From an optimization exercise on the open Yosys and OpenROAD flow, aimed at small area, a short achievable clock period and few clock cycles per item; shortcuts taken in it are not production practice.
RTL that was checked went through simulation tests only; none was proved equivalent to the original.
Not every run is shown, and edits may drop behaviour that the tests do not exercise.
Only the layout flow was run in runs 3, 4 and 9 to 13; the RTL was not checked for function there.

==> design/flow/design.v <==
`timescale 1ns / 1ns
module simple_ALU(input i_clk,
				  input i_rst,
				  input logic  [15:0] i_memData,
				  output logic  [15:0]  o_memData,
				  output logic [15:0] o_memAddr,
				  output logic o_memWrEnable);
  typedef enum bit [1:0] {FETCH, DECODE, EXECUTE, PCCOUNTER} state_t;
  state_t state, state_next;
  typedef enum bit [3:0] {ADD, ADDi, SUB, SUBi, SRA, SRAi, SRL, SRLi, SLL, SLLi, AND, ANDi, OR, ORi, XOR, XORi} state_opcode;
  state_opcode state_op, state_op_next;
  logic [5:0] r_programCounter, r_programCounter_next;
  logic [15:0] r_instruction, r_instruction_next;
  logic  [15:0] r_operand1, r_operand1_next;
  always@(posedge i_clk) begin
	r_programCounter	<=  r_programCounter_next;
	r_instruction 		<=  r_instruction_next;
	r_operand1 			<=  r_operand1_next;
    state 				<=  state_next;
    state_op 			<=  state_op_next;
  end
  always@(*) begin
    if(i_rst) begin
    	state_next 				= FETCH;
		state_op_next 			= ADD;
    	r_programCounter_next	= 0;
      	o_memAddr 				= 0;
  		r_instruction_next 		= 0;
		o_memData 				= 0;
		o_memWrEnable 			= 0;
		r_operand1_next 		= 0;
    end
  	else begin
		r_programCounter_next	= r_programCounter;
      	r_instruction_next 		= r_instruction;
		o_memWrEnable 			= 0;
		o_memData 				= 0;
		o_memAddr 				= 0;
		r_operand1_next 		= r_operand1;
      	state_next 				= state;
		state_op_next 			= state_op;
      case(state)
      	FETCH: begin
          r_instruction_next	= i_memData;
          o_memAddr 			= i_memData[11:6];
		  state_next 			= DECODE;
        end
        DECODE: begin
          case(r_instruction[15:12])
          	4'b0000: state_op_next = ADD	;
          	4'b1000: state_op_next = ADDi;
            4'b0001: state_op_next = SUB	;
            4'b1001: state_op_next = SUBi;
            4'b0010: state_op_next = SRA	;
            4'b1010: state_op_next = SRAi;
            4'b0011: state_op_next = SRL	;
            4'b1011: state_op_next = SRLi;
            4'b0100: state_op_next = SLL	;
            4'b1100: state_op_next = SLLi;
            4'b0101: state_op_next = AND	;
            4'b1101: state_op_next = ANDi;
            4'b0110: state_op_next = OR	;
            4'b1110: state_op_next = ORi	;
            4'b0111: state_op_next = XOR	;
            4'b1111: state_op_next = XORi;
            default: state_op_next = ADD;
          endcase
			r_operand1_next = i_memData;
			o_memAddr = r_instruction[5:0];
			state_next = EXECUTE;
        end
        EXECUTE: begin
			o_memAddr = r_instruction[11:6];
			o_memWrEnable = 1;
			case(state_op)
				ADD	: 	o_memData = r_operand1 + i_memData;
				ADDi:	o_memData = r_operand1 + r_instruction[5:0];
				SUB	:	o_memData = r_operand1 - i_memData;
				SUBi:	o_memData = r_operand1 - r_instruction[5:0];
				SRA	:	o_memData = $signed(r_operand1) >>> i_memData;
				SRAi:	o_memData = $signed(r_operand1) >>> r_instruction[5:0];
				SRL	:	o_memData = r_operand1 >> i_memData;
				SRLi:	o_memData = r_operand1 >> r_instruction[5:0];
				SLL	:	o_memData = r_operand1 << i_memData;
				SLLi:	o_memData = r_operand1 << r_instruction[5:0];
				AND	:	o_memData = r_operand1 & i_memData;
				ANDi:	o_memData = r_operand1 & r_instruction[5:0];
				OR	:	o_memData = r_operand1 | i_memData;
				ORi	:	o_memData = r_operand1 | r_instruction[5:0];
				XOR	:	o_memData = r_operand1 ^ i_memData;
				XORi:	o_memData = r_operand1 ^ r_instruction[5:0];
			endcase
			state_next = PCCOUNTER;
        end
        PCCOUNTER: begin
			r_programCounter_next	= r_programCounter + 1;
			o_memAddr 				= r_programCounter + 1;
			state_next 				= FETCH;
        end
		default : state_next = FETCH;
   	   endcase
    end
  end
endmodule
==> design/flow/run.sh <==
#!/bin/bash
# synth_recipe.tcl (not shown) runs the flow's synth.tcl, then flattens the netlist and writes it again
# the make line also repeats each setting of config.mk as NAME=value (left out here)
make -C /OpenROAD-flow-scripts/flow DESIGN_CONFIG=/design/flow/config.mk WORK_HOME=/design/flow/orfs CLKGATE_MAP_FILE= SYNTH_SCRIPT=/design/flow/synth_recipe.tcl finish
==> design/flow/config.mk <==
export PLATFORM = sky130hd
export DESIGN_NAME = simple_ALU
export DESIGN_NICKNAME = simple_ALU
export VERILOG_FILES = /design/flow/design.v
export SDC_FILE = /design/flow/constraint.sdc
export NUM_CORES = 4
export LEC_CHECK = 0
export CAP_MARGIN = 20
export CORE_MARGIN = 2
export CORE_UTILIZATION = 40
export SLEW_MARGIN = 20
==> design/flow/constraint.sdc <==
create_clock -name core_clock -period 9.0 [get_ports {i_clk}]
set_input_delay 1.8000 -clock core_clock [delete_from_list [all_inputs] [get_ports {i_clk}]]
set_output_delay 1.8000 -clock core_clock [all_outputs]
set_load 0.01 [all_outputs]
==> run_1/m1.png <==
The bar under the picture is 50 um long.
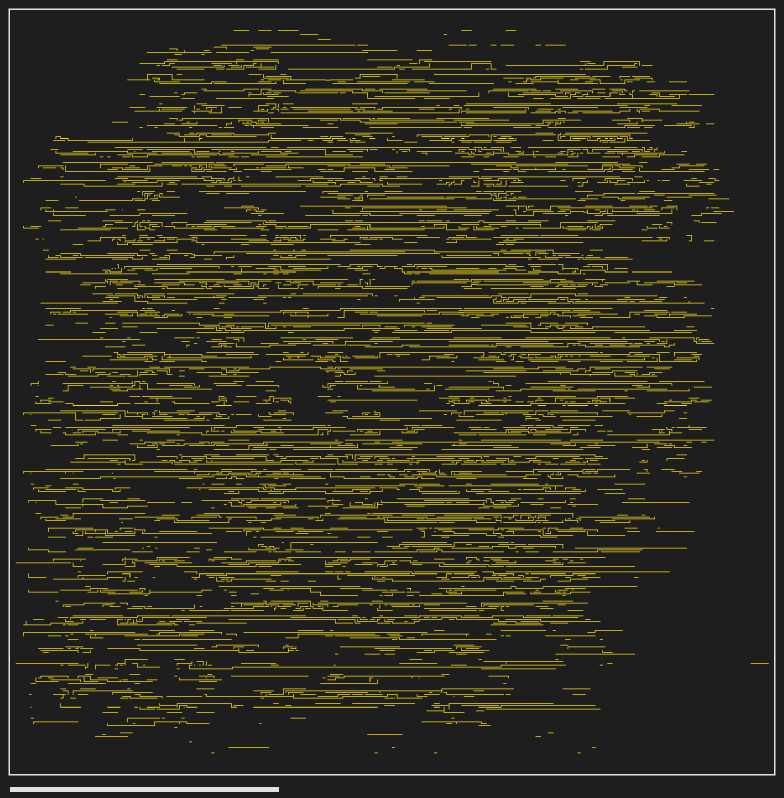
wire length on this layer	13,100 um
nets with wire on the layer	979
grt met1 use: 0.414
final WL: 31,100 um
Vias: 8,213

==> run_1/placed.png <==
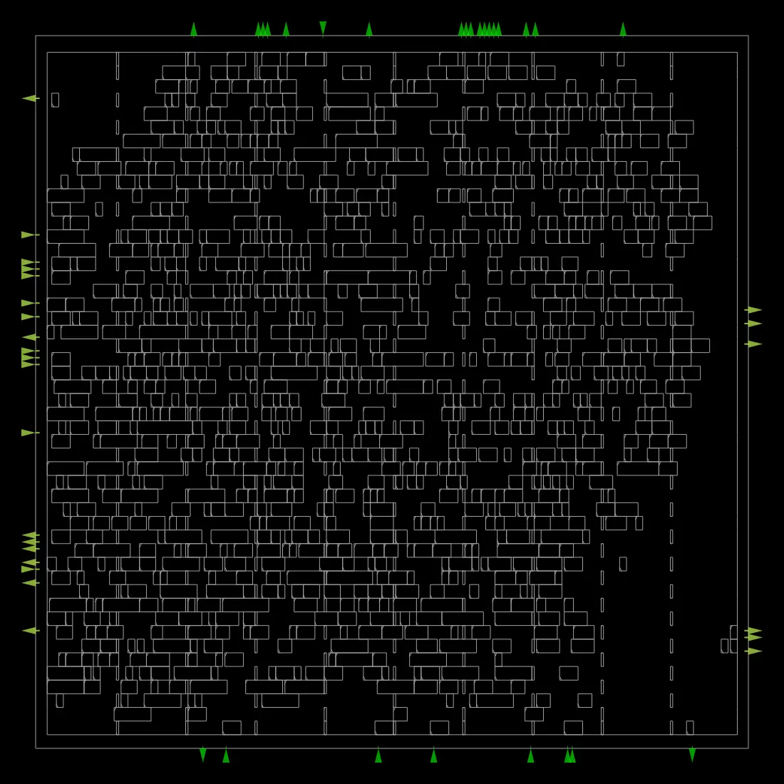
fin util: 0.442
Fill cells: 1,962
Core Area: 18,700 sq um

==> run_1/critical_path.png <==
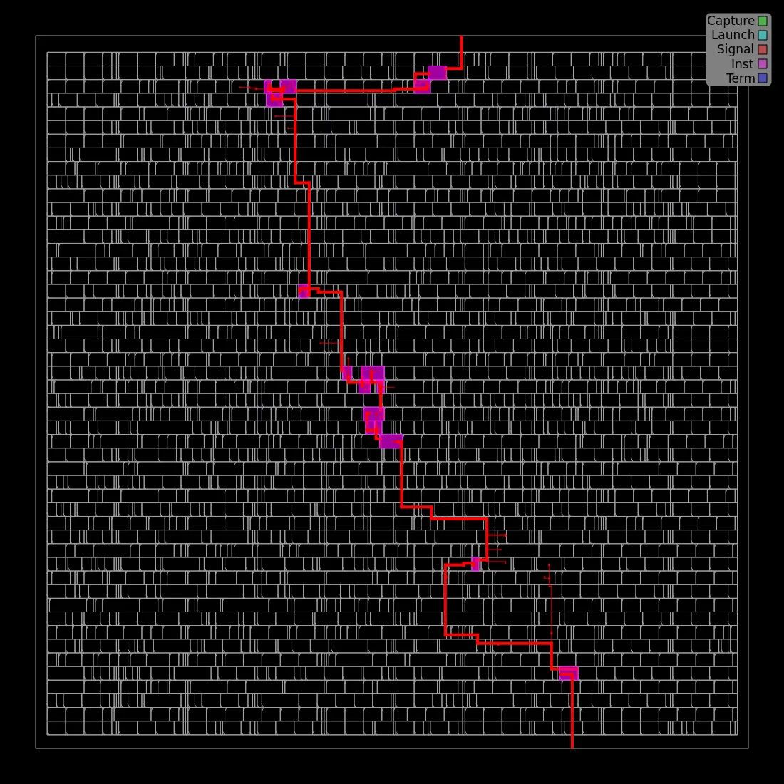
Min Clock Period, post-route: 7960 ps
setup TNS: 0 ps
setup ws final: 1040 ps
Post-Layout Cell Count: 1,233

==> run_1/m3.png <==
Cells faint in the background.
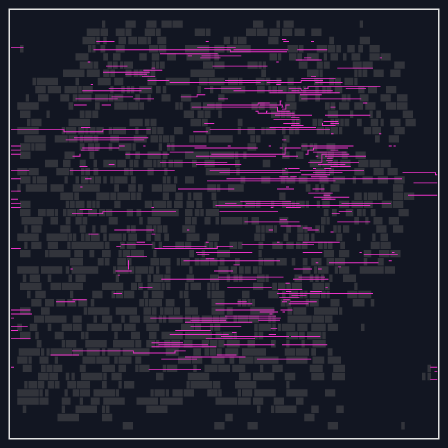
nets with wire on the layer	161
longest straight run	58.0 um
share of all routed wire	8.4%
M3 GR Usage: 0.0404

==> run 1: stage by stage <==
| stage | hold WS (ps) | utilization |
|---|---|---|
| 6_report | 493 | 0.442 |
| 5_1_grt | 529 | 0.442 |
| 4_1_cts | 496 | 0.442 |
| 3_5_place_dp | 487 | 0.432 |
| 3_3_place_gp | 474 | 0.432 |
| 2_1_floorplan | 460 | - |
==> run 1: final cells by class <==
type | count | share of cell area
clock buffers | 6 | 0.0168
clock inverters | 2 | 0.00469
inverters | 48 | 0.0218
multi-input cells | 836 | 0.746
flip-flops and latches | 44 | 0.107
well taps | 234 | 0.0354
repair buffers | 63 | 0.0687
==> run 1: per-layer routing <==
metal  vias to the layer above  share of wire  global-route usage  routed length [um]
met5                         -              0                   0                   0
met1                      3943           0.42               0.414               13100
li1                       3713              -                   -                   -
met3                       108          0.084              0.0404                2600
met2                       449           0.43               0.480               13500
met4                         0          0.059               0.157                1840
==> run 1: synthesized netlist by cell type (8+ instances only) <==
| cell | number | share of area |
|---|---|---|
| nor2_1 | 120 | 0.059 |
| mux2i_1 | 116 | 0.15 |
| nand2_1 | 76 | 0.037 |
| ha_1 | 69 | 0.11 |
| clkbuf_1 | 65 | 0.032 |
| o21ai_0 | 55 | 0.036 |
| a21oi_1 | 50 | 0.033 |
| inv_1 | 46 | 0.023 |
| dfxtp_1 | 44 | 0.12 |
| nand3_1 | 31 | 0.020 |
| nor3_1 | 28 | 0.018 |
| a221oi_1 | 20 | 0.023 |
| xnor2_1 | 19 | 0.022 |
| a31oi_1 | 17 | 0.014 |
| buf_4 | 17 | 0.017 |
| mux4_2 | 13 | 0.038 |
| o22ai_1 | 13 | 0.011 |
| a211oi_1 | 12 | 0.012 |
| mux2_2 | 12 | 0.018 |
| nand4_1 | 10 | 0.0082 |
| xor2_1 | 9 | 0.010 |
| a22oi_1 | 8 | 0.0079 |
| and2_1 | 8 | 0.0066 |
| and3_1 | 8 | 0.0066 |
==> run 1: worst max-delay path: cells and delay by family <==
family | cells | cell delay [ps]
AND/OR/NAND/NOR | 3 | 230
XOR/XNOR | 1 | 180
buffers and inverters | 4 | 1620
adder cells (fa/ha/maj) | 2 | 620
AO/OA/AOI/OAI | 6 | 1710
==> out/summary.txt, run 1 <==
Post-CTS setup buffers -> 0
Vias in the first global route -> 7,746
CP Class -> in -> out
Drt pass-1 iters -> 5
Post-placement cell area -> 8080 sq um
Mapped Cells -> 1,014
FF+latch count, synth -> 44
Most common cell after layout, fill and taps aside -> nor2_1
Critical Path End -> o_memData[13]
Worst Path Max Fanout -> 9
Worst path required time -> 7200 ps
Share of cells above drive strength 1 -> 0.0741
Largest family of logic cells by synthesized area -> compound AO/OA/AOI/OAI gates
Fmax -> 0.126 GHz
Port buffer count -> 41
Inserted Diodes -> 0
Worst Tran Pin Value -> 1030 ps
Global-route wire length before repair -> 47,200 um
Max incr delay on CP -> 730 ps
Setup Slack @ Placement -> 1100 ps
DRT iter0 DRCs -> 971
Crit-path cells -> clkdlybuf4s50_1, inv_1, ha_1, nor2_1, a21oi_1, o221a_2, inv_1, ha_1, nand2b_1, a21oi_1, o21ai_0, o311ai_0, nand2_1, xor2_1, a221oi_1, clkdlybuf4s50_1
FF-to-FF path depth -> 4
Initial Utilization -> 0.407
GRT Overall Usage -> 0.307
Compound-cell area share of the yosys netlist -> 0.236
Seq. cell area -> 882 sq um
Worst Setup SP -> i_memData[0]
Largest net degree at the start of global routing -> 53
Hold path start -> r_instruction[14]
Yosys warns -> 1
Hold crit path type -> reg -> reg
Slew Limit Fails -> 0
Final ANT Viol Nets -> 0
Fin area -> 8260 sq um
Worst Setup End Kind -> primary output
DRC viols -> 0
Hold Path Depth -> 2
Netlist cell types -> 77
Critical-path top delay cell -> clkdlybuf4s50_1
Routed length per instance -> 25.2 um
CTS Root Cell -> clkbuf_16
Total CTS buffers -> 5
Final nets -> 1,086
Post-Synth Simple-Gate Area -> 0.196
Io pins -> 51
Final Hold Vio Count -> 0
CTS Buffer Depth -> 2
Hold Buf Count CTS -> 0
Synth Area in XOR/XNOR -> 0.0322
Chip Width -> 142 um
Reg2reg start -> state[0]
Synth-to-layout area growth -> 8.42%
Top_reg_cell synth -> dfxtp_1
Most frequent cells in the layout -> 119 x nor2_1, 114 x mux2i_1, 76 x nand2_1, 69 x ha_1, 55 x o21ai_0
Multi-input combinational cell area -> 6160 sq um
Post-synthesis mux area share -> 0.221
FP Rows -> 50
CP arrival -> 6160 ps
Initial antenna violation count -> 0
Post-synthesis async set-or-reset flop share -> 0
Grt total ovfl -> 0
Placed insts -> 1,224
Status -> timing/DRC/antenna clean
CTS tree -> yes
Reg clk slew, reported paths -> 70 ps
Maxcap violations -> 0
H-tree levels -> 2
EDFF count, synth -> 0
Hold Path End -> state_op[3]
Post-Synthesis Cell Area -> 7620 sq um
Biggest regs -> r_instruction (16), r_operand1 (16), r_programCounter (6)
Routability Congestion -> 1.02
Post-CTS sizing -> 0
Worst Skew -> 6.98 ps
Worst r2r dst -> r_instruction[4]
HPWL Detailed -> 23,300 um
Post-synthesis sequential area ratio -> 0.116
Synth Area per Inst -> 7.52 sq um
Worst skew pair latency -> 300 ps
Full die area -> 20,200 sq um
Routed vias/inst -> 6.66
Setup violators final -> 0
Die Y -> 142 um
Startpoint types -> input port
# clock sinks -> 44
RSZ-0062 raised after global routing -> false
Slew margin rel. -> 0.296
Adder-cell share of the synthesized area -> 0.116
Tcrit/Tclk final -> 0.885
R2r setup slk -> 7210 ps
Testbench counts for the RTL of run 1, summed over its fixed seeds: cycles 639,992, instrs 160,000.
==> run 2, diff against run 1 <==
==> design/flow/design.v (replaced) <==
`timescale 1ns / 1ns
module simple_ALU(input i_clk,
                  input i_rst,
                  input logic  [15:0] i_memData,
                  output logic [15:0] o_memData,
                  output logic [15:0] o_memAddr,
                  output logic o_memWrEnable);
  localparam logic [1:0] S_FETCH = 2'd0,   
                         S_WRITE = 2'd1,   
                         S_RD1   = 2'd2,   
                         S_RD2   = 2'd3;   
  logic [1:0]  state;
  logic [5:0]  addr;       
  logic [15:0] wdata;      
  logic        we;         
  logic        first;      
  logic [5:0]  pc;         
  logic        fwdI;       
  logic [15:0] ins;        
  logic [15:0] breg;       
  logic        aMem;       
  logic        bMem;       
  logic        twoRd;      
  assign o_memAddr     = {10'd0, addr};
  assign o_memData     = wdata;
  assign o_memWrEnable = we;
  wire [15:0] opA = aMem ? i_memData : wdata;
  wire [15:0] opB = bMem ? i_memData : breg;
  wire [2:0]  fn  = ins[14:12];
  wire        sub   = (fn == 3'd1);
  wire [15:0] sum   = opA + (opB ^ {16{sub}}) + {15'd0, sub};
  wire        big   = |opB[15:4];
  wire        left  = (fn == 3'd4);
  wire        fill  = (fn == 3'd2) & opA[15];
  wire [15:0] shin;
  wire [15:0] shout;
  wire [15:0] shres;
  genvar gi;
  generate
    for (gi = 0; gi < 16; gi++) begin : g_rev
      assign shin[gi]  = left ? opA[15-gi] : opA[gi];
      assign shres[gi] = left ? shout[15-gi] : shout[gi];
    end
  endgenerate
  wire [31:0] shx = {{16{fill}}, shin} >> opB[3:0];
  assign shout = shx[15:0];
  logic [15:0] alu;
  always_comb begin
    case (fn)
      3'd0, 3'd1: alu = sum;
      3'd2, 3'd3, 3'd4: alu = big ? {16{fill}} : shres;
      3'd5: alu = opA & opB;
      3'd6: alu = opA | opB;
      default: alu = opA ^ opB;
    endcase
  end
  wire [15:0] insIn = fwdI ? wdata : i_memData;
  wire [5:0]  dRd   = insIn[11:6];
  wire [5:0]  dRs   = insIn[5:0];
  wire        dImm  = insIn[15];
  wire        aKnown = we & (dRd == addr);
  wire        bKnown = dImm | (we & (dRs == addr));
  wire        needA  = ~aKnown;
  wire        needB  = ~bKnown;
  wire        same   = needA & needB & (dRd == dRs);
  wire        dTwo   = needA & needB & ~same;
  wire [5:0]  pcNext = pc + 6'd1;
  always_ff @(posedge i_clk) begin
    if (i_rst) begin
      state <= S_FETCH;
      addr  <= 6'd0;
      we    <= 1'b0;
      first <= 1'b1;
      pc    <= 6'd0;
      fwdI  <= 1'b0;
    end else begin
      case (state)
        S_FETCH: begin
          wdata <= alu;
          we    <= ~first;
          first <= 1'b0;
          addr  <= ins[11:6];
          pc    <= addr;
          fwdI  <= ~first & (ins[11:6] == addr);
          state <= S_WRITE;
        end
        S_WRITE: begin
          we    <= 1'b0;
          ins   <= insIn;
          breg  <= dImm ? {10'd0, dRs} : wdata;
          twoRd <= dTwo;
          aMem  <= needA;
          bMem  <= needB & ~dTwo;
          if (dTwo) begin
            addr  <= dRs;
            state <= S_RD1;
          end else if (needA) begin
            addr  <= dRd;
            state <= S_RD2;
          end else if (needB) begin
            addr  <= dRs;
            state <= S_RD2;
          end else begin
            addr  <= pcNext;
            state <= S_FETCH;
          end
        end
        S_RD1: begin
          addr  <= ins[11:6];
          state <= S_RD2;
        end
        default: begin   
          if (twoRd) breg <= i_memData;
          addr  <= pcNext;
          state <= S_FETCH;
        end
      endcase
    end
  end
endmodule
==> run_2/placed.png <==
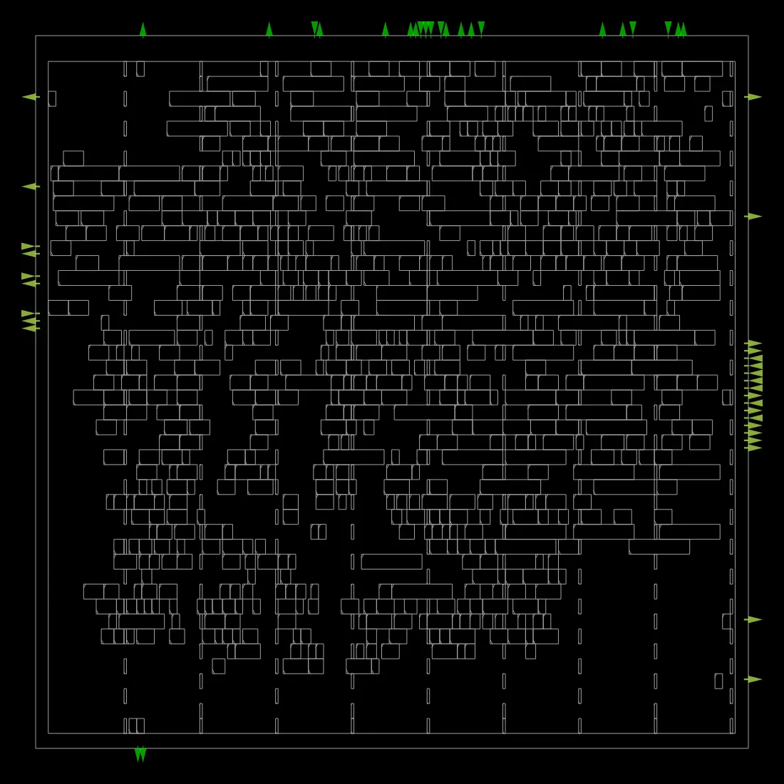
Post-Layout Cell Count: 937
n_taps: 211
fin util: 0.467
Core Area: 15,300 sq um
Fill cells: 1,487

==> run 2 against run 1 <==
Against the previous run:
- core utilization rose by 2.6 points
- sequential share of layout area grew 13 points
- first-iteration DRC count fell by 53%
- largest cell class unchanged
- clock skew increased by 1.9 ps
==> out/summary.txt, run 2 <==
Status -> timing/DRC/antenna clean
HPWL Detailed -> 15,100 um
Biggest regs -> breg (16), wdata (16), ins (9)
Routability Congestion -> 1.00
Max incr delay on CP -> 520 ps
CP Class -> in -> reg
Share of cells above drive strength 1 -> 0.0964
Die Y -> 130 um
Top_reg_cell synth -> edfxtp_1
DRC viols -> 0
Seq. cell area -> 1660 sq um
Vias in the first global route -> 5,320
Initial antenna violation count -> 0
EDFF count, synth -> 44
Mapped Cells -> 701
WP buf/inv -> 2
Tcrit/Tclk final -> 0.613
Final Hold Vio Count -> 0
Post-synthesis sequential area ratio -> 0.262
Grt total ovfl -> 0
Maxcap violations -> 0
CTS Root Cell -> clkbuf_16
Critical-path top delay cell -> fa_1
Most numerous cell in the Yosys netlist -> mux2i_1
Full die area -> 16,900 sq um
Fmax -> 0.181 GHz
Chip Width -> 130 um
H-tree levels -> 3
Final nets -> 789
Final ANT Viol Nets -> 0
Crit-path cells -> clkdlybuf4s50_1, mux2i_4, inv_2, mux2i_1, fa_1, a211oi_1, o21ai_0, a41o_1, a21oi_1, o21ai_0, a31oi_1, xnor2_1, a22o_1
# clock sinks -> 61
Inserted Diodes -> 0
DRT iter0 DRCs -> 459
Initial Utilization -> 0.413
Setup violators final -> 0
CP arrival -> 5600 ps
Slew margin rel. -> 0.269
Worst Skew -> 8.87 ps
Startpoint types -> input port
Largest net degree at the start of global routing -> 29
Netlist cell types -> 70
Dominant cell type by area after synthesis -> edfxtp_1
FP Rows -> 45
RSZ-0062 raised after global routing -> false
Post-synthesis async set-or-reset flop share -> 0
Synth-to-layout area growth -> 13.0%
Hold crit path type -> reg -> reg
Worst Path Max Fanout -> 13
Ranking of synthesized cells by area -> edfxtp_1 21%, mux2i_1 11%, ha_1 9.7%, dfxtp_1 5.4%, xor2_1 4.3%
CTS tree -> yes
Min Clock Period, post-route -> 5510 ps
Setup Slack @ Placement -> 3170 ps
Worst Setup End Kind -> flop
Multi-input combinational cell area -> 4300 sq um
Reg clk slew, reported paths -> 60 ps
Testbench counts for the RTL of run 2, summed over its fixed seeds: cycles 484,378, instrs 160,000.
==> run_2/ff_map.png <==
Other sequential cells in the stronger grey, the rest of the logic in the fainter grey.
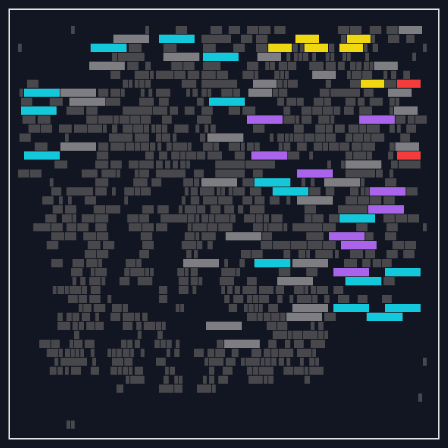
colour	name in the netlist	flops
purple	`ins`	9
red	`state`	2
cyan	`breg`	16
yellow	`pc`	6
not coloured	28
register share of the cell area: 0.232

run 2: changes by cell type after synthesis, sizes merged, moves of 17 or more:
cell | before | now
nor2 | 120 | 52
mux2i | 121 | 70
edfxtp | 0 | 44
clkbuf | 65 | 23
nand2 | 76 | 45
dfxtp | 44 | 17
nand3 | 31 | 6
mux2 | 12 | 34
xor2 | 9 | 31
ha | 69 | 49
a221oi | 20 | 1
nor3 | 28 | 11
run 2: per-layer routing:
| layer | wire, um | GRT usage | up-vias |
|---|---|---|---|
| li1 | - | - | 2584 |
| met1 | 9060 | 0.329 | 2756 |
| met2 | 9600 | 0.401 | 212 |
| met3 | 1170 | 0.0316 | 21 |
| met4 | 345 | 0.0538 | 0 |
| met5 | 0 | 0 | - |
run 2: logic make-up (layout without fill, tap and decap cells):
kind of cell | count (synthesis) | in the layout | share of synthesized area
compound gates | 185 | 185 | 0.194
other cells | 1 | 10 | 0.000592
flops | 61 | 61 | 0.262
simple gates | 148 | 148 | 0.106
mux | 107 | 107 | 0.188
xor+xnor | 60 | 60 | 0.0830
buf+inv | 89 | 105 | 0.0658
fa+ha+maj | 50 | 50 | 0.100
run 2: worst paths after layout:
path	cells past startpoint	to	slack, ps	startpoint
setup / recovery	13	wdata[14]	3490	i_memData[0]
hold / removal	1	first	460	first
setup reg to reg	13	wdata[14]	4680	bMem
hold reg to reg	1	first	460	first
run 2: layout make-up:
class	instances	share of cell area
inverters	41	0.0215
well taps	211	0.0369
clock inverters	3	0.00594
clock buffers	13	0.0379
repair buffers	48	0.0643
flip-flops and latches	61	0.232
multi-input cells	560	0.601
run 2: metrics by stage:
stage               hold slack [ps]  utilization  area (sq um)  std cells
finish                          459        0.467          7160        937
global route                    478        0.467          7160        937
global placement                439        0.447          6840        921
CTS                             463        0.467          7160        937
floorplan                       427            -          6370        710
detailed placement              449        0.447          6840        921
run 2: worst reg2reg max path: stages (launching register included):
cell and delay, ps:
edfxtp_1 320, buf_4 330, mux2i_4 630, inv_2 280
mux2i_1 250, fa_1 520, a211oi_1 310, o21ai_0 200
a41o_1 280, a21oi_1 270, o21ai_0 200, a31oi_1 230
xnor2_1 80, a22o_1 180
==> run 3, diff against run 2 <==
==> design/flow/design.v (replaced) <==
`timescale 1ns / 1ns
module simple_ALU(input i_clk,
                  input i_rst,
                  input logic  [15:0] i_memData,
                  output logic [15:0] o_memData,
                  output logic [15:0] o_memAddr,
                  output logic o_memWrEnable);
  localparam logic [1:0] S_FETCH = 2'd0,
                         S_DEC   = 2'd1,
                         S_RD1   = 2'd2,
                         S_RD2   = 2'd3;
  logic [1:0]  state;
  logic [5:0]  addr;       
  logic [15:0] wdata;      
  logic        we;         
  logic        kv;         
  logic        first;      
  logic [5:0]  pc;         
  logic        stale;      
  logic [5:0]  rd;         
  logic [5:0]  rs;         
  logic        twoRd;      
  logic        cmpB;       
  logic [15:0] breg;       
  logic        opAdd, opSh, opAnd, opOr, opXor;
  logic        sub, left, arith;
  assign o_memAddr     = {10'd0, addr};
  assign o_memData     = wdata;
  assign o_memWrEnable = we;
  wire [15:0] x = i_memData;
  wire [15:0] y = breg;
  wire [16:0] sum   = {x, 1'b1} + {y ^ {16{sub}}, sub};
  wire        fill  = arith & x[15];
  wire [15:0] shin, shres;
  genvar gi;
  generate
    for (gi = 0; gi < 16; gi++) begin : g_rev
      assign shin[gi]  = left ? x[15-gi] : x[gi];
      assign shres[gi] = left ? shx[15-gi] : shx[gi];
    end
  endgenerate
  wire [31:0] shw = {{16{fill}}, shin} >> y[3:0];
  wire [15:0] shx = shw[15:0];
  wire [15:0] alu = ({16{opAdd}} & sum[16:1])
                  | ({16{opSh}}  & shres)
                  | ({16{opAnd}} & (x & y))
                  | ({16{opOr}}  & (x | y))
                  | ({16{opXor}} & (x ^ y));
  wire [15:0] ins   = i_memData;
  wire [2:0]  dFn   = ins[14:12];
  wire [5:0]  dRd   = ins[11:6];
  wire [5:0]  dRs   = ins[5:0];
  wire        dImm  = ins[15];
  wire        aK    = kv & (dRd == addr);
  wire        bF    = ~dImm & kv & (dRs == addr);
  wire        bK    = dImm | bF;
  wire        comm  = (dFn == 3'd0) | (dFn[2] & (dFn[1:0] != 2'd0));
  wire        shift = (dFn == 3'd2) | (dFn == 3'd3) | (dFn == 3'd4);
  wire        eqRR  = (dRd == dRs);
  wire        same  = ~aK & ~bK & eqRR & ~shift;
  wire        bOnly = aK & ~bK & comm;
  wire        two   = ~bK & ~same & ~bOnly;      
  wire        none  = aK & bK;
  wire [5:0]  pcNext = pc + 6'd1;
  wire [15:0] bVal  = dImm ? {10'd0, dRs} : wdata;
  wire        bBig  = dImm ? (dRs[5:4] != 2'd0) : (|wdata[15:4]);
  always_ff @(posedge i_clk) begin
    if (i_rst) begin
      state <= S_FETCH;
      addr  <= 6'd0;
      we    <= 1'b0;
      kv    <= 1'b0;
      first <= 1'b1;
      pc    <= 6'd0;
      stale <= 1'b0;
    end else begin
      case (state)
        S_FETCH: begin
          wdata <= alu;
          we    <= ~first;
          kv    <= ~first;
          first <= 1'b0;
          addr  <= rd;
          pc    <= addr;
          stale <= ~first & (rd == addr);
          state <= S_DEC;
        end
        S_DEC: begin
          we    <= 1'b0;
          if (stale) begin
            stale <= 1'b0;
          end else begin
            rd    <= dRd;
            rs    <= dRs;
            twoRd <= two;
            cmpB  <= two;
            sub   <= (dFn == 3'd1) & ~same;
            left  <= (dFn == 3'd4);
            arith <= (dFn == 3'd2);
            opAdd <= (dFn[2:1] == 2'd0) & ~same;
            opSh  <= (shift & ~(bK & bBig & (dFn != 3'd2)))
                   | (same & (dFn == 3'd0));
            opAnd <= (dFn == 3'd5) | (same & (dFn == 3'd1 | dFn == 3'd7));
            opOr  <= (dFn == 3'd6);
            opXor <= (dFn == 3'd7) & ~same;
            if (same)
              breg <= (dFn == 3'd0) ? 16'd1 : (dFn == 3'd5) ? 16'hFFFF : 16'd0;
            else
              breg <= (shift & bBig) ? 16'd15 : bVal;
            if (same) begin
              left <= 1'b1;
              arith <= 1'b0;
            end
            if (two) begin
              addr  <= dRs;
              state <= S_RD1;
            end else if (none) begin
              addr  <= pcNext;
              state <= S_FETCH;
            end else begin
              addr  <= bOnly ? dRs : dRd;
              state <= S_RD2;
            end
          end
        end
        S_RD1: begin
          addr  <= rd;
          state <= S_RD2;
        end
        default: begin   
          if (cmpB) begin
            breg <= (opSh & |i_memData[15:4]) ? 16'd15 : i_memData;
            if (|i_memData[15:4] & ~arith) opSh <= 1'b0;
          end
          addr  <= pcNext;
          state <= S_FETCH;
        end
      endcase
    end
  end
endmodule
--- a/design/flow/config.mk
+++ b/design/flow/config.mk
@@ -8,4 +8,5 @@
 export CAP_MARGIN = 20
 export CORE_MARGIN = 2
 export CORE_UTILIZATION = 40
+export SETUP_SLACK_MARGIN = 5
 export SLEW_MARGIN = 20
==> run_3/sizing.png <==
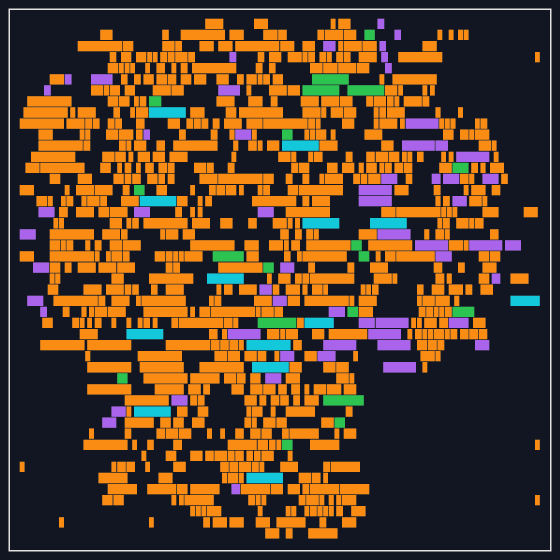
colour	size	cells
green	x3 and x4	19
cyan	x6 and larger	13
orange	x1 and smaller	689
purple	x2	57
fin area: 7450 sq um
Buffers excl. clock: 50
synth-to-layout area growth: 12.6%

==> run 3 against run 2 <==
Against the previous run:
- setup slack gained 1500 ps
- critical path depth shrank 6
- largest cell class unchanged
- non-clock buffer count is 2 higher
- clock skew grew 0.88 ps
- cell count up 6.5%
- area after synthesis up 4.5%
- still clean on timing, DRC and antenna
==> out/summary.txt, run 3 <==
Most numerous cell in the Yosys netlist -> nand2_1
RSZ-0062 raised after global routing -> false
Setup Slack @ Placement -> 3940 ps
EDFF count, synth -> 47
Port buffer count -> 40
Setup TNS -> 0 ps
Mapped Cells -> 777
Global-route wire length before repair -> 35,000 um
Maxcap violations -> 0
Ranking of synthesized cells by area -> edfxtp_1 21%, ha_1 9.8%, dfxtp_1 5.4%, xor2_1 5.4%, nand2_1 5.0%
Post-Layout Cell Count -> 998
Most common cell after layout, fill and taps aside -> nand2_1
Die Y -> 133 um
# clock sinks -> 65
Vias in the first global route -> 6,021
Tcrit/Tclk final -> 0.443
Min Clock Period, post-route -> 3990 ps
Hold crit path type -> reg -> reg
Synth Area per Inst -> 8.52 sq um
FF+latch count, synth -> 65
CTS tree -> yes
Synth cell count leaders -> 88 x nand2_1, 57 x o21ai_0, 54 x a21oi_1
DRC viols -> 0
Full die area -> 17,600 sq um
Fmax -> 0.251 GHz
Status -> timing/DRC/antenna clean
Share of cells above drive strength 1 -> 0.114
Setup ws final -> 5010 ps
CP arrival -> 4080 ps
Worst skew pair latency -> 350 ps
Post-Synthesis Cell Area -> 6620 sq um
HPWL Detailed -> 16,000 um
Largest net degree at the start of global routing -> 33
Routability Congestion -> 0.968
Biggest regs -> breg (16), wdata (16)
Dominant cell type by area after synthesis -> edfxtp_1
Initial Utilization -> 0.405
Final nets -> 843
Worst Skew -> 9.75 ps
Met1 WL -> 9340 um
Grt total ovfl -> 0
Highest routed layer -> met4
Slew margin rel. -> 0.252
Reg clk slew, reported paths -> 60 ps
Worst path required time -> 9090 ps
Core Area -> 16,300 sq um
CTS Buffer Depth -> 2
Top_reg_cell synth -> edfxtp_1
Routed vias/inst -> 6.36
Netlist cell types -> 72
Startpoint types -> input port
Worst Path Max Fanout -> 13
Fill cells -> 1,607
Yosys warns -> 1
Post-synthesis async set-or-reset flop share -> 0
Chip Width -> 133 um
Setup violators final -> 0
Most frequent cells in the layout -> 88 x nand2_1, 56 x o21ai_0, 53 x a21oi_1, 48 x ha_1, 47 x edfxtp_1
Final hold slack -> 454 ps
Drt pass-1 iters -> 6
Metal2 WL -> 10,500 um
Io pins -> 51
Inserted Diodes -> 0
Worst Setup End Kind -> flop
Initial antenna violation count -> 0
Final ANT Viol Nets -> 0
Placed insts -> 979
CP Class -> in -> reg
Slew Limit Fails -> 0
DRT iter0 DRCs -> 740
H-tree levels -> 3
CTS Root Cell -> clkbuf_16
Total CTS buffers -> 9
Routed length per instance -> 22.9 um
Worst Tran Pin Value -> 1120 ps
Post-synthesis sequential area ratio -> 0.268
Hold Buf Count CTS -> 0
GRT Overall Usage -> 0.254
Top-area cell type share of the netlist area -> 0.213
Post-placement cell area -> 7030 sq um
Final Hold Vio Count -> 0
FP Rows -> 47
Met3 WL -> 2500 um
==> run_3/m1.png <==
The bar under the picture is 50 um long.
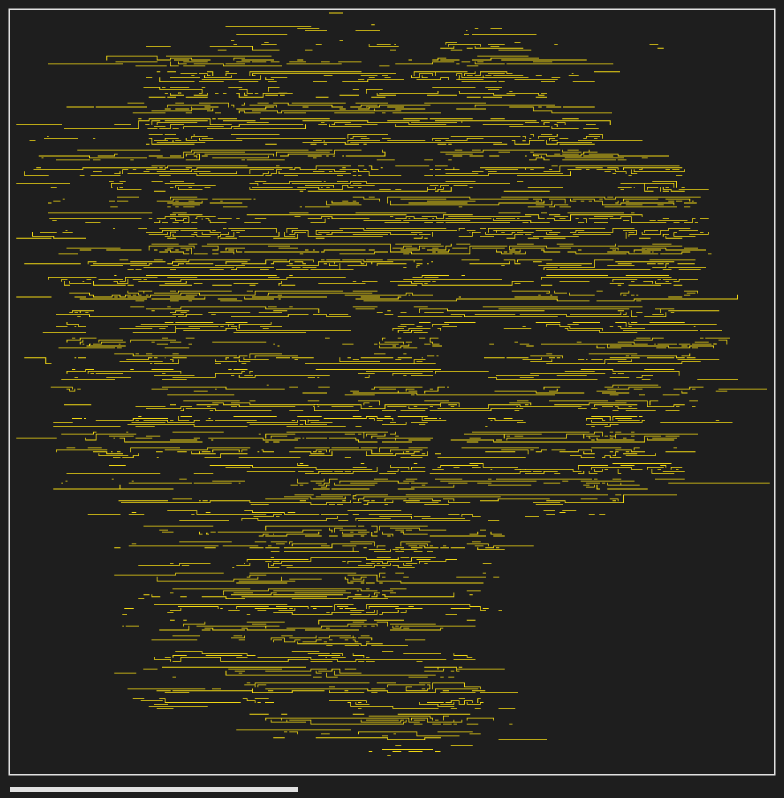
main direction	horizontal
longest straight run	35.0 um
grt met1 use: 0.360
Vias: 6,346
final WL: 22,800 um

-- run 3: worst paths after layout --
path	end	depth (start not counted)	slack (ps)	from
worst max-delay path	wdata[13]	7	5010	i_memData[13]
worst min-delay path	first	2	450	first
worst max register to register	wdata[15]	8	5320	sub
worst min register to register	first	2	450	first
-- run 3: what timing repair did --
item                                   CTS  global route
setup buffers                            1             1
resized for setup                       53            33
cloned                                   0             1
pin swaps                                2             2
setup endpoints to repair               43            26
endpoints found under the hold margin    0             0
-- run 3: metrics by stage --
stage,util
after floorplan,-
after global placement,0.430
after detailed placement,0.430
after CTS,0.450
after global routing,0.456
final,0.456
-- run 3: worst max-delay path, stage by stage --
cell and delay, ps:
clkdlybuf4s15_2 350, mux4_1 620, mux2_2 290, a22o_1 210, a31oi_1 210, o221ai_1 290, a211o_1 310
-- run 3: cells by family after synthesis --
family	Yosys count	share of synthesized area
simple gates	217	0.154
xor+xnor	59	0.0781
other cells	1	0.000567
mux	37	0.0912
buf+inv	117	0.0785
flops	65	0.268
fa+ha+maj	52	0.0983
compound gates	229	0.232
-- run 3: cell type report --
type,count,area [sq um],share of cell area
sequential,65,1770,0.238
multi-input combinational,604,4470,0.601
inverter,43,161,0.0217
clock inverter,7,61.3,0.00823
timing repair buffer,50,478,0.0642
clock buffer,9,225,0.0302
tap,220,275,0.0370
-- run 3: metal layers --
metal,vias up,global-route usage
met1,3077,0.360
met2,409,0.404
met5,-,0
met4,0,0.0860
met3,50,0.0291
li1,2810,-
==> run 4, diff against run 3 <==
==> design/flow/flow/run.sh (new file) <==
#!/bin/bash
set -euo pipefail
bash standard.sh SETUP_SLACK_MARGIN=6.5 finish > standard.log 2>&1
==> design/flow/standard.sh (new file) <==
#!/bin/bash
# synth_recipe.tcl (not shown) runs the flow's synth.tcl, then flattens the netlist and writes it again
# the make line also repeats each setting of config.mk as NAME=value (left out here)
make -C /OpenROAD-flow-scripts/flow DESIGN_CONFIG=/design/flow/config.mk WORK_HOME=/design/flow/orfs CLKGATE_MAP_FILE= SYNTH_SCRIPT=/design/flow/synth_recipe.tcl "${@:-finish}"
--- a/design/flow/config.mk
+++ b/design/flow/config.mk
@@ -8,5 +8,4 @@
 export CAP_MARGIN = 20
 export CORE_MARGIN = 2
 export CORE_UTILIZATION = 40
-export SETUP_SLACK_MARGIN = 5
 export SLEW_MARGIN = 20
removed: design/flow/run.sh
==> run_4/ff_map.png <==
Other sequential cells in the stronger grey, the rest of the logic in the fainter grey.
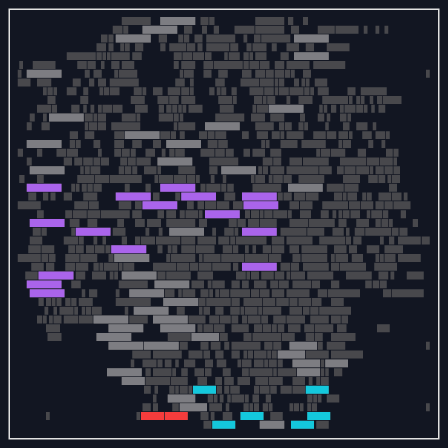
colour	name in the netlist	flops
red	`state`	2
purple	`breg`	16
cyan	`pc`	6
fin util: 0.562
Seq. cell area: 1800 sq um

==> run 4 against run 3 <==
Against the previous run:
- global-route usage increased by 3.1 points
- first-iteration DRC count fell by 1.4%
- flip-flop and latch count unchanged
- cell count is 9.1% higher
- clock-buffer cell count unchanged
- wire length increased by 11%
- final area up 23%
- via count grew 6.3%
- critical endpoint is now wdata[15]
==> out/summary.txt, run 4 <==
Initial Utilization -> 0.405
Synth-to-layout area growth -> 38.9%
Global-route wire length before repair -> 38,700 um
Critical-path top delay cell -> or4_1
Largest net degree at the start of global routing -> 33
CP Class -> in -> reg
Setup TNS -> 0 ps
Slew margin rel. -> 0.339
WP buf/inv -> 2
CTS tree -> yes
Post-synthesis sequential area ratio -> 0.268
Initial antenna violation count -> 0
Multi-input combinational cell area -> 5220 sq um
Top-area cell type share of the netlist area -> 0.213
EDFF count, synth -> 47
Status -> timing/DRC/antenna clean
Biggest regs -> breg (16), wdata (16)
FF+latch count, synth -> 65
Dominant cell type by area after synthesis -> edfxtp_1
Post-Synth Simple-Gate Area -> 0.154
# clock sinks -> 65
Netlist cell types -> 72
Final nets -> 934
Total CTS buffers -> 9
Routability Congestion -> 0.940
Worst Skew -> 7.49 ps
HPWL Detailed -> 16,400 um
Final Hold Vio Count -> 0
Vias in the first global route -> 6,580
Post-placement cell area -> 7200 sq um
GRT Overall Usage -> 0.285
Reg clk slew, reported paths -> 60 ps
Final ANT Viol Nets -> 0
Fill cells -> 1,441
Share of cells above drive strength 1 -> 0.368
Most common cell after layout, fill and taps aside -> nand2_1
Routed vias/inst -> 6.19
H-tree levels -> 3
CP arrival -> 3650 ps
Io pins -> 51
Hold crit path type -> reg -> reg
Post-synthesis mux area share -> 0.0911
Fin area -> 9190 sq um
Chip Width -> 133 um
Routed length per instance -> 23.3 um
Slew Limit Fails -> 0
Synth cell count leaders -> 88 x nand2_1, 57 x o21ai_0, 54 x a21oi_1
Drt pass-1 iters -> 5
CP top delay family -> simple AND/OR/NAND/NOR gates
Max incr delay on CP -> 510 ps
Setup violators final -> 0
Mapped Cells -> 777
Largest family of logic cells by synthesized area -> compound AO/OA/AOI/OAI gates
FP Rows -> 47
Maxcap violations -> 0
RSZ-0062 raised after global routing -> true
Compound-cell area share of the yosys netlist -> 0.232
Synth Area in XOR/XNOR -> 0.0781
Hold Buf Count CTS -> 0
Full die area -> 17,600 sq um
Top_reg_cell synth -> edfxtp_1
Fmax -> 0.279 GHz
Worst skew pair latency -> 340 ps
Tcrit/Tclk final -> 0.398
Adder-cell share of the synthesized area -> 0.0983
CTS Buffer Depth -> 2
==> run_4/m3.png <==
Cells faint in the background.
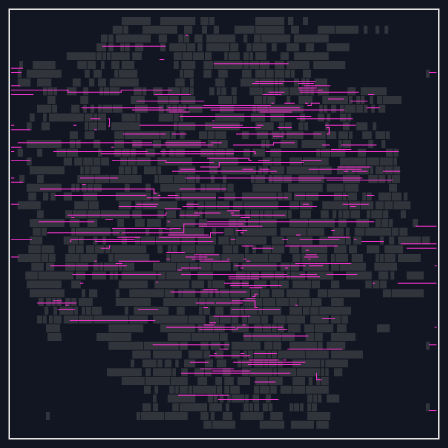
main direction	horizontal
share of all routed wire	9.9%
longest straight run	54.5 um
wire length on this layer	2,510 um
nets with wire on the layer	147
Vias: 6,745
M3 GR Usage: 0.0559
final WL: 25,400 um

run 4: cell counts after synthesis:
Identical to the previous run, type by type.
run 4: final timing paths:
kind                  from  slack [ps]   endpoint  cells after the start
max          i_memData[15]        5420  wdata[15]                      8
min                  first         450      first                      2
max reg2reg        breg[1]        5740  wdata[15]                      8
min reg2reg          first         450      first                      2
run 4: area by class of cell:
type | instances | share of cell area
Clock buffer | 9 | 0.0245
Clock inverter | 7 | 0.00831
Timing Repair Buffer | 140 | 0.156
Inverter | 43 | 0.0177
Tap cell | 220 | 0.0300
Sequential cell | 65 | 0.195
Multi-Input combinational cell | 605 | 0.568
run 4: repair_timing:
item,CTS,global route
pin swaps,46,42
endpoints found under the setup margin,135,87
cloned,3,0
buffers inserted,77,16
gates resized for setup,352,55
run 4: metrics by stage:
step | utilization | hold WS [ps] | setup slack, ps
after CTS | 0.539 | 447 | 5460
after floorplan | - | 423 | 5310
after global routing | 0.562 | 494 | 5390
after global placement | 0.441 | 432 | 4090
final | 0.562 | 454 | 5420
after detailed placement | 0.441 | 438 | 4010
run 4: cells by family after synthesis:
| family | Yosys count |
|---|---|
| DFF | 65 |
| buffers and inverters | 117 |
| AOI/OAI and AO/OA | 229 |
| xor gates and xnor gates | 59 |
| other | 1 |
| adders and majority gates | 52 |
| and+or+nand+nor | 217 |
| muxes | 37 |
run 4: worst reg2reg max path, cell delays in order (launching register included):
cell,delay [ps]
edfxtp_1,890
xor2_1,320
ha_4,360
nand2_2,60
o211a_1,240
or3_4,340
and2_4,170
o31a_1,230
or4_1,390
run 4: layer usage:
layer / share of wire / vias to the layer above / GRT usage
li1: - / 3007 / -
met1: 0.40 / 3254 / 0.385
met2: 0.46 / 407 / 0.455
met3: 0.099 / 77 / 0.0559
met4: 0.037 / 0 / 0.103
met5: 0 / - / 0
==> run 5, diff against run 4 <==
--- a/design/flow/design.v
+++ b/design/flow/design.v
@@ -30,6 +30,7 @@
   wire [15:0] x = i_memData;
   wire [15:0] y = breg;
   wire [16:0] sum   = {x, 1'b1} + {y ^ {16{sub}}, sub};
+  wire        big   = |y[15:4];
   wire        fill  = arith & x[15];
   wire [15:0] shin, shres;
   genvar gi;
@@ -40,7 +41,7 @@
     end
   endgenerate
   wire [31:0] shw = {{16{fill}}, shin} >> y[3:0];
-  wire [15:0] shx = shw[15:0];
+  wire [15:0] shx = big ? {16{fill}} : shw[15:0];
   wire [15:0] alu = ({16{opAdd}} & sum[16:1])
                   | ({16{opSh}}  & shres)
                   | ({16{opAnd}} & (x & y))
@@ -62,8 +63,6 @@
   wire        two   = ~bK & ~same & ~bOnly;      
   wire        none  = aK & bK;
   wire [5:0]  pcNext = pc + 6'd1;
-  wire [15:0] bVal  = dImm ? {10'd0, dRs} : wdata;
-  wire        bBig  = dImm ? (dRs[5:4] != 2'd0) : (|wdata[15:4]);
   always_ff @(posedge i_clk) begin
     if (i_rst) begin
       state <= S_FETCH;
@@ -98,15 +97,16 @@
             left  <= (dFn == 3'd4);
             arith <= (dFn == 3'd2);
             opAdd <= (dFn[2:1] == 2'd0) & ~same;
-            opSh  <= (shift & ~(bK & bBig & (dFn != 3'd2)))
-                   | (same & (dFn == 3'd0));
+            opSh  <= shift | (same & (dFn == 3'd0));
             opAnd <= (dFn == 3'd5) | (same & (dFn == 3'd1 | dFn == 3'd7));
             opOr  <= (dFn == 3'd6);
             opXor <= (dFn == 3'd7) & ~same;
             if (same)
               breg <= (dFn == 3'd0) ? 16'd1 : (dFn == 3'd5) ? 16'hFFFF : 16'd0;
+            else if (dImm)
+              breg <= {10'd0, dRs};
             else
-              breg <= (shift & bBig) ? 16'd15 : bVal;
+              breg <= wdata;
             if (same) begin
               left <= 1'b1;
               arith <= 1'b0;
@@ -128,10 +128,7 @@
           state <= S_RD2;
         end
         default: begin   
-          if (cmpB) begin
-            breg <= (opSh & |i_memData[15:4]) ? 16'd15 : i_memData;
-            if (|i_memData[15:4] & ~arith) opSh <= 1'b0;
-          end
+          if (cmpB) breg <= i_memData;
           addr  <= pcNext;
           state <= S_FETCH;
         end
==> design/flow/run.sh (new file) <==
#!/bin/bash
# synth_recipe.tcl (not shown) runs the flow's synth.tcl, then flattens the netlist and writes it again
# the make line also repeats each setting of config.mk as NAME=value (left out here)
make -C /OpenROAD-flow-scripts/flow DESIGN_CONFIG=/design/flow/config.mk WORK_HOME=/design/flow/orfs CLKGATE_MAP_FILE= SYNTH_SCRIPT=/design/flow/synth_recipe.tcl finish
removed: design/flow/flow/run.sh
removed: design/flow/standard.sh
==> run_5/sizing.png <==
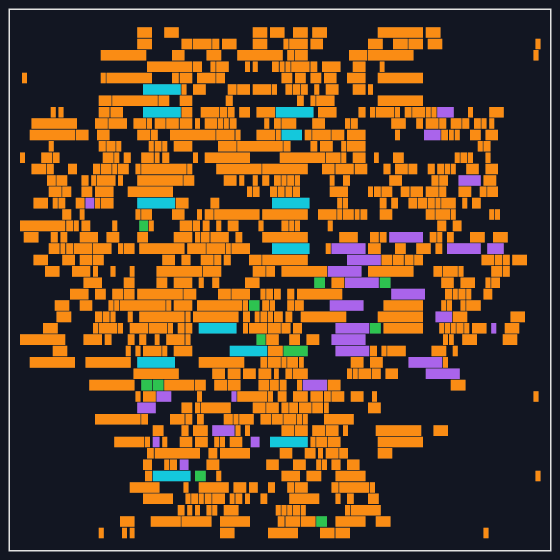
colour	size	cells
orange	x1 and smaller	677
purple	x2	28
green	x3 and x4	11
cyan	x6 and larger	12
Buffers excl. clock: 48
setup ws final: 4010 ps
synth-to-layout area growth: 11.6%
fin area: 6990 sq um

==> run 5 against run 4 <==
Against the previous run:
- wire length fell by 20%
- critical path type unchanged
- maximum frequency down 28%
- global-route usage down 3.9 points
- critical path depth unchanged
- largest cell class unchanged
- still clean
==> out/summary.txt, run 5 <==
Synth Area in XOR/XNOR -> 0.0825
Routed vias/inst -> 6.00
Post-CTS sizing -> 0
Reg clk slew, reported paths -> 60 ps
Top-area cell type share of the netlist area -> 0.225
EDFF count, synth -> 47
CTS Root Cell -> clkbuf_16
Grt total ovfl -> 0
Final Hold Vio Count -> 0
Adder-cell share of the synthesized area -> 0.104
Full die area -> 16,700 sq um
Total CTS buffers -> 9
CP arrival -> 5010 ps
# clock sinks -> 65
Initial Utilization -> 0.411
Worst Setup End Kind -> flop
CTS Buffer Depth -> 2
Post-Synth Simple-Gate Area -> 0.156
Biggest regs -> breg (16), wdata (16)
Final hold slack -> 455 ps
Post-synthesis sequential area ratio -> 0.283
Hold Buf Count CTS -> 0
Status -> timing/DRC/antenna clean
Post-Synthesis Cell Area -> 6270 sq um
Global-route wire length before repair -> 31,000 um
H-tree levels -> 3
Dominant cell type by area after synthesis -> edfxtp_1
Worst path required time -> 9020 ps
FP Rows -> 45
Initial antenna violation count -> 0
DRC viols -> 0
Slew Limit Fails -> 0
Worst skew pair latency -> 340 ps
GRT Overall Usage -> 0.246
Netlist cell types -> 68
Largest family of logic cells by synthesized area -> compound AO/OA/AOI/OAI gates
Most frequent cells in the layout -> 79 x nand2_1, 52 x ha_1, 49 x nor2_1, 49 x a21oi_1, 47 x edfxtp_1
Max incr delay on CP -> 820 ps
Chip Width -> 129 um
Synth cell count leaders -> 79 x nand2_1, 52 x ha_1, 49 x a21oi_1, 49 x nor2_1, 47 x edfxtp_1
CP Class -> in -> reg
Inserted Diodes -> 0
Min Clock Period, post-route -> 4990 ps
Vias in the first global route -> 5,254
Worst Skew -> 9.46 ps
CTS tree -> yes
Setup TNS -> 0 ps
Final ANT Viol Nets -> 0
Worst Path Max Fanout -> 15
Hold crit path type -> reg -> reg
Metal2 WL -> 9150 um
Post-synthesis mux area share -> 0.0911
Drt pass-1 iters -> 5
Post-synthesis async set-or-reset flop share -> 0
Critical-path top delay cell -> nor2_1
Post-CTS setup buffers -> 0
Worst Tran Pin Value -> 1070 ps
Tcrit/Tclk final -> 0.554
Share of cells above drive strength 1 -> 0.0701
Slew margin rel. -> 0.284
Fmax -> 0.201 GHz
Die Y -> 129 um
Routability Congestion -> 0.918
Met3 WL -> 1710 um
Crit-path cells -> clkdlybuf4s50_1, xnor2_1, nand4_1, or4_1, nand3_1, nor3_1, nor2_1, a22oi_1
Port buffer count -> 40
Met1 WL -> 9000 um
Core Area -> 15,300 sq um
Yosys warns -> 1
Routed length per instance -> 21.6 um
FF+latch count, synth -> 65
Largest net degree at the start of global routing -> 23
Compound-cell area share of the yosys netlist -> 0.200
HPWL Detailed -> 15,100 um
Maxcap violations -> 0
DRT iter0 DRCs -> 538
Io pins -> 51
Top_reg_cell synth -> edfxtp_1
Synth Area per Inst -> 8.74 sq um
Ranking of synthesized cells by area -> edfxtp_1 23%, ha_1 10%, dfxtp_1 5.8%, xor2_1 5.6%, nand2_1 4.7%
Most common cell after layout, fill and taps aside -> nand2_1
RSZ-0062 raised after global routing -> false
Setup violators final -> 0
Most numerous cell in the Yosys netlist -> nand2_1
Highest routed layer -> met4
Startpoint types -> input port
Final nets -> 793
Mapped Cells -> 717
Testbench counts for the RTL of run 5, summed over its fixed seeds: cycles 486,726, instrs 160,000.
==> run_5/m3.png <==
Cells faint in the background.
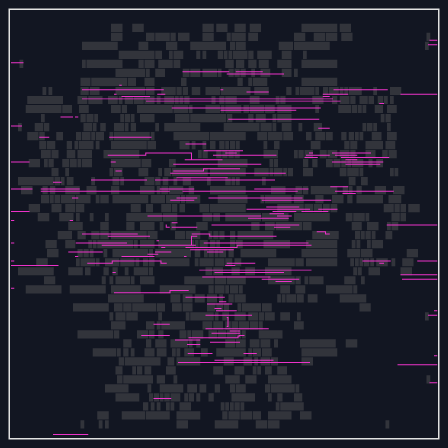
wire length on this layer	1,710 um
share of all routed wire	8.5%
main direction	horizontal
longest straight run	75.4 um
nets with wire on the layer	111
M3 GR Usage: 0.0355
final WL: 20,200 um
Vias: 5,636

run 5: layer usage:
metal,vias up,GRT usage
met2,279,0.383
met1,2713,0.358
li1,2617,-
met5,-,0
met3,27,0.0355
met4,0,0.0716
run 5: area by class of cell:
| cell class | count | area [sq um] |
|---|---|---|
| clock buffers | 13 | 293 |
| inverters | 46 | 173 |
| repair buffers | 48 | 460 |
| fillers | 1441 | 8260 |
| well taps | 211 | 264 |
| multi-input cells | 553 | 4020 |
| clock inverters | 3 | 17.5 |
| flip-flops and latches | 65 | 1770 |
run 5: final timing paths:
check	cells after the start	slack [ps]	from	to
max reg2reg	7	5380	breg[14]	wdata[12]
max	8	4010	i_memData[9]	breg[12]
min reg2reg	1	450	first	first
min	1	450	first	first
run 5: metrics by stage:
stage	utilization	setup WS (ps)	instances	cell area, sq um
floorplan	-	5130	726	6300
global route	0.458	3750	939	6990
global placement	0.438	3840	922	6680
detailed placement	0.438	3720	922	6680
finish	0.458	4010	939	6990
CTS	0.458	4060	938	6990
run 5: worst max-delay path: cells and delay by family:
family / cells / cell delay (ps)
AND/OR/NAND/NOR: 5 / 2070
XOR/XNOR: 1 / 180
buffers and inverters: 1 / 790
AO/OA/AOI/OAI: 1 / 160
run 5: kinds of logic (layout without fill, tap and decap cells):
kind of cell,Yosys count,after routing
adders and majority gates,52,52
muxes,37,37
AOI/OAI and AO/OA,185,185
DFF,65,65
other,1,10
and+or+nand+nor,210,210
xor gates and xnor gates,59,59
buffers and inverters,108,110
==> run 6, diff against run 5 <==
--- a/design/flow/config.mk
+++ b/design/flow/config.mk
@@ -8,4 +8,5 @@
 export CAP_MARGIN = 20
 export CORE_MARGIN = 2
 export CORE_UTILIZATION = 40
+export SETUP_SLACK_MARGIN = 5
 export SLEW_MARGIN = 20
==> run_6/ff_map.png <==
Other sequential cells in the stronger grey, the rest of the logic in the fainter grey.
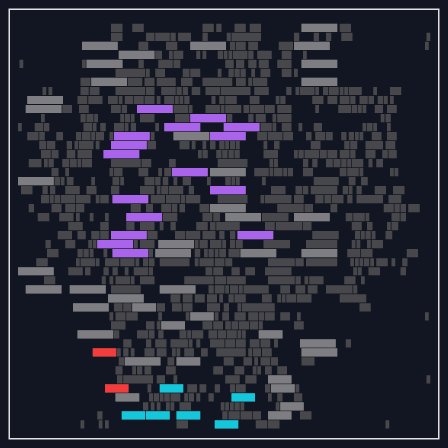
colour	name in the netlist	flops
cyan	`pc`	6
red	`state`	2
purple	`breg`	16
not coloured	41
fin util: 0.464
Seq. cell area: 1770 sq um
register share of the cell area: 0.250

==> run 6 against run 5 <==
Against the previous run:
- still clean on timing, DRC and antenna
- area after synthesis is the same
- final area grew 1.2%
- die area is the same
- via count grew 1.2%
- non-clock buffer count is the same
- critical path type unchanged
- highest routed layer unchanged
==> out/summary.txt, run 6 <==
Routed length per instance -> 21.6 um
Synth-to-layout area growth -> 13.0%
Total CTS buffers -> 9
Startpoint types -> input port
CTS tree -> yes
Status -> timing/DRC/antenna clean
Yosys warns -> 1
Reg clk slew, reported paths -> 60 ps
Share of cells above drive strength 1 -> 0.114
Mapped Cells -> 717
H-tree levels -> 3
EDFF count, synth -> 47
Post-Synth Simple-Gate Area -> 0.156
DRC viols -> 0
Routed vias/inst -> 6.07
HPWL Detailed -> 15,100 um
Netlist cell types -> 68
Vias in the first global route -> 5,322
Full die area -> 16,700 sq um
DRT iter0 DRCs -> 566
Worst Path Max Fanout -> 15
Adder-cell share of the synthesized area -> 0.104
Fill cells -> 1,437
Fmax -> 0.251 GHz
Post-synthesis async set-or-reset flop share -> 0
Ranking of synthesized cells by area -> edfxtp_1 23%, ha_1 10%, dfxtp_1 5.8%, xor2_1 5.6%, nand2_1 4.7%
Worst Setup End Kind -> flop
Post-synthesis mux area share -> 0.0911
Final nets -> 793
Initial Utilization -> 0.411
Largest net degree at the start of global routing -> 23
Chip Width -> 129 um
Top_reg_cell synth -> edfxtp_1
Port buffer count -> 40
Most frequent cells in the layout -> 79 x nand2_1, 50 x ha_1, 48 x nor2_1, 47 x a21oi_1, 47 x edfxtp_1
Core Area -> 15,300 sq um
Final Hold Vio Count -> 0
Initial antenna violation count -> 0
Worst path required time -> 9190 ps
Slew Limit Fails -> 0
Die Y -> 129 um
RSZ-0062 raised after global routing -> true
FF+latch count, synth -> 65
Largest family of logic cells by synthesized area -> compound AO/OA/AOI/OAI gates
Tcrit/Tclk final -> 0.443
Dominant cell type by area after synthesis -> edfxtp_1
Worst Skew -> 7.55 ps
GRT Overall Usage -> 0.248
Fin area -> 7080 sq um
Post-Synthesis Cell Area -> 6270 sq um
Drt pass-1 iters -> 5
Io pins -> 51
Vias -> 5,704
Biggest regs -> breg (16), wdata (16)
Post-placement cell area -> 6680 sq um
Worst skew pair latency -> 340 ps
CP Class -> in -> reg
Grt total ovfl -> 0
Synth Area in XOR/XNOR -> 0.0825
Setup violators final -> 0
Global-route wire length before repair -> 31,200 um
Most numerous cell in the Yosys netlist -> nand2_1
Worst Tran Pin Value -> 1050 ps
# clock sinks -> 65
Slew margin rel. -> 0.294
Synth cell count leaders -> 79 x nand2_1, 52 x ha_1, 49 x a21oi_1, 49 x nor2_1, 47 x edfxtp_1
FP Rows -> 45
Top-area cell type share of the netlist area -> 0.225
Post-synthesis sequential area ratio -> 0.283
Final hold slack -> 453 ps
Compound-cell area share of the yosys netlist -> 0.200
CTS Buffer Depth -> 2
==> run_6/critical_path.png <==
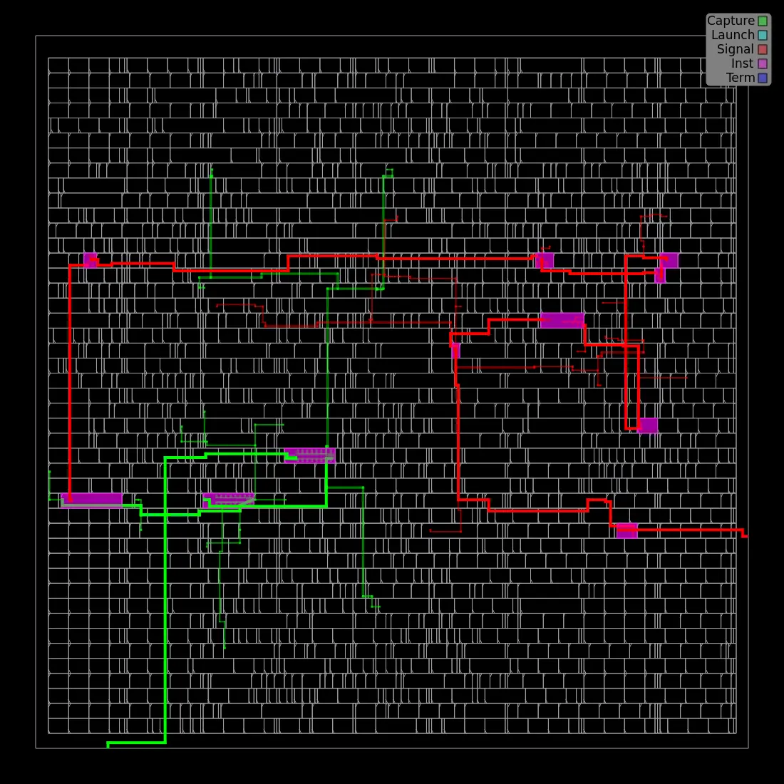
setup ws final: 5010 ps
Post-Layout Cell Count: 939
Min Clock Period, post-route: 3990 ps

[run 6: cell counts after synthesis]
No cell type changed its count.
[run 6: cells by family (layout without fill, tap and decap cells)]
group,count (synthesis),in the layout
buf+inv,108,110
simple gates,210,210
compound gates,185,185
xor+xnor,59,59
other cells,1,10
mux,37,37
fa+ha+maj,52,52
flops,65,65
[run 6: cell type report]
| class | instances | area, sq um | share of cell area |
|---|---|---|---|
| clock buffers | 13 | 293 | 0.0414 |
| clock inverters | 3 | 17.5 | 0.00247 |
| inverters | 46 | 173 | 0.0244 |
| multi-input cells | 553 | 4140 | 0.585 |
| flip-flops and latches | 65 | 1770 | 0.250 |
| well taps | 211 | 264 | 0.0373 |
| repair buffers | 48 | 417 | 0.0589 |
[run 6: path summary, 6_finish.rpt]
kind | start | endpoint | slack [ps] | depth (start not counted)
max | i_memData[15] | wdata[14] | 5010 | 8
min | first | first | 450 | 1
max reg2reg | breg[14] | wdata[12] | 5340 | 7
min reg2reg | first | first | 450 | 1
[run 6: metal layers]
metal	up-vias	track usage	routed length, um
met2	271	0.386	9270
li1	2615	-	-
met5	-	0	0
met4	0	0.0723	376
met1	2783	0.357	8770
met3	35	0.0400	1890
[run 6: critical path: stages]
cell	delay, ps
clkdlybuf4s18_2	430
inv_1	250
o31ai_4	370
mux2i_1	230
a211o_1	330
a21oi_1	220
o221ai_1	310
nand4_1	220
[run 6: through the flow]
step | setup slack, ps | std cells
2_1_floorplan | 5130 | 726
3_3_place_gp | 3840 | 922
3_5_place_dp | 3720 | 922
4_1_cts | 5000 | 939
5_1_grt | 4980 | 939
6_report | 5010 | 939
[run 6: what timing repair did]
| item | in CTS | in global routing |
|---|---|---|
| endpoints found under the hold margin | 0 | 0 |
| pin swaps | 1 | 1 |
| setup buffers | 1 | 0 |
| endpoints found under the setup margin | 44 | 24 |
| gates resized for setup | 74 | 14 |
==> run 7, diff against run 6 <==
==> design/flow/flow/run.sh (new file) <==
#!/bin/bash
# Standard layout, with plain buffers (not delay cells) on the ports.
# Full make output goes to standard.log here; ORFS keeps each step's log
# under orfs/logs/.
set -euo pipefail
bash standard.sh "BUFFER_PORTS_ARGS=-buffer_cell sky130_fd_sc_hd__buf_2" finish > standard.log 2>&1
==> design/flow/standard.sh (new file) <==
#!/bin/bash
# synth_recipe.tcl (not shown) runs the flow's synth.tcl, then flattens the netlist and writes it again
# the make line also repeats each setting of config.mk as NAME=value (left out here)
make -C /OpenROAD-flow-scripts/flow DESIGN_CONFIG=/design/flow/config.mk WORK_HOME=/design/flow/orfs CLKGATE_MAP_FILE= SYNTH_SCRIPT=/design/flow/synth_recipe.tcl "${@:-finish}"
--- a/design/flow/config.mk
+++ b/design/flow/config.mk
@@ -8,5 +8,6 @@
 export CAP_MARGIN = 20
 export CORE_MARGIN = 2
 export CORE_UTILIZATION = 40
+export CTS_BUF_LIST = sky130_fd_sc_hd__clkbuf_8
 export SETUP_SLACK_MARGIN = 5
 export SLEW_MARGIN = 20
removed: design/flow/run.sh
==> run_7/placed.png <==
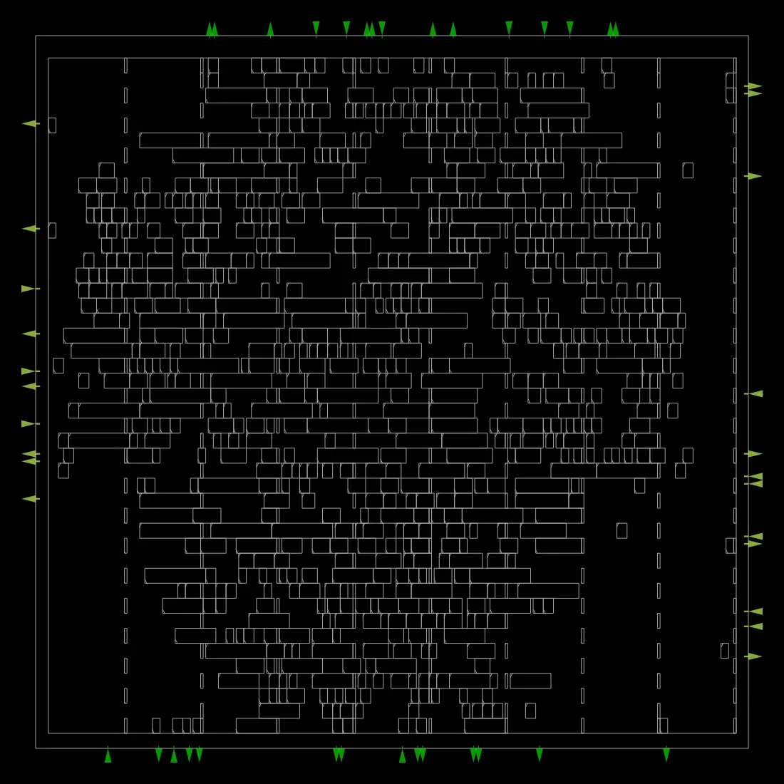
Core Area: 15,300 sq um
register share of the cell area: 0.265

==> run 7 against run 6 <==
Against the previous run:
- clock skew grew 3.2 ps
- via count grew 0.21%
- global-route usage shrank 0.35 points
- non-clock buffer count shrank 2
- maximum frequency grew 0.25%
- sequential share of layout area grew 1.5 points
- critical path depth shrank 2
- clock-buffer cell count shrank 4
==> out/summary.txt, run 7 <==
Status -> timing/DRC/antenna clean
CP arrival -> 4090 ps
Worst Skew -> 10.8 ps
Worst Setup End Kind -> flop
Fmax -> 0.251 GHz
Synth cell count leaders -> 79 x nand2_1, 52 x ha_1, 49 x a21oi_1, 49 x nor2_1, 47 x edfxtp_1
CP top delay family -> multiplexers
Max incr delay on CP -> 560 ps
Netlist cell types -> 68
Post-CTS setup buffers -> 0
Port buffer count -> 40
Final nets -> 791
Min Clock Period, post-route -> 3980 ps
Dominant cell type by area after synthesis -> edfxtp_1
Yosys warns -> 1
Tcrit/Tclk final -> 0.442
Largest family of logic cells by synthesized area -> compound AO/OA/AOI/OAI gates
CTS Root Cell -> clkbuf_8
Share of cells above drive strength 1 -> 0.127
CTS Buffer Depth -> 2
Global-route wire length before repair -> 30,800 um
Post-synthesis async set-or-reset flop share -> 0
Adder-cell share of the synthesized area -> 0.104
Initial antenna violation count -> 0
Reg clk slew, reported paths -> 70 ps
Post-Synth Simple-Gate Area -> 0.156
Crit-path cells -> buf_2, mux4_2, mux4_2, a221oi_2, o31ai_1, or3_1
Setup TNS -> 0 ps
Die Y -> 129 um
Multi-input combinational cell area -> 4050 sq um
Most frequent cells in the layout -> 79 x nand2_1, 52 x ha_1, 48 x nor2_1, 47 x a21oi_1, 47 x edfxtp_1
GRT Max-Usage Layer -> met2
DRC viols -> 0
Total CTS buffers -> 9
Hold crit path type -> reg -> reg
Grt met2 use -> 0.376
Synth Area per Inst -> 8.74 sq um
WP buf/inv -> 1
RSZ-0062 raised after global routing -> false
Chip Width -> 129 um
Setup violators final -> 0
Drt pass-1 iters -> 5
Fin util -> 0.438
Mapped Cells -> 717
Worst Tran Pin Value -> 931 ps
Ranking of synthesized cells by area -> edfxtp_1 23%, ha_1 10%, dfxtp_1 5.8%, xor2_1 5.6%, nand2_1 4.7%
Most common cell after layout, fill and taps aside -> nand2_1
Initial Utilization -> 0.411
Final ANT Viol Nets -> 0
# clock sinks -> 65
Vias -> 5,716
FF+latch count, synth -> 65
CP Class -> in -> reg
CTS tree -> yes
Slew Limit Fails -> 0
Final Hold Vio Count -> 0
Vias in the first global route -> 5,286
Synth Area in XOR/XNOR -> 0.0825
Full die area -> 16,700 sq um
EDFF count, synth -> 47
GRT Overall Usage -> 0.245
Slew margin rel. -> 0.374
Startpoint types -> input port
Grt met1 use -> 0.338
Grt total ovfl -> 0
Fill cells -> 1,448
H-tree levels -> 3
Routed length per instance -> 21.4 um
Seq. cell area -> 1770 sq um
Hold Buf Count CTS -> 0
Synth-to-layout area growth -> 6.73%
Critical-path top delay cell -> mux4_2
Compound-cell area share of the yosys netlist -> 0.200
Maxcap violations -> 0
DRT iter0 DRCs -> 604
Inserted Diodes -> 0
Post-synthesis mux area share -> 0.0911
Routability Congestion -> 0.951
HPWL Detailed -> 15,000 um
Io pins -> 51
Setup Slack @ Placement -> 4200 ps
Post-Synthesis Cell Area -> 6270 sq um
==> run_7/m3.png <==
Cells faint in the background.
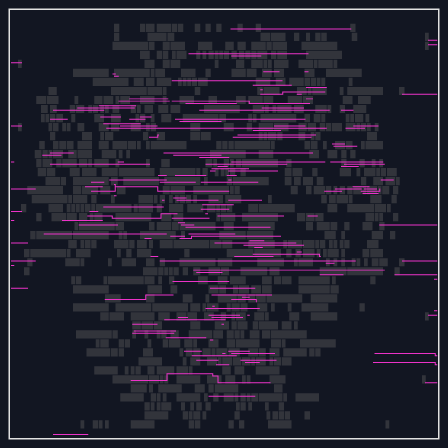
nets with wire on the layer	118
longest straight run	66.2 um
share of all routed wire	9.5%
wire length on this layer	1,910 um
final WL: 20,100 um
M3 GR Usage: 0.0582

==> run 7: cell counts after synthesis <==
No cell type changed its count.
==> run 7: what timing repair did <==
action	in CTS	in global routing
pin swaps	0	0
setup endpoints to repair	17	18
gates resized for setup	4	4
==> run 7: final timing paths <==
check | cells after the start | endpoint | startpoint | slack (ps)
worst min-delay path | 2 | pc[5] | pc[5] | 480
worst max-delay path | 6 | wdata[12] | i_memData[1] | 5020
worst min register to register | 2 | pc[5] | pc[5] | 480
worst max register to register | 7 | wdata[12] | breg[13] | 5310
==> run 7: per-stage QoR <==
step                      hold WS, ps  cells  cell area (sq um)
after floorplan                   427    726               6300
after global placement            436    921               6470
after detailed placement          457    921               6470
after CTS                         479    937               6670
after global routing              496    937               6690
final                             478    937               6690
==> run 7: worst register-to-register path, stage by stage, from the launching register on <==
cell and delay [ps]:
edfxtp_1 480, nor4_1 830, nand4_1 630, nor2_1 400
mux2i_1 310, and2_1 170, o31ai_1 160, or3_1 450
==> run 7: area by class of cell <==
cell class                      instances  share of cell area
Multi-Input combinational cell        553               0.606
Sequential cell                        65               0.265
Tap cell                              211              0.0395
Timing Repair Buffer                   46              0.0367
Inverter                               46              0.0258
Clock buffer                            9              0.0185
Clock inverter                          7             0.00842
==> run 7: per-layer routing <==
layer  share of wire  routed length, um
met5               0                  0
met2            0.45               9000
met4           0.024                480
met3           0.095               1910
met1            0.43               8690
==> run 7: kinds of logic (layout without fill, tap and decap cells) <==
family                   after synthesis  after routing
AO/OA/AOI/OAI                        185            185
XOR/XNOR                              59             59
adder cells (fa/ha/maj)               52             52
buffers and inverters                108            108
flip-flops                            65             65
multiplexers                          37             37
other                                  1             10
AND/OR/NAND/NOR                      210            210
==> run 8, diff against run 7 <==
==> design/flow/flow/run.sh (replaced) <==
#!/bin/bash
# Standard layout, with plain buffers (not delay cells) on the ports and the
# timing repair aiming at 5.5 ns of setup slack.
# Full make output goes to standard.log here; ORFS keeps each step's log
# under orfs/logs/.
set -euo pipefail
bash standard.sh "BUFFER_PORTS_ARGS=-buffer_cell sky130_fd_sc_hd__buf_2" SETUP_SLACK_MARGIN=5.5 finish > standard.log 2>&1
--- a/design/flow/config.mk
+++ b/design/flow/config.mk
@@ -9,5 +9,4 @@
 export CORE_MARGIN = 2
 export CORE_UTILIZATION = 40
 export CTS_BUF_LIST = sky130_fd_sc_hd__clkbuf_8
-export SETUP_SLACK_MARGIN = 5
 export SLEW_MARGIN = 20
==> run_8/m3.png <==
Cells faint in the background.
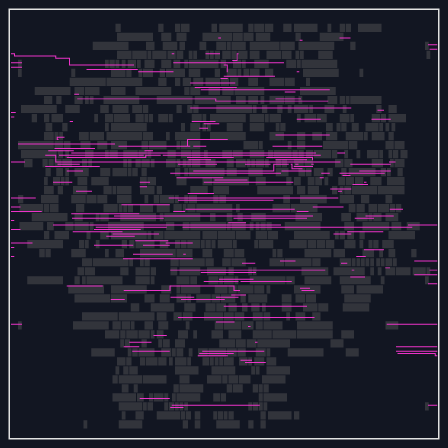
nets with wire on the layer	124
main direction	horizontal
final WL: 21,400 um
Vias: 5,878

==> run 8 against run 7 <==
Against the previous run:
- setup slack improved by 290 ps
- flip-flop and latch count stayed put
- sequential share of layout area down 3.2 points
- area after synthesis unchanged
- clock skew is 3.1 ps lower
- critical endpoint unchanged
- largest cell class unchanged
==> out/summary.txt, run 8 <==
Status -> timing/DRC/antenna clean
Yosys warns -> 1
Min Clock Period, post-route -> 3690 ps
Full die area -> 16,700 sq um
GRT Max-Usage Layer -> met2
Tcrit/Tclk final -> 0.410
Chip Width -> 129 um
Fmax -> 0.271 GHz
Slew Limit Fails -> 0
Worst skew pair latency -> 360 ps
Hold crit path type -> reg -> reg
Biggest regs -> breg (16), wdata (16)
Netlist cell types -> 68
Post-synthesis async set-or-reset flop share -> 0
Worst path required time -> 9100 ps
Fin area -> 7590 sq um
Core Area -> 15,300 sq um
Most numerous cell in the Yosys netlist -> nand2_1
Worst Setup End Kind -> flop
Reg clk slew, reported paths -> 70 ps
Largest net degree at the start of global routing -> 32
Ranking of synthesized cells by area -> edfxtp_1 23%, ha_1 10%, dfxtp_1 5.8%, xor2_1 5.6%, nand2_1 4.7%
CTS tree -> yes
Worst Path Max Fanout -> 11
Mapped Cells -> 717
R2r setup slk -> 5840 ps
CP arrival -> 3800 ps
Routed vias/inst -> 6.03
CTS Root Cell -> clkbuf_8
Total CTS buffers -> 9
# clock sinks -> 65
Final ANT Viol Nets -> 0
Startpoint types -> input port
Routed length per instance -> 22.0 um
Setup Slack @ Placement -> 4440 ps
Grt met2 use -> 0.384
Final nets -> 829
Die Y -> 129 um
Port buffer count -> 40
Most common cell after layout, fill and taps aside -> nand2_1
HPWL Detailed -> 15,200 um
FF+latch count, synth -> 65
Drt pass-1 iters -> 7
CP Class -> in -> reg
Routability Congestion -> 0.936
Share of cells above drive strength 1 -> 0.250
GRT Overall Usage -> 0.258
Dominant cell type by area after synthesis -> edfxtp_1
M3 GR Usage -> 0.0665
Setup TNS -> 0 ps
EDFF count, synth -> 47
Global-route wire length before repair -> 32,500 um
DRT iter0 DRCs -> 539
Grt total ovfl -> 0
DRC viols -> 0
Grt met1 use -> 0.355
H-tree levels -> 3
Synth Area per Inst -> 8.74 sq um
CTS Buffer Depth -> 2
Slew margin rel. -> 0.419
Post-placement cell area -> 6570 sq um
Setup ws final -> 5310 ps
Setup violators final -> 0
Inserted Diodes -> 0
Final hold slack -> 459 ps
Synth cell count leaders -> 79 x nand2_1, 52 x ha_1, 49 x a21oi_1, 49 x nor2_1, 47 x edfxtp_1
Initial antenna violation count -> 0
Most frequent cells in the layout -> 78 x nand2_1, 47 x nor2_1, 47 x edfxtp_1, 46 x ha_1
Post-synthesis sequential area ratio -> 0.283
Top_reg_cell synth -> edfxtp_1
Worst Skew -> 7.67 ps
Maxcap violations -> 0
Hold Buf Count CTS -> 0
Post-Synthesis Cell Area -> 6270 sq um
Worst Tran Pin Value -> 864 ps
RSZ-0062 raised after global routing -> true
Top-area cell type share of the netlist area -> 0.225
Vias in the first global route -> 5,613
Initial Utilization -> 0.411
Final Hold Vio Count -> 0
Synth-to-layout area growth -> 21.1%
Io pins -> 51
==> run_8/placed.png <==
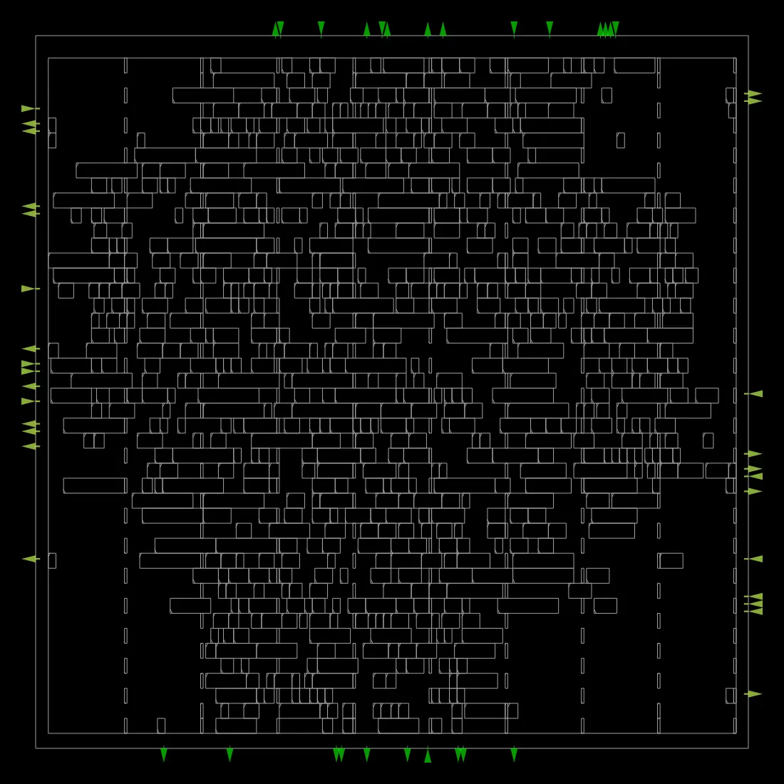
fin util: 0.497
num sequential: 65
Fill cells: 1,416
FP Rows: 45
register share of the cell area: 0.233

run 8: changes by cell type in the layout (fill, tap and decap cells not counted), moves of 9 or more:
cell,delta
a21oi_1,-12
buf_4,+35
buf_6,+11
o21ai_0,-9
buf_2,-16
a21oi_2,+11
run 8: routing by layer:
| metal | up-vias | routed length [um] |
|---|---|---|
| li1 | 2682 | - |
| met1 | 2848 | 9060 |
| met2 | 301 | 9470 |
| met3 | 47 | 2160 |
| met4 | 0 | 720 |
| met5 | - | 0 |
run 8: worst max-delay path, cell delays in order:
cell	delay (ps)
buf_6	130
mux4_2	480
mux4_2	550
a221oi_4	340
o31ai_4	140
or3_1	350
run 8: area by class of cell:
| type | count | area (sq um) | share of cell area |
|---|---|---|---|
| multi-input combinational | 553 | 4460 | 0.587 |
| sequential | 65 | 1770 | 0.233 |
| timing repair buffer | 84 | 702 | 0.0925 |
| tap | 211 | 264 | 0.0348 |
| inverter | 46 | 176 | 0.0232 |
| clock buffer | 10 | 138 | 0.0181 |
| clock inverter | 6 | 82.6 | 0.0109 |
run 8: stage by stage:
stage	instances
2_1_floorplan	726
3_3_place_gp	920
3_5_place_dp	920
4_1_cts	959
5_1_grt	975
6_report	975
run 8: logic make-up after synthesis:
| group | synth area share |
|---|---|
| flops | 0.283 |
| fa+ha+maj | 0.104 |
| compound gates | 0.200 |
| mux | 0.0911 |
| buf+inv | 0.0835 |
| simple gates | 0.156 |
| other cells | 0.000598 |
| xor+xnor | 0.0825 |
run 8: path summary, 6_finish.rpt:
kind | start | depth (start not counted) | to
max reg2reg | breg[2] | 9 | wdata[15]
min | first | 1 | first
max | i_memData[13] | 6 | wdata[12]
min reg2reg | first | 1 | first
run 8: what timing repair did:
| action | CTS | global route |
|---|---|---|
| setup buffers | 23 | 15 |
| pin swaps | 20 | 25 |
| endpoints found under the setup margin | 36 | 38 |
| resized for setup | 79 | 40 |
==> run 9, diff against run 8 <==
==> design/flow/design.v (replaced) <==
`timescale 1ns / 1ns
module simple_ALU(input i_clk,
                  input i_rst,
                  input logic  [15:0] i_memData,
                  output logic [15:0] o_memData,
                  output logic [15:0] o_memAddr,
                  output logic o_memWrEnable);
  localparam logic [2:0] S_FETCH = 3'd0,
                         S_DEC   = 3'd1,
                         S_RD1   = 3'd2,
                         S_RD2   = 3'd3,
                         S_SHX   = 3'd4;
  logic [2:0]  state;
  logic [5:0]  addr;       
  logic [15:0] wdata;      
  logic        we;         
  logic        kv;         
  logic        first;      
  logic [5:0]  pc;         
  logic        stale;      
  logic [5:0]  rd;         
  logic        twoRd;      
  logic        sameRd;     
  logic [15:0] breg;       
  logic        opAdd, opDbl, opAnd, opOr, opXor, opSh;
  logic        cin;        
  logic        left;       
  logic        arith;      
  logic        isAnd;      
  assign o_memAddr     = {10'd0, addr};
  assign o_memData     = wdata;
  assign o_memWrEnable = we;
  wire [15:0] x = i_memData;
  wire [15:0] y = breg;
  wire [16:0] sum = {x, 1'b1} + {y, cin};
  wire [15:0] xin;
  wire [15:0] u;
  genvar gi;
  generate
    for (gi = 0; gi < 16; gi++) begin : g_rev
      assign xin[gi] = left ? x[15-gi] : x[gi];
      assign u[gi]   = left ? s2[15-gi] : s2[gi];
    end
  endgenerate
  wire        fill1 = arith & x[15];
  wire [18:0] s1w   = {{3{fill1}}, xin} >> y[1:0];
  wire [15:0] s1    = s1w[15:0];
  wire        fill2 = arith & wdata[15];
  wire [27:0] s2w   = {{12{fill2}}, wdata} >> {y[3:2], 2'b00};
  wire [15:0] s2    = s2w[15:0];
  wire        big   = |y[15:4];
  wire [15:0] shr   = big ? {16{fill2}} : u;
  wire        inShx = (state == S_SHX);
  wire [15:0] alu = ({16{opAdd}} & sum[16:1])
                  | ({16{opDbl}} & {x[14:0], 1'b0})
                  | ({16{opAnd}} & (x & y))
                  | ({16{opOr}}  & (x | y))
                  | ({16{opXor}} & (x ^ y))
                  | ({16{opSh & inShx}} & s1)
                  | ({16{opSh & ~inShx}} & shr);
  wire [15:0] ins   = i_memData;
  wire [2:0]  dFn   = ins[14:12];
  wire [5:0]  dRd   = ins[11:6];
  wire [5:0]  dRs   = ins[5:0];
  wire        dImm  = ins[15];
  wire        aK    = kv & (dRd == addr);
  wire        bK    = dImm | (kv & (dRs == addr));
  wire        dShift = (dFn == 3'd2) | (dFn == 3'd3) | (dFn == 3'd4);
  wire        dComm  = (dFn == 3'd0) | (dFn[2] & (dFn[1:0] != 2'd0));
  wire        dSub   = (dFn == 3'd1);
  wire        same  = ~aK & ~bK & (dRd == dRs) & ~dShift;
  wire        bOnly = aK & ~bK & dComm;
  wire        two   = ~bK & ~same & ~bOnly;      
  wire        none  = aK & bK;
  wire [5:0]  pcNext = pc + 6'd1;
  wire [15:0] bDec  = dImm ? {10'd0, dRs} : wdata;
  always_ff @(posedge i_clk) begin
    if (i_rst) begin
      state <= S_FETCH;
      addr  <= 6'd0;
      we    <= 1'b0;
      kv    <= 1'b0;
      first <= 1'b1;
      pc    <= 6'd0;
      stale <= 1'b0;
    end else begin
      case (state)
        S_FETCH: begin
          we    <= ~first;
          kv    <= ~first;
          first <= 1'b0;
          addr  <= rd;
          pc    <= addr;
          stale <= ~first & (rd == addr);
          state <= S_DEC;
        end
        S_DEC: begin
          we    <= 1'b0;
          if (stale) begin
            stale <= 1'b0;
          end else if (two) begin
            addr  <= dRs;
            state <= S_RD1;
          end else if (none) begin
            addr  <= pcNext;
            state <= dShift ? S_SHX : S_FETCH;
          end else begin
            addr  <= bOnly ? dRs : dRd;
            state <= S_RD2;
          end
        end
        S_RD1: begin
          addr  <= rd;
          state <= S_RD2;
        end
        S_RD2: begin
          addr  <= pcNext;
          state <= opSh ? S_SHX : S_FETCH;
        end
        default: begin   
          state <= S_FETCH;
        end
      endcase
    end
  end
  always_ff @(posedge i_clk) begin
    case (state)
      S_FETCH, S_SHX: wdata <= alu;
      S_DEC: begin
        if (!stale) begin
          rd     <= dRd;
          twoRd  <= two;
          sameRd <= same;
          breg   <= bDec ^ {16{dSub}};
          cin    <= dSub;
          opAdd  <= (dFn[2:1] == 2'd0);
          opDbl  <= 1'b0;
          opAnd  <= (dFn == 3'd5);
          opOr   <= (dFn == 3'd6);
          opXor  <= (dFn == 3'd7);
          opSh   <= dShift;
          left   <= (dFn == 3'd4);
          arith  <= (dFn == 3'd2);
          isAnd  <= (dFn == 3'd5);
        end
      end
      S_RD2: begin
        if (twoRd) breg <= i_memData ^ {16{cin}};
        if (sameRd) begin
          opAdd <= 1'b0;
          opDbl <= opAdd & ~cin;
          opAnd <= cin | opAnd | opXor;
          opXor <= 1'b0;
          cin   <= 1'b0;
          breg  <= isAnd ? 16'hFFFF : 16'd0;
        end
      end
      default: ;
    endcase
  end
endmodule
==> run_9/critical_path.png <==
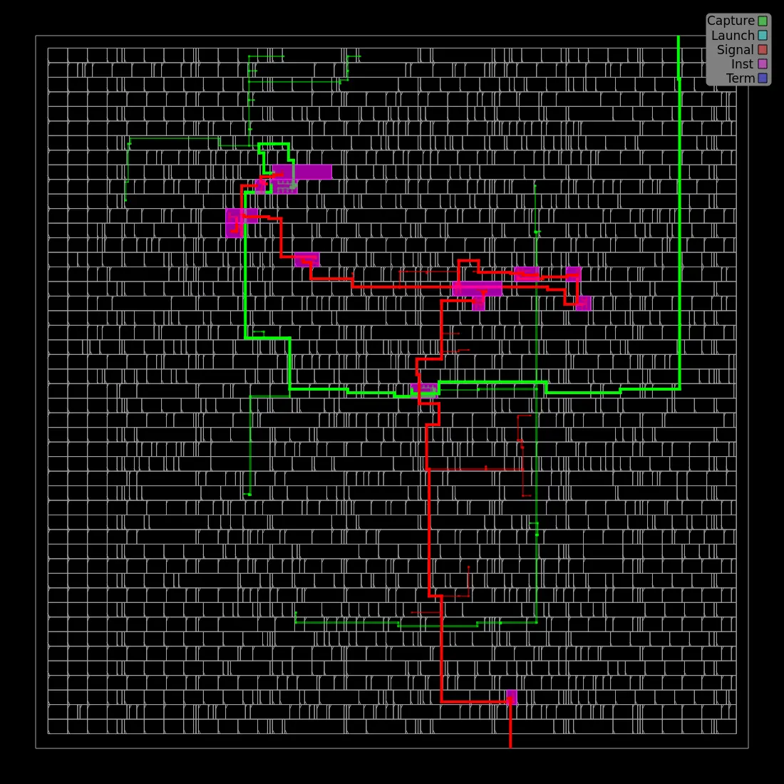
setup ws final: 5560 ps
fin util: 0.438
Post-Layout Cell Count: 965
Min Clock Period, post-route: 3440 ps

==> run 9 against run 8 <==
Against the previous run:
- maximum frequency is 7.4% higher
- area after synthesis is 6.0% higher
- setup slack better by 250 ps
- core utilization is 6.0 points lower
- non-clock buffer count is 37 lower
- via count is 1.4% higher
- synthesized cell count is 4.5% higher
- critical path depth is 4 higher
- critical path type unchanged
==> out/summary.txt, run 9 <==
Status -> timing/DRC/antenna clean
Routed vias/inst -> 6.18
Reg clk slew, reported paths -> 80 ps
Die Y -> 133 um
Ranking of synthesized cells by area -> edfxtp_1 23%, ha_1 6.4%, mux4_2 6.1%, dfxtp_1 5.7%, xor2_1 5.1%
Hold Path Depth -> 2
Final ANT Viol Nets -> 0
Synth Area per Inst -> 8.87 sq um
Core Area -> 16,400 sq um
Worst Tran Pin Value -> 997 ps
Vias -> 5,960
Worst path required time -> 9120 ps
CP arrival -> 3560 ps
HPWL Detailed -> 15,700 um
Tcrit/Tclk final -> 0.382
Routed length per instance -> 22.8 um
Worst skew pair latency -> 390 ps
Post-Synthesis Cell Area -> 6640 sq um
Placed insts -> 947
Inserted Diodes -> 0
Mapped Cells -> 749
Io pins -> 51
Biggest regs -> breg (16), wdata (16)
Hold Path End -> pc[5]
Initial antenna violation count -> 0
R2r setup slk -> 5770 ps
Global-route wire length before repair -> 33,900 um
Post-synthesis sequential area ratio -> 0.283
Fmax -> 0.291 GHz
Slew margin rel. -> 0.335
Yosys warns -> 1
Worst Skew -> 9.43 ps
RSZ-0062 raised after global routing -> true
H-tree levels -> 3
Final hold slack -> 473 ps
Final Hold Vio Count -> 0
Synth-to-layout area growth -> 8.10%
Most numerous cell in the Yosys netlist -> nand2_1
Post-placement cell area -> 6940 sq um
Hold crit path type -> reg -> reg
Drt pass-1 iters -> 5
Setup TNS -> 0 ps
Setup violators final -> 0
Worst Setup End Kind -> flop
Share of cells above drive strength 1 -> 0.172
Startpoint types -> input port
Dominant cell type by area after synthesis -> edfxtp_1
Maxcap violations -> 0
Largest net degree at the start of global routing -> 45
Reg2reg start -> breg[1]
CTS tree -> yes
Most common cell after layout, fill and taps aside -> nand2_1
DRT iter0 DRCs -> 732
DRC viols -> 0
Post-synthesis async set-or-reset flop share -> 0
GRT Overall Usage -> 0.253
# clock sinks -> 69
FF-to-FF path depth -> 9
Routability Congestion -> 0.981
Final nets -> 793
Port buffer count -> 40
Most frequent cells in the layout -> 57 x nand2_1, 50 x edfxtp_1, 47 x o21ai_0, 46 x nor2_1, 39 x xor2_1
Synth cell count leaders -> 57 x nand2_1, 50 x edfxtp_1, 50 x o21ai_0
Slew Limit Fails -> 0
==> run_9/ff_map.png <==
Other sequential cells in the stronger grey, the rest of the logic in the fainter grey.
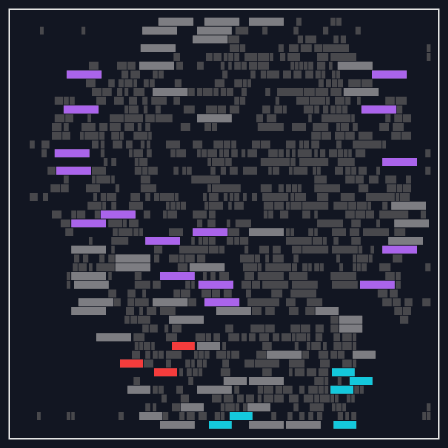
colour	name in the netlist	flops
cyan	`pc`	6
red	`state`	3
purple	`breg`	16
Seq. cell area: 1880 sq um
register share of the cell area: 0.262

[run 9: cell types whose count changed after synthesis, sizes merged, moves of 8 or more]
cell / before / now
o21ai: 38 / 68
nand2: 79 / 57
o211ai: 9 / 28
ha: 52 / 34
buf: 29 / 46
a21oi: 50 / 35
xnor2: 19 / 32
nor2b: 2 / 11
o221ai: 10 / 1
a22o: 0 / 8
o31ai: 8 / 0
[run 9: final cells by class]
cell class                      instances  area (sq um)  share of cell area
Timing Repair Buffer                   47           285              0.0397
Inverter                               44           168              0.0233
Clock inverter                          7          51.3             0.00714
Sequential cell                        69          1880               0.262
Multi-Input combinational cell        569          4400               0.612
Clock buffer                            9           124              0.0172
Tap cell                              220           275              0.0383
[run 9: worst max-delay path, stage by stage]
cell	delay, ps
buf_2	300
inv_4	50
ha_4	250
a211oi_2	230
o211ai_1	110
buf_4	170
a31oi_2	240
o41ai_2	110
xnor2_1	190
o21ai_1	90
[run 9: timing repair]
| item | CTS | global route |
|---|---|---|
| gates resized for setup | 2 | 15 |
| endpoints found under the setup margin | 4 | 8 |
| pin swaps | 1 | 2 |
| setup buffers | 1 | 0 |
| cloned | 0 | 0 |
[run 9: logic make-up (layout without fill, tap and decap cells)]
family | count (synthesis) | after routing | synth area share
DFF | 69 | 69 | 0.283
AOI/OAI and AO/OA | 226 | 226 | 0.232
adders and majority gates | 35 | 35 | 0.0670
other | 1 | 10 | 0.000564
muxes | 44 | 44 | 0.102
xor gates and xnor gates | 72 | 72 | 0.0960
buffers and inverters | 120 | 107 | 0.0863
and+or+nand+nor | 182 | 182 | 0.133
[run 9: per-layer routing]
metal	vias up	part of all wire	track usage
li1	2711	-	-
met1	2914	0.43	0.339
met2	291	0.45	0.381
met3	42	0.085	0.0659
met4	2	0.035	0.115
met5	-	0.0024	0.0222
[run 9: stage by stage]
stage          utilization  setup WS [ps]
2_1_floorplan            -           5490
3_3_place_gp         0.423           5020
3_5_place_dp         0.423           5010
4_1_cts              0.435           5510
5_1_grt              0.438           5490
6_report             0.438           5560
==> run 10, diff against run 9 <==
--- a/design/flow/config.mk
+++ b/design/flow/config.mk
@@ -5,6 +5,7 @@
 export SDC_FILE = /design/flow/constraint.sdc
 export NUM_CORES = 4
 export LEC_CHECK = 0
+export ABC_AREA = 1
 export CAP_MARGIN = 20
 export CORE_MARGIN = 2
 export CORE_UTILIZATION = 40
==> run_10/placed.png <==
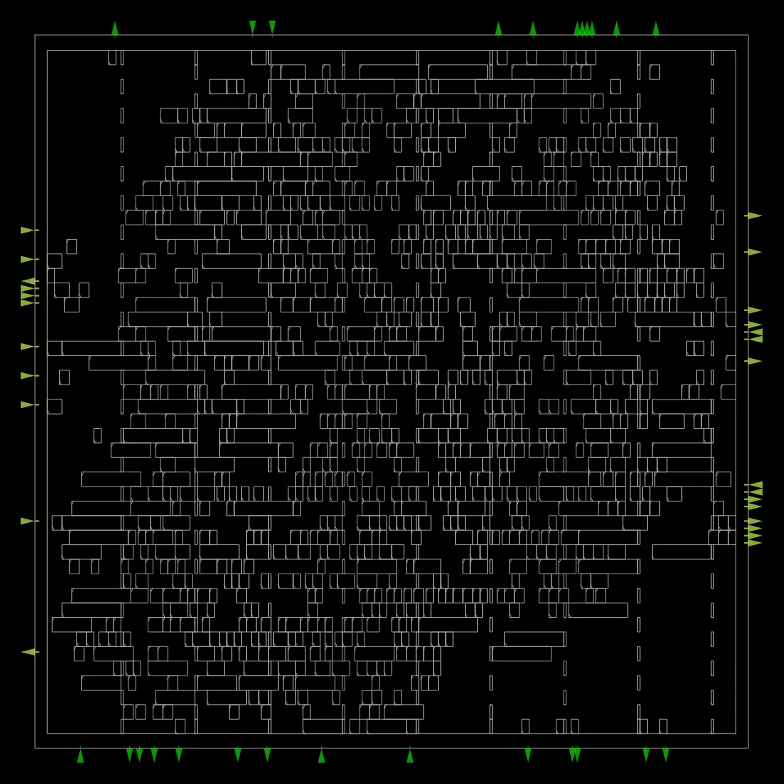
register share of the cell area: 0.261
Post-Layout Cell Count: 1,239
num sequential: 69
n_taps: 220
Core Area: 16,500 sq um

==> run 10 against run 9 <==
Against the previous run:
- still clean on timing, DRC and antenna
- wire length up 9.8%
- sequential share of layout area fell by 0.11 points
- clock-buffer cell count did not move
- synthesized cell count is 35% higher
- critical endpoint unchanged
==> out/summary.txt, run 10 <==
Routability Congestion -> 0.956
Routed vias/inst -> 5.65
Worst path required time -> 9120 ps
Biggest regs -> breg (16), wdata (16)
Post-synthesis sequential area ratio -> 0.281
Maxcap violations -> 0
Share of cells above drive strength 1 -> 0.115
Synth cell count leaders -> 291 x nand2_1, 111 x o21ai_0, 77 x inv_1
H-tree levels -> 3
Dominant cell type by area after synthesis -> edfxtp_1
Mapped Cells -> 1,010
Final ANT Viol Nets -> 0
FF+latch count, synth -> 69
DRC viols -> 0
Compound-cell area share of the yosys netlist -> 0.202
CTS Root Cell -> clkbuf_8
Fmax -> 0.296 GHz
Synth Area in XOR/XNOR -> 0.0510
Tcrit/Tclk final -> 0.376
Synth-to-layout area growth -> 7.64%
EDFF count, synth -> 50
FF-to-FF path depth -> 15
Grt total ovfl -> 0
Io pins -> 51
Largest net degree at the start of global routing -> 57
# clock sinks -> 69
Initial antenna violation count -> 0
Min Clock Period, post-route -> 3380 ps
Routed length per instance -> 19.5 um
HPWL Detailed -> 18,000 um
Post-Synth Simple-Gate Area -> 0.285
Adder-cell share of the synthesized area -> 0.0665
Hold crit path type -> reg -> reg
Setup violators final -> 0
Die Y -> 133 um
Synth Area per Inst -> 6.63 sq um
Port buffer count -> 40
Setup TNS -> 0 ps
Worst Tran Pin Value -> 1110 ps
Initial Utilization -> 0.407
Most common cell after layout, fill and taps aside -> nand2_1
Final nets -> 1,067
Reg clk slew, reported paths -> 90 ps
RSZ-0062 raised after global routing -> true
Top-area cell type share of the netlist area -> 0.224
GRT Overall Usage -> 0.274
Final Hold Vio Count -> 0
Total CTS buffers -> 9
Fill cells -> 1,800
Vias in the first global route -> 6,343
Post-synthesis mux area share -> 0.00896
DRT iter0 DRCs -> 815
Global-route wire length before repair -> 37,100 um
Top_reg_cell synth -> edfxtp_1
Slew margin rel. -> 0.258
Inserted Diodes -> 0
Netlist cell types -> 50
Worst Path Max Fanout -> 9
Most frequent cells in the layout -> 288 x nand2_1, 110 x o21ai_0, 77 x inv_1, 63 x nor2_1, 61 x a21oi_1
Post-Synthesis Cell Area -> 6700 sq um
CTS tree -> yes
Most numerous cell in the Yosys netlist -> nand2_1
Slew Limit Fails -> 0
Chip Width -> 133 um
CP arrival -> 3510 ps
Full die area -> 17,800 sq um
Drt pass-1 iters -> 6
Final WL -> 24,200 um
Worst skew pair latency -> 380 ps
Final hold slack -> 458 ps
Startpoint types -> input port
Hold Path Depth -> 2
CTS Buffer Depth -> 2
Post-synthesis async set-or-reset flop share -> 0
Vias -> 7,006
Placed insts -> 1,222
Ranking of synthesized cells by area -> edfxtp_1 22%, nand2_1 16%, o21ai_0 8.3%, ha_1 6.3%, dfxtp_1 5.7%
CP Class -> in -> reg
Worst Setup End Kind -> flop
Largest family of logic cells by synthesized area -> simple AND/OR/NAND/NOR gates
Status -> timing/DRC/antenna clean
Worst Skew -> 19.8 ps
FP Rows -> 47
Yosys warns -> 1
==> run_10/ff_map.png <==
Other sequential cells in the stronger grey, the rest of the logic in the fainter grey.
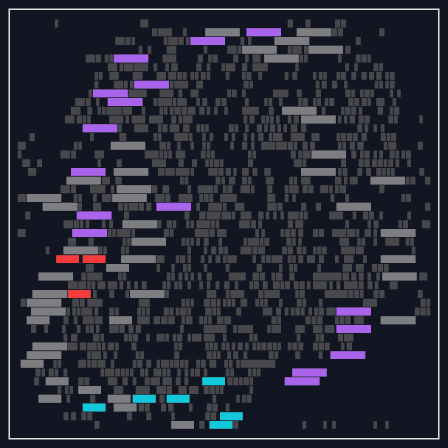
colour	name in the netlist	flops
purple	`breg`	16
cyan	`pc`	6
red	`state`	3
fin util: 0.438

==> run 10: changes by cell type after synthesis, sizes merged, moves of 21 or more <==
cell and change:
nand2 +239, o211ai -21, o21ai +55, nand3 +46
a21oi +32, xor2 -26, inv +59
==> run 10: repair_timing <==
| item | 4_1_cts | 5_1_grt |
|---|---|---|
| pin swaps | 0 | 0 |
| hold buffers | 0 | 0 |
| setup endpoints to repair | 1 | 10 |
| setup buffers | 0 | 1 |
| gates resized for setup | 1 | 21 |
==> run 10: layout make-up <==
type | count | area [sq um] | area share
Multi-Input combinational cell | 783 | 4200 | 0.582
Sequential cell | 69 | 1880 | 0.261
Inverter | 106 | 400 | 0.0555
Tap cell | 220 | 275 | 0.0382
Timing Repair Buffer | 45 | 260 | 0.0361
Clock buffer | 9 | 124 | 0.0172
Clock inverter | 7 | 75.1 | 0.0104
==> run 10: cells by family after synthesis <==
group	after synthesis
flops	69
fa+ha+maj	35
buf+inv	167
compound gates	241
other cells	1
xor+xnor	39
simple gates	452
mux	6
==> run 10: final timing paths <==
path | start | endpoint | slack, ps
worst min register to register | first | first | 460
worst min-delay path | first | first | 460
worst max-delay path | i_memData[7] | wdata[14] | 5620
worst max register to register | breg[1] | wdata[10] | 5900
==> run 10: layer usage <==
layer | vias up | wire [um] | GRT usage
li1 | 3363 | - | -
met1 | 3281 | 11000 | 0.393
met2 | 329 | 10600 | 0.424
met3 | 33 | 2140 | 0.0468
met4 | 0 | 497 | 0.0804
met5 | - | 0 | 0
==> run 10: stage by stage <==
| stage | utilization | worst slack [ps] | instance area [sq um] |
|---|---|---|---|
| CTS | 0.434 | 5530 | 7150 |
| floorplan | - | 5510 | 6750 |
| finish | 0.438 | 5620 | 7210 |
| detailed placement | 0.422 | 5110 | 6950 |
| global placement | 0.422 | 5080 | 6950 |
| global route | 0.438 | 5460 | 7210 |
==> run 10: worst max-delay path, stage by stage <==
cell and delay, ps:
clkbuf_4 220, inv_1 100, ha_1 410, a21oi_2 170
nor2_1 60, nor2_1 170, nor2_1 60, a211oi_1 250
nand3_1 120, nand3_1 90, nand2_1 60
==> run 11, diff against run 10 <==
==> design/flow/flow/run.sh (replaced) <==
#!/bin/bash
# Standard layout, with plain buffers (not delay cells) on the ports and the
# timing repair aiming at 6.0 ns of setup slack.
# Full make output goes to standard.log here; ORFS keeps each step's log
# under orfs/logs/.
set -euo pipefail
bash standard.sh "BUFFER_PORTS_ARGS=-buffer_cell sky130_fd_sc_hd__buf_2" SETUP_SLACK_MARGIN=6.0 finish > standard.log 2>&1
--- a/design/flow/config.mk
+++ b/design/flow/config.mk
@@ -5,7 +5,6 @@
 export SDC_FILE = /design/flow/constraint.sdc
 export NUM_CORES = 4
 export LEC_CHECK = 0
-export ABC_AREA = 1
 export CAP_MARGIN = 20
 export CORE_MARGIN = 2
 export CORE_UTILIZATION = 40
==> run_11/m1.png <==
The bar under the picture is 50 um long.
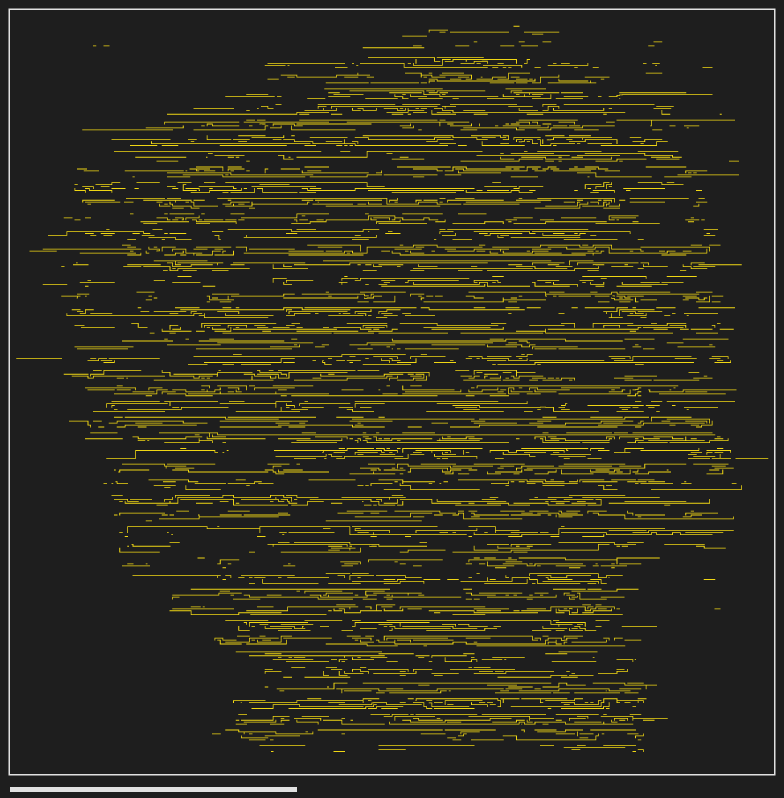
wire length on this layer	9,990 um
nets with wire on the layer	765
grt met1 use: 0.381
Vias: 6,298
final WL: 23,600 um

==> run 11 against run 10 <==
Against the previous run:
- register-to-register slack is essentially flat
- via count shrank 10%
- maximum frequency up 4.3%
- critical path depth shrank 1
- wire length decreased by 2.4%
- critical path type unchanged
- core utilization up 5.9 points
- cell count is 18% lower
- global-route usage is 0.44 points lower
==> out/summary.txt, run 11 <==
Synth cell count leaders -> 57 x nand2_1, 50 x edfxtp_1, 50 x o21ai_0
Slew Limit Fails -> 0
Initial antenna violation count -> 1
Setup violators final -> 0
Total CTS buffers -> 9
Largest net degree at the start of global routing -> 45
Vias in the first global route -> 5,902
Full die area -> 17,700 sq um
CTS tree -> yes
# clock sinks -> 69
CTS Root Cell -> clkbuf_8
Worst path required time -> 9110 ps
FP Rows -> 47
Die Y -> 133 um
Grt total ovfl -> 0
EDFF count, synth -> 50
Max incr delay on CP -> 320 ps
Tcrit/Tclk final -> 0.360
Critical-path top delay cell -> a211o_1
Port buffer count -> 40
H-tree levels -> 3
Hold Path Depth -> 2
DRC viols -> 0
Routed length per instance -> 23.2 um
Share of cells above drive strength 1 -> 0.281
Biggest regs -> breg (16), wdata (16)
Worst Path Max Fanout -> 5
CP Class -> in -> reg
Drt pass-1 iters -> 5
Final nets -> 845
Post-synthesis sequential area ratio -> 0.283
Post-Layout Cell Count -> 1,017
CP arrival -> 3360 ps
HPWL Detailed -> 16,100 um
Top-area cell type share of the netlist area -> 0.226
Most numerous cell in the Yosys netlist -> nand2_1
Routability Congestion -> 0.922
Dominant cell type by area after synthesis -> edfxtp_1
Post-Synthesis Cell Area -> 6640 sq um
R2r setup slk -> 5890 ps
Setup ws final -> 5760 ps
Status -> timing/DRC/antenna clean
Reg2reg start -> breg[1]
Reg clk slew, reported paths -> 80 ps
Initial Utilization -> 0.405
Crit-path cells -> buf_12, inv_2, ha_4, o21ai_2, o211ai_1, buf_4, nand3_2, a211o_1, xor2_1, o21ai_1
Worst Skew -> 15.2 ps
Hold crit path type -> reg -> reg
WP buf/inv -> 3
FF+latch count, synth -> 69
Fmax -> 0.308 GHz
FF-to-FF path depth -> 9
Synth-to-layout area growth -> 22.8%
Netlist cell types -> 70
Mapped Cells -> 749
Synth Area per Inst -> 8.87 sq um
Hold Path End -> pc[1]
RSZ-0062 raised after global routing -> true
Worst Tran Pin Value -> 1070 ps
Top_reg_cell synth -> edfxtp_1
==> run_11/ff_map.png <==
Other sequential cells in the stronger grey, the rest of the logic in the fainter grey.
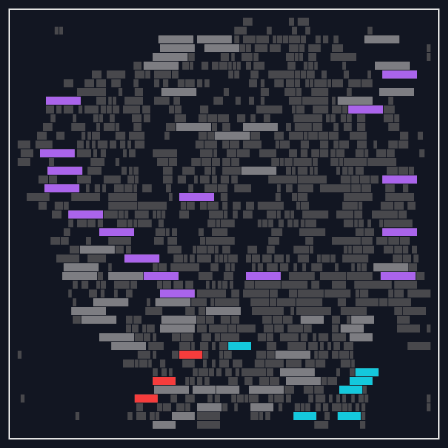
colour	name in the netlist	flops
cyan	`pc`	6
red	`state`	3
purple	`breg`	16
fin util: 0.497
Seq. cell area: 1880 sq um
register share of the cell area: 0.231

-- run 11: changes by cell type in the layout (fill, tap and decap cells not counted), moves of 31 or more --
cell,previous run,this run
nand2_1,288,55
nand3_1,56,11
buf_4,7,51
inv_1,77,33
a21oi_1,61,30
o21ai_0,110,42
-- run 11: through the flow --
stage,area (sq um),hold WS (ps),util
floorplan,7050,448,-
finish,8160,495,0.497
CTS,7910,496,0.482
detailed placement,7010,484,0.428
global route,8160,546,0.497
global placement,7010,457,0.428
-- run 11: logic make-up after synthesis --
family / after synthesis / share of synthesized area
AOI/OAI and AO/OA: 226 / 0.232
xor gates and xnor gates: 72 / 0.0960
adders and majority gates: 35 / 0.0670
buffers and inverters: 120 / 0.0863
DFF: 69 / 0.283
muxes: 44 / 0.102
other: 1 / 0.000564
and+or+nand+nor: 182 / 0.133
-- run 11: worst max path at each step --
stage | endpoint | depth (start not counted)
2_1_floorplan | wdata[14] | 10
3_3_place_gp | wdata[14] | 8
3_5_place_dp | wdata[14] | 9
4_1_cts | wdata[12] | 10
5_1_grt | wdata[2] | 6
6_report | wdata[12] | 10
-- run 11: per-layer routing --
| layer | track usage | share of wire | vias up |
|---|---|---|---|
| met2 | 0.420 | 0.46 | 330 |
| met4 | 0.107 | 0.037 | 0 |
| met1 | 0.381 | 0.42 | 3091 |
| li1 | - | - | 2812 |
| met3 | 0.0345 | 0.079 | 65 |
| met5 | 0 | 0 | - |
-- run 11: final cells by class --
cell class / count / area [sq um]
clock buffer: 9 / 124
clock inverter: 7 / 66.3
fill: 1554 / 8250
inverter: 44 / 184
multi-input combinational: 569 / 4710
sequential: 69 / 1880
tap: 220 / 275
timing repair buffer: 99 / 917
-- run 11: worst register-to-register path: stages (launching register included) --
cell	delay, ps
edfxtp_1	700
clkinvlp_4	540
ha_4	450
o21ai_2	80
o211ai_1	190
buf_4	190
nand3_2	80
a211o_1	320
xor2_1	230
o21ai_1	90
-- run 11: timing repair --
item,4_1_cts,5_1_grt
hold buffers,0,0
pin swaps,45,27
setup endpoints to repair,40,27
buffers inserted,35,17
gates resized for setup,95,27
cloned,1,1
==> run 12, diff against run 11 <==
==> design/flow/flow/run.sh (replaced) <==
#!/bin/bash
# Standard layout, with plain buffers (not delay cells) on the ports.
# Full make output goes to standard.log here; ORFS keeps each step's log
# under orfs/logs/.
set -euo pipefail
bash standard.sh "BUFFER_PORTS_ARGS=-buffer_cell sky130_fd_sc_hd__buf_2" finish > standard.log 2>&1
--- a/design/flow/config.mk
+++ b/design/flow/config.mk
@@ -9,4 +9,5 @@
 export CORE_MARGIN = 2
 export CORE_UTILIZATION = 40
 export CTS_BUF_LIST = sky130_fd_sc_hd__clkbuf_8
+export SETUP_SLACK_MARGIN = 5
 export SLEW_MARGIN = 20
==> run_12/ff_map.png <==
Other sequential cells in the stronger grey, the rest of the logic in the fainter grey.
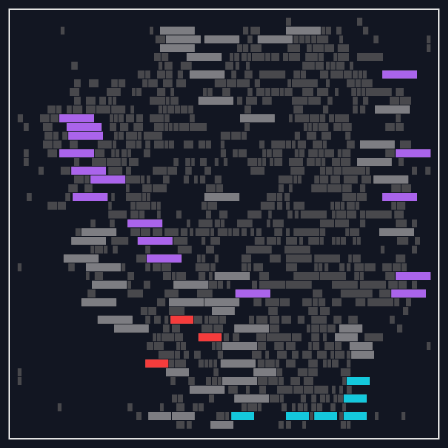
colour	name in the netlist	flops
cyan	`pc`	6
red	`state`	3
purple	`breg`	16
register share of the cell area: 0.269

==> run 12 against run 11 <==
Against the previous run:
- maximum frequency shrank 15%
- synthesized cell count is the same
- via count fell by 4.9%
- clock-buffer cell count grew 1
- hold slack got worse by 12 ps
- final area fell by 14%
- register-to-register slack got worse by 310 ps
- critical endpoint is now wdata[14]
- largest cell class unchanged
==> out/summary.txt, run 12 <==
Startpoint types -> input port
FP Rows -> 47
Synth cell count leaders -> 57 x nand2_1, 50 x edfxtp_1, 50 x o21ai_0
Max incr delay on CP -> 430 ps
FF+latch count, synth -> 69
Netlist cell types -> 70
Most frequent cells in the layout -> 57 x nand2_1, 50 x o21ai_0, 50 x edfxtp_1, 47 x nor2_1, 42 x inv_1
Mapped Cells -> 749
Final Hold Vio Count -> 0
Io pins -> 51
H-tree levels -> 3
Hold Path Depth -> 2
Crit-path cells -> buf_2, inv_1, ha_1, a211oi_1, o211ai_1, a31oi_1, o41ai_2, xnor2_1, o21ai_1
Reg2reg start -> breg[1]
Dominant cell type by area after synthesis -> edfxtp_1
Synth Area in XOR/XNOR -> 0.0960
R2r setup slk -> 5580 ps
Final ANT Viol Nets -> 0
Synth Area per Inst -> 8.87 sq um
Post-CTS sizing -> 0
Compound-cell area share of the yosys netlist -> 0.232
Routability Congestion -> 0.961
Hold path start -> pc[5]
Vias in the first global route -> 5,739
DRC viols -> 0
Slew Limit Fails -> 0
Post-synthesis sequential area ratio -> 0.283
Routed length per instance -> 22.3 um
Post-CTS setup buffers -> 0
CTS Buffer Depth -> 2
Post-synthesis mux area share -> 0.102
Hold Buf Count CTS -> 0
Post-Synthesis Cell Area -> 6640 sq um
Post-Synth Simple-Gate Area -> 0.133
CP Class -> in -> reg
Slew margin rel. -> 0.339
Setup ws final -> 5190 ps
RSZ-0062 raised after global routing -> false
Status -> timing/DRC/antenna clean
Worst Tran Pin Value -> 991 ps
Die Y -> 133 um
Hold Path End -> pc[5]
CP arrival -> 3940 ps
Setup Slack @ Placement -> 4930 ps
Setup TNS -> 0 ps
Fin util -> 0.426
Chip Width -> 133 um
Most common cell after layout, fill and taps aside -> nand2_1
Final nets -> 792
HPWL Detailed -> 15,600 um
CP top delay family -> compound AO/OA/AOI/OAI gates
Yosys warns -> 1
Biggest regs -> breg (16), wdata (16)
Worst Setup End Kind -> flop
Worst path required time -> 9130 ps
Total CTS buffers -> 9
Core Area -> 16,400 sq um
Fill cells -> 1,625
Adder-cell share of the synthesized area -> 0.0670
Most numerous cell in the Yosys netlist -> nand2_1
# clock sinks -> 69
Fmax -> 0.262 GHz
Global-route wire length before repair -> 33,800 um
Port buffer count -> 40
GRT Overall Usage -> 0.249
Top_reg_cell synth -> edfxtp_1
Reg clk slew, reported paths -> 80 ps
Setup violators final -> 0
Synth-to-layout area growth -> 5.10%
Grt total ovfl -> 0
CTS Root Cell -> clkbuf_8
Worst Path Max Fanout -> 12
Worst skew pair latency -> 390 ps
Routed vias/inst -> 6.21
WP buf/inv -> 2
Largest family of logic cells by synthesized area -> compound AO/OA/AOI/OAI gates
Min Clock Period, post-route -> 3810 ps
FF-to-FF path depth -> 8
Full die area -> 17,700 sq um
EDFF count, synth -> 50
Drt pass-1 iters -> 9
Worst Skew -> 13.4 ps
Critical-path top delay cell -> a211oi_1
Hold crit path type -> reg -> reg
==> run_12/m1.png <==
The bar under the picture is 50 um long.
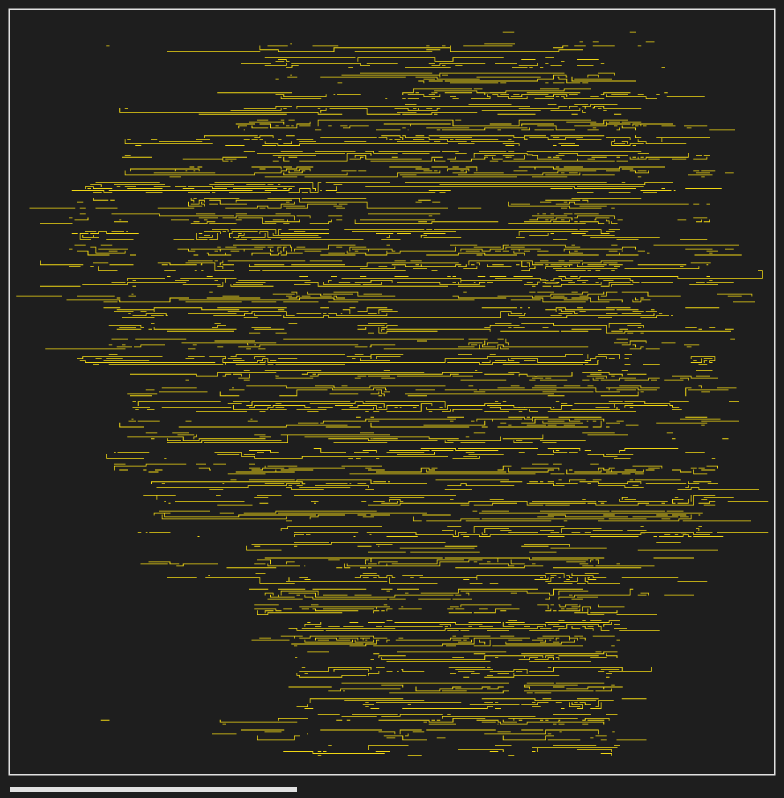
wire length on this layer	9,580 um
longest straight run	40.5 um
nets with wire on the layer	726
share of all routed wire	44%
final WL: 21,600 um
Vias: 5,989
grt met1 use: 0.352

-- run 12: cell counts after synthesis --
Identical to the previous run, type by type.
-- run 12: cell families after synthesis --
group,count (synthesis)
other,1
flip-flops,69
adder cells (fa/ha/maj),35
buffers and inverters,120
XOR/XNOR,72
multiplexers,44
AND/OR/NAND/NOR,182
AO/OA/AOI/OAI,226
-- run 12: layout make-up --
cell class	count	area [sq um]	area share
antenna	1	2.50	0.000358
clock buffer	10	138	0.0197
clock inverter	6	37.5	0.00538
inverter	44	165	0.0237
multi-input combinational	569	4230	0.606
sequential	69	1880	0.269
tap	220	275	0.0394
timing repair buffer	46	253	0.0362
-- run 12: worst max path at each step --
| stage | start | to | slack (ps) | cells after the start |
|---|---|---|---|---|
| finish | i_memData[0] | wdata[14] | 5190 | 9 |
| detailed placement | i_memData[0] | wdata[14] | 4930 | 9 |
| global route | i_memData[0] | wdata[14] | 5070 | 9 |
| CTS | i_memData[0] | wdata[14] | 5330 | 9 |
| floorplan | i_memData[8] | wdata[9] | 5260 | 9 |
| global placement | i_memData[15] | wdata[15] | 4950 | 6 |
-- run 12: tightest hold or removal path: cells and delay by family (launching register included) --
| kind | cells | cell delay, ps |
|---|---|---|
| AO/OA/AOI/OAI | 1 | 60 |
| flip-flops | 1 | 330 |
| AND/OR/NAND/NOR | 1 | 60 |
-- run 12: per-layer routing --
| metal | vias to the layer above | GRT usage | wire length, um |
|---|---|---|---|
| li1 | 2703 | - | - |
| met1 | 2957 | 0.352 | 9580 |
| met2 | 281 | 0.370 | 9420 |
| met3 | 48 | 0.0444 | 1780 |
| met4 | 0 | 0.114 | 775 |
| met5 | - | 0 | 0 |
-- run 12: stage by stage --
step | hold WS (ps) | instances | instance area, sq um
2_1_floorplan | 448 | 758 | 6680
3_3_place_gp | 457 | 947 | 6790
3_5_place_dp | 472 | 947 | 6790
4_1_cts | 484 | 963 | 6970
5_1_grt | 514 | 964 | 6980
6_report | 483 | 965 | 6980
==> run 13, diff against run 12 <==
--- a/design/flow/design.v
+++ b/design/flow/design.v
@@ -11,12 +11,13 @@
                          S_RD2   = 3'd3,
                          S_SHX   = 3'd4;
   logic [2:0]  state;
-  logic [5:0]  addr;       
+  logic [5:0]  rs;         
+  logic [5:0]  pcn;        
+  logic        selRd, selRs, selPc;   
   logic [15:0] wdata;      
   logic        we;         
   logic        kv;         
   logic        first;      
-  logic [5:0]  pc;         
   logic        stale;      
   logic [5:0]  rd;         
   logic        twoRd;      
@@ -27,6 +28,7 @@
   logic        left;       
   logic        arith;      
   logic        isAnd;      
+  wire  [5:0]  addr = ({6{selRd}} & rd) | ({6{selRs}} & rs) | ({6{selPc}} & pcn);
   assign o_memAddr     = {10'd0, addr};
   assign o_memData     = wdata;
   assign o_memWrEnable = we;
@@ -63,8 +65,8 @@
   wire [5:0]  dRd   = ins[11:6];
   wire [5:0]  dRs   = ins[5:0];
   wire        dImm  = ins[15];
-  wire        aK    = kv & (dRd == addr);
-  wire        bK    = dImm | (kv & (dRs == addr));
+  wire        aK    = kv & (dRd == rd);
+  wire        bK    = dImm | (kv & (dRs == rd));
   wire        dShift = (dFn == 3'd2) | (dFn == 3'd3) | (dFn == 3'd4);
   wire        dComm  = (dFn == 3'd0) | (dFn[2] & (dFn[1:0] != 2'd0));
   wire        dSub   = (dFn == 3'd1);
@@ -72,16 +74,17 @@
   wire        bOnly = aK & ~bK & dComm;
   wire        two   = ~bK & ~same & ~bOnly;      
   wire        none  = aK & bK;
-  wire [5:0]  pcNext = pc + 6'd1;
   wire [15:0] bDec  = dImm ? {10'd0, dRs} : wdata;
   always_ff @(posedge i_clk) begin
     if (i_rst) begin
       state <= S_FETCH;
-      addr  <= 6'd0;
+      selRd <= 1'b0;
+      selRs <= 1'b0;
+      selPc <= 1'b1;
+      pcn   <= 6'd0;
       we    <= 1'b0;
       kv    <= 1'b0;
       first <= 1'b1;
-      pc    <= 6'd0;
       stale <= 1'b0;
     end else begin
       case (state)
@@ -89,32 +92,33 @@
           we    <= ~first;
           kv    <= ~first;
           first <= 1'b0;
-          addr  <= rd;
-          pc    <= addr;
-          stale <= ~first & (rd == addr);
+          {selRd, selRs, selPc} <= 3'b100;
+          pcn   <= pcn + 6'd1;
+          stale <= ~first & (rd == pcn);
           state <= S_DEC;
         end
         S_DEC: begin
           we    <= 1'b0;
           if (stale) begin
             stale <= 1'b0;
+            kv    <= 1'b0;
           end else if (two) begin
-            addr  <= dRs;
+            {selRd, selRs, selPc} <= 3'b010;
             state <= S_RD1;
           end else if (none) begin
-            addr  <= pcNext;
+            {selRd, selRs, selPc} <= 3'b001;
             state <= dShift ? S_SHX : S_FETCH;
           end else begin
-            addr  <= bOnly ? dRs : dRd;
+            {selRd, selRs, selPc} <= {~bOnly, bOnly, 1'b0};
             state <= S_RD2;
           end
         end
         S_RD1: begin
-          addr  <= rd;
+          {selRd, selRs, selPc} <= 3'b100;
           state <= S_RD2;
         end
         S_RD2: begin
-          addr  <= pcNext;
+          {selRd, selRs, selPc} <= 3'b001;
           state <= opSh ? S_SHX : S_FETCH;
         end
         default: begin   
@@ -123,12 +127,13 @@
       endcase
     end
   end
+  always_ff @(posedge i_clk) wdata <= alu;
   always_ff @(posedge i_clk) begin
     case (state)
-      S_FETCH, S_SHX: wdata <= alu;
       S_DEC: begin
         if (!stale) begin
           rd     <= dRd;
+          rs     <= dRs;
           twoRd  <= two;
           sameRd <= same;
           breg   <= bDec ^ {16{dSub}};
==> design/flow/flow/run.sh (replaced) <==
#!/bin/bash
# Standard layout, with plain buffers (not delay cells) on the ports and the
# timing repair aiming at 5.5 ns of setup slack.
# Full make output goes to standard.log here; ORFS keeps each step's log
# under orfs/logs/.
set -euo pipefail
bash standard.sh "BUFFER_PORTS_ARGS=-buffer_cell sky130_fd_sc_hd__buf_2" SETUP_SLACK_MARGIN=5.5 finish > standard.log 2>&1
--- a/design/flow/config.mk
+++ b/design/flow/config.mk
@@ -9,5 +9,4 @@
 export CORE_MARGIN = 2
 export CORE_UTILIZATION = 40
 export CTS_BUF_LIST = sky130_fd_sc_hd__clkbuf_8
-export SETUP_SLACK_MARGIN = 5
 export SLEW_MARGIN = 20
==> run_13/m1.png <==
The bar under the picture is 50 um long.
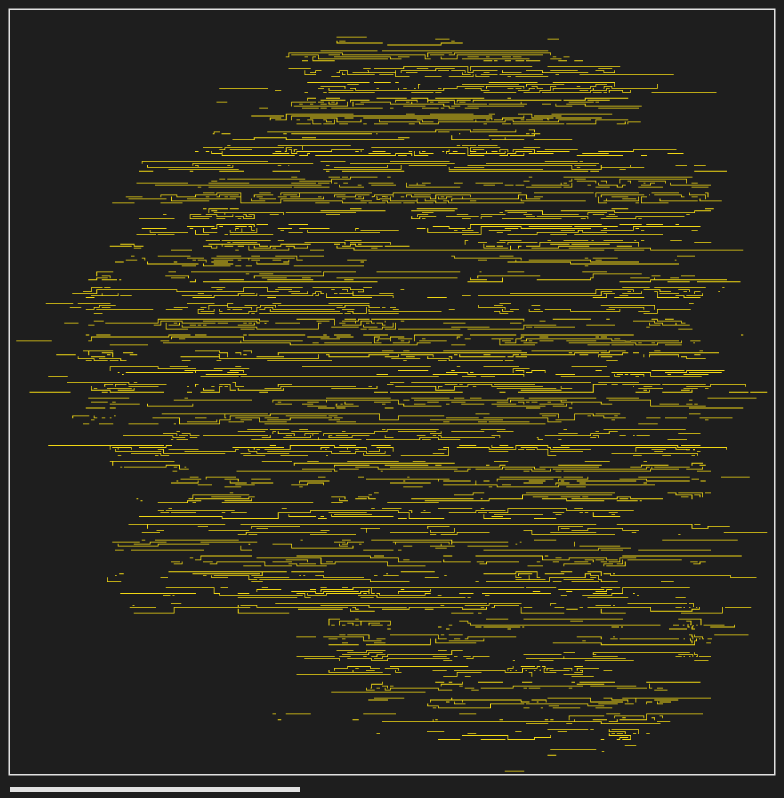
wire length on this layer	9,220 um
longest straight run	61.2 um
grt met1 use: 0.346
Vias: 5,765
final WL: 20,700 um

==> run 13 against run 12 <==
Against the previous run:
- still clean on timing, DRC and antenna
- register-to-register slack better by 280 ps
- sequential share of layout area decreased by 0.30 points
- cell count down 2.4%
- clock skew fell by 3.3 ps
- die area is 1.8% lower
- critical path depth is the same
- wire length is 3.8% lower
- area after synthesis is 1.9% lower
- non-clock buffer count fell by 2
- final area decreased by 1.0%
- critical path type unchanged
- critical endpoint is now wdata[8]
- largest cell class unchanged
- highest routed layer unchanged
==> out/summary.txt, run 13 <==
Total CTS buffers -> 9
Maxcap violations -> 0
Setup violators final -> 0
Worst Setup SP -> i_memData[0]
Final hold slack -> 467 ps
H-tree levels -> 3
WP buf/inv -> 2
M3 GR Usage -> 0.0367
CTS Buffer Depth -> 2
Min Clock Period, post-route -> 3480 ps
Post-synthesis async set-or-reset flop share -> 0
Initial Utilization -> 0.410
Metal2 WL -> 9200 um
Max incr delay on CP -> 350 ps
FF-to-FF path depth -> 5
GRT Overall Usage -> 0.241
Worst path required time -> 9260 ps
Status -> timing/DRC/antenna clean
Startpoint types -> input port
Slew Limit Fails -> 0
Full die area -> 17,300 sq um
Highest routed layer -> met4
Drt pass-1 iters -> 6
CTS tree -> yes
CP top delay family -> compound AO/OA/AOI/OAI gates
==> run_13/sizing.png <==
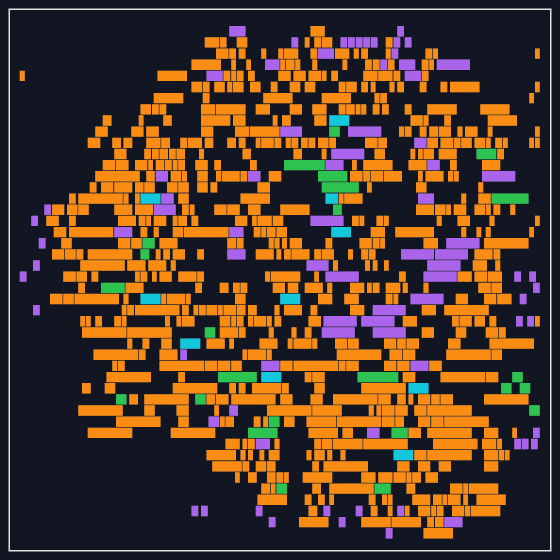
colour	size	cells
green	x3 and x4	24
cyan	x6 and larger	10
orange	x1 and smaller	612
purple	x2	80
synth-to-layout area growth: 6.03%
setup ws final: 5520 ps
fin area: 6910 sq um

-- run 13: kinds of logic after synthesis --
kind of cell / count (synthesis)
DFF: 72
buffers and inverters: 118
xor gates and xnor gates: 70
and+or+nand+nor: 168
muxes: 42
adders and majority gates: 35
other: 1
AOI/OAI and AO/OA: 223
-- run 13: layout make-up --
cell class | count | area (sq um)
clock buffers | 9 | 124
fillers | 1607 | 8970
clock inverters | 7 | 47.5
repair buffers | 44 | 240
multi-input cells | 548 | 4210
inverters | 46 | 175
well taps | 216 | 270
flip-flops and latches | 72 | 1840
-- run 13: tightest hold or removal path, cell delays in order, from the launching register on --
cell and delay (ps):
dfxtp_1 320, nand2_1 50, a21oi_1 60
-- run 13: worst max-delay path by stage --
stage	endpoint	slack, ps	depth (start not counted)
after floorplan	wdata[9]	5450	9
after global placement	wdata[8]	5130	9
after detailed placement	wdata[8]	5110	9
after CTS	wdata[8]	5510	9
after global routing	wdata[8]	5430	9
final	wdata[8]	5520	9

-- separate check: timing with driven ports --
No port has a modelled driver above. Below, the same layouts with a new extraction and two added sets of constraints. Step 1: set_driving_cell puts a clkbuf_16 on i_clk and a buf_2 on each other input, an assumption about the parent block. Step 2 times the ports against the registers' clock, not the clock port: input delays grow and output delays shrink by t, the midpoint of the rising clock arrivals with the driver on. Three values: ideal, step 1, step 2; two values: the first two.
run | shift t [ns] | setup slack, ns | slew at the worst register clock pin (ns) | cell pins on the clock port's net
run 1 | 0.333 | 1.036 / 1.007 / 1.007 | 0.07 / 0.07 | 1
run 2 | 0.368 | 3.486 / 3.502 / 3.134 | 0.06 / 0.06 | 1
run 3 | 0.384 | 5.013 / 5.034 / 4.650 | 0.06 / 0.06 | 1
run 4 | 0.380 | 5.421 / 5.418 / 5.038 | 0.07 / 0.07 | 1
run 5 | 0.369 | 4.014 / 4.008 / 3.639 | 0.06 / 0.06 | 1
run 6 | 0.369 | 5.009 / 5.009 / 4.639 | 0.06 / 0.06 | 1
run 7 | 0.408 | 5.019 / 5.034 / 4.625 | 0.08 / 0.08 | 1
run 8 | 0.391 | 5.307 / 5.301 / 4.910 | 0.08 / 0.08 | 1
run 9 | 0.423 | 5.561 / 5.577 / 5.153 | 0.09 / 0.09 | 1
run 10 | 0.414 | 5.616 / 5.636 / 5.222 | 0.10 / 0.10 | 1
run 11 | 0.415 | 5.756 / 5.723 / 5.307 | 0.09 / 0.09 | 1
run 12 | 0.425 | 5.188 / 5.195 / 4.770 | 0.09 / 0.09 | 1
run 13 | 0.406 | 5.523 / 5.537 / 5.131 | 0.09 / 0.09 | 1
After both steps every run listed still meets setup and hold. The setup slack of run 11, which loses most, moves by -0.033 ns with the drivers and by -0.449 ns with both steps.
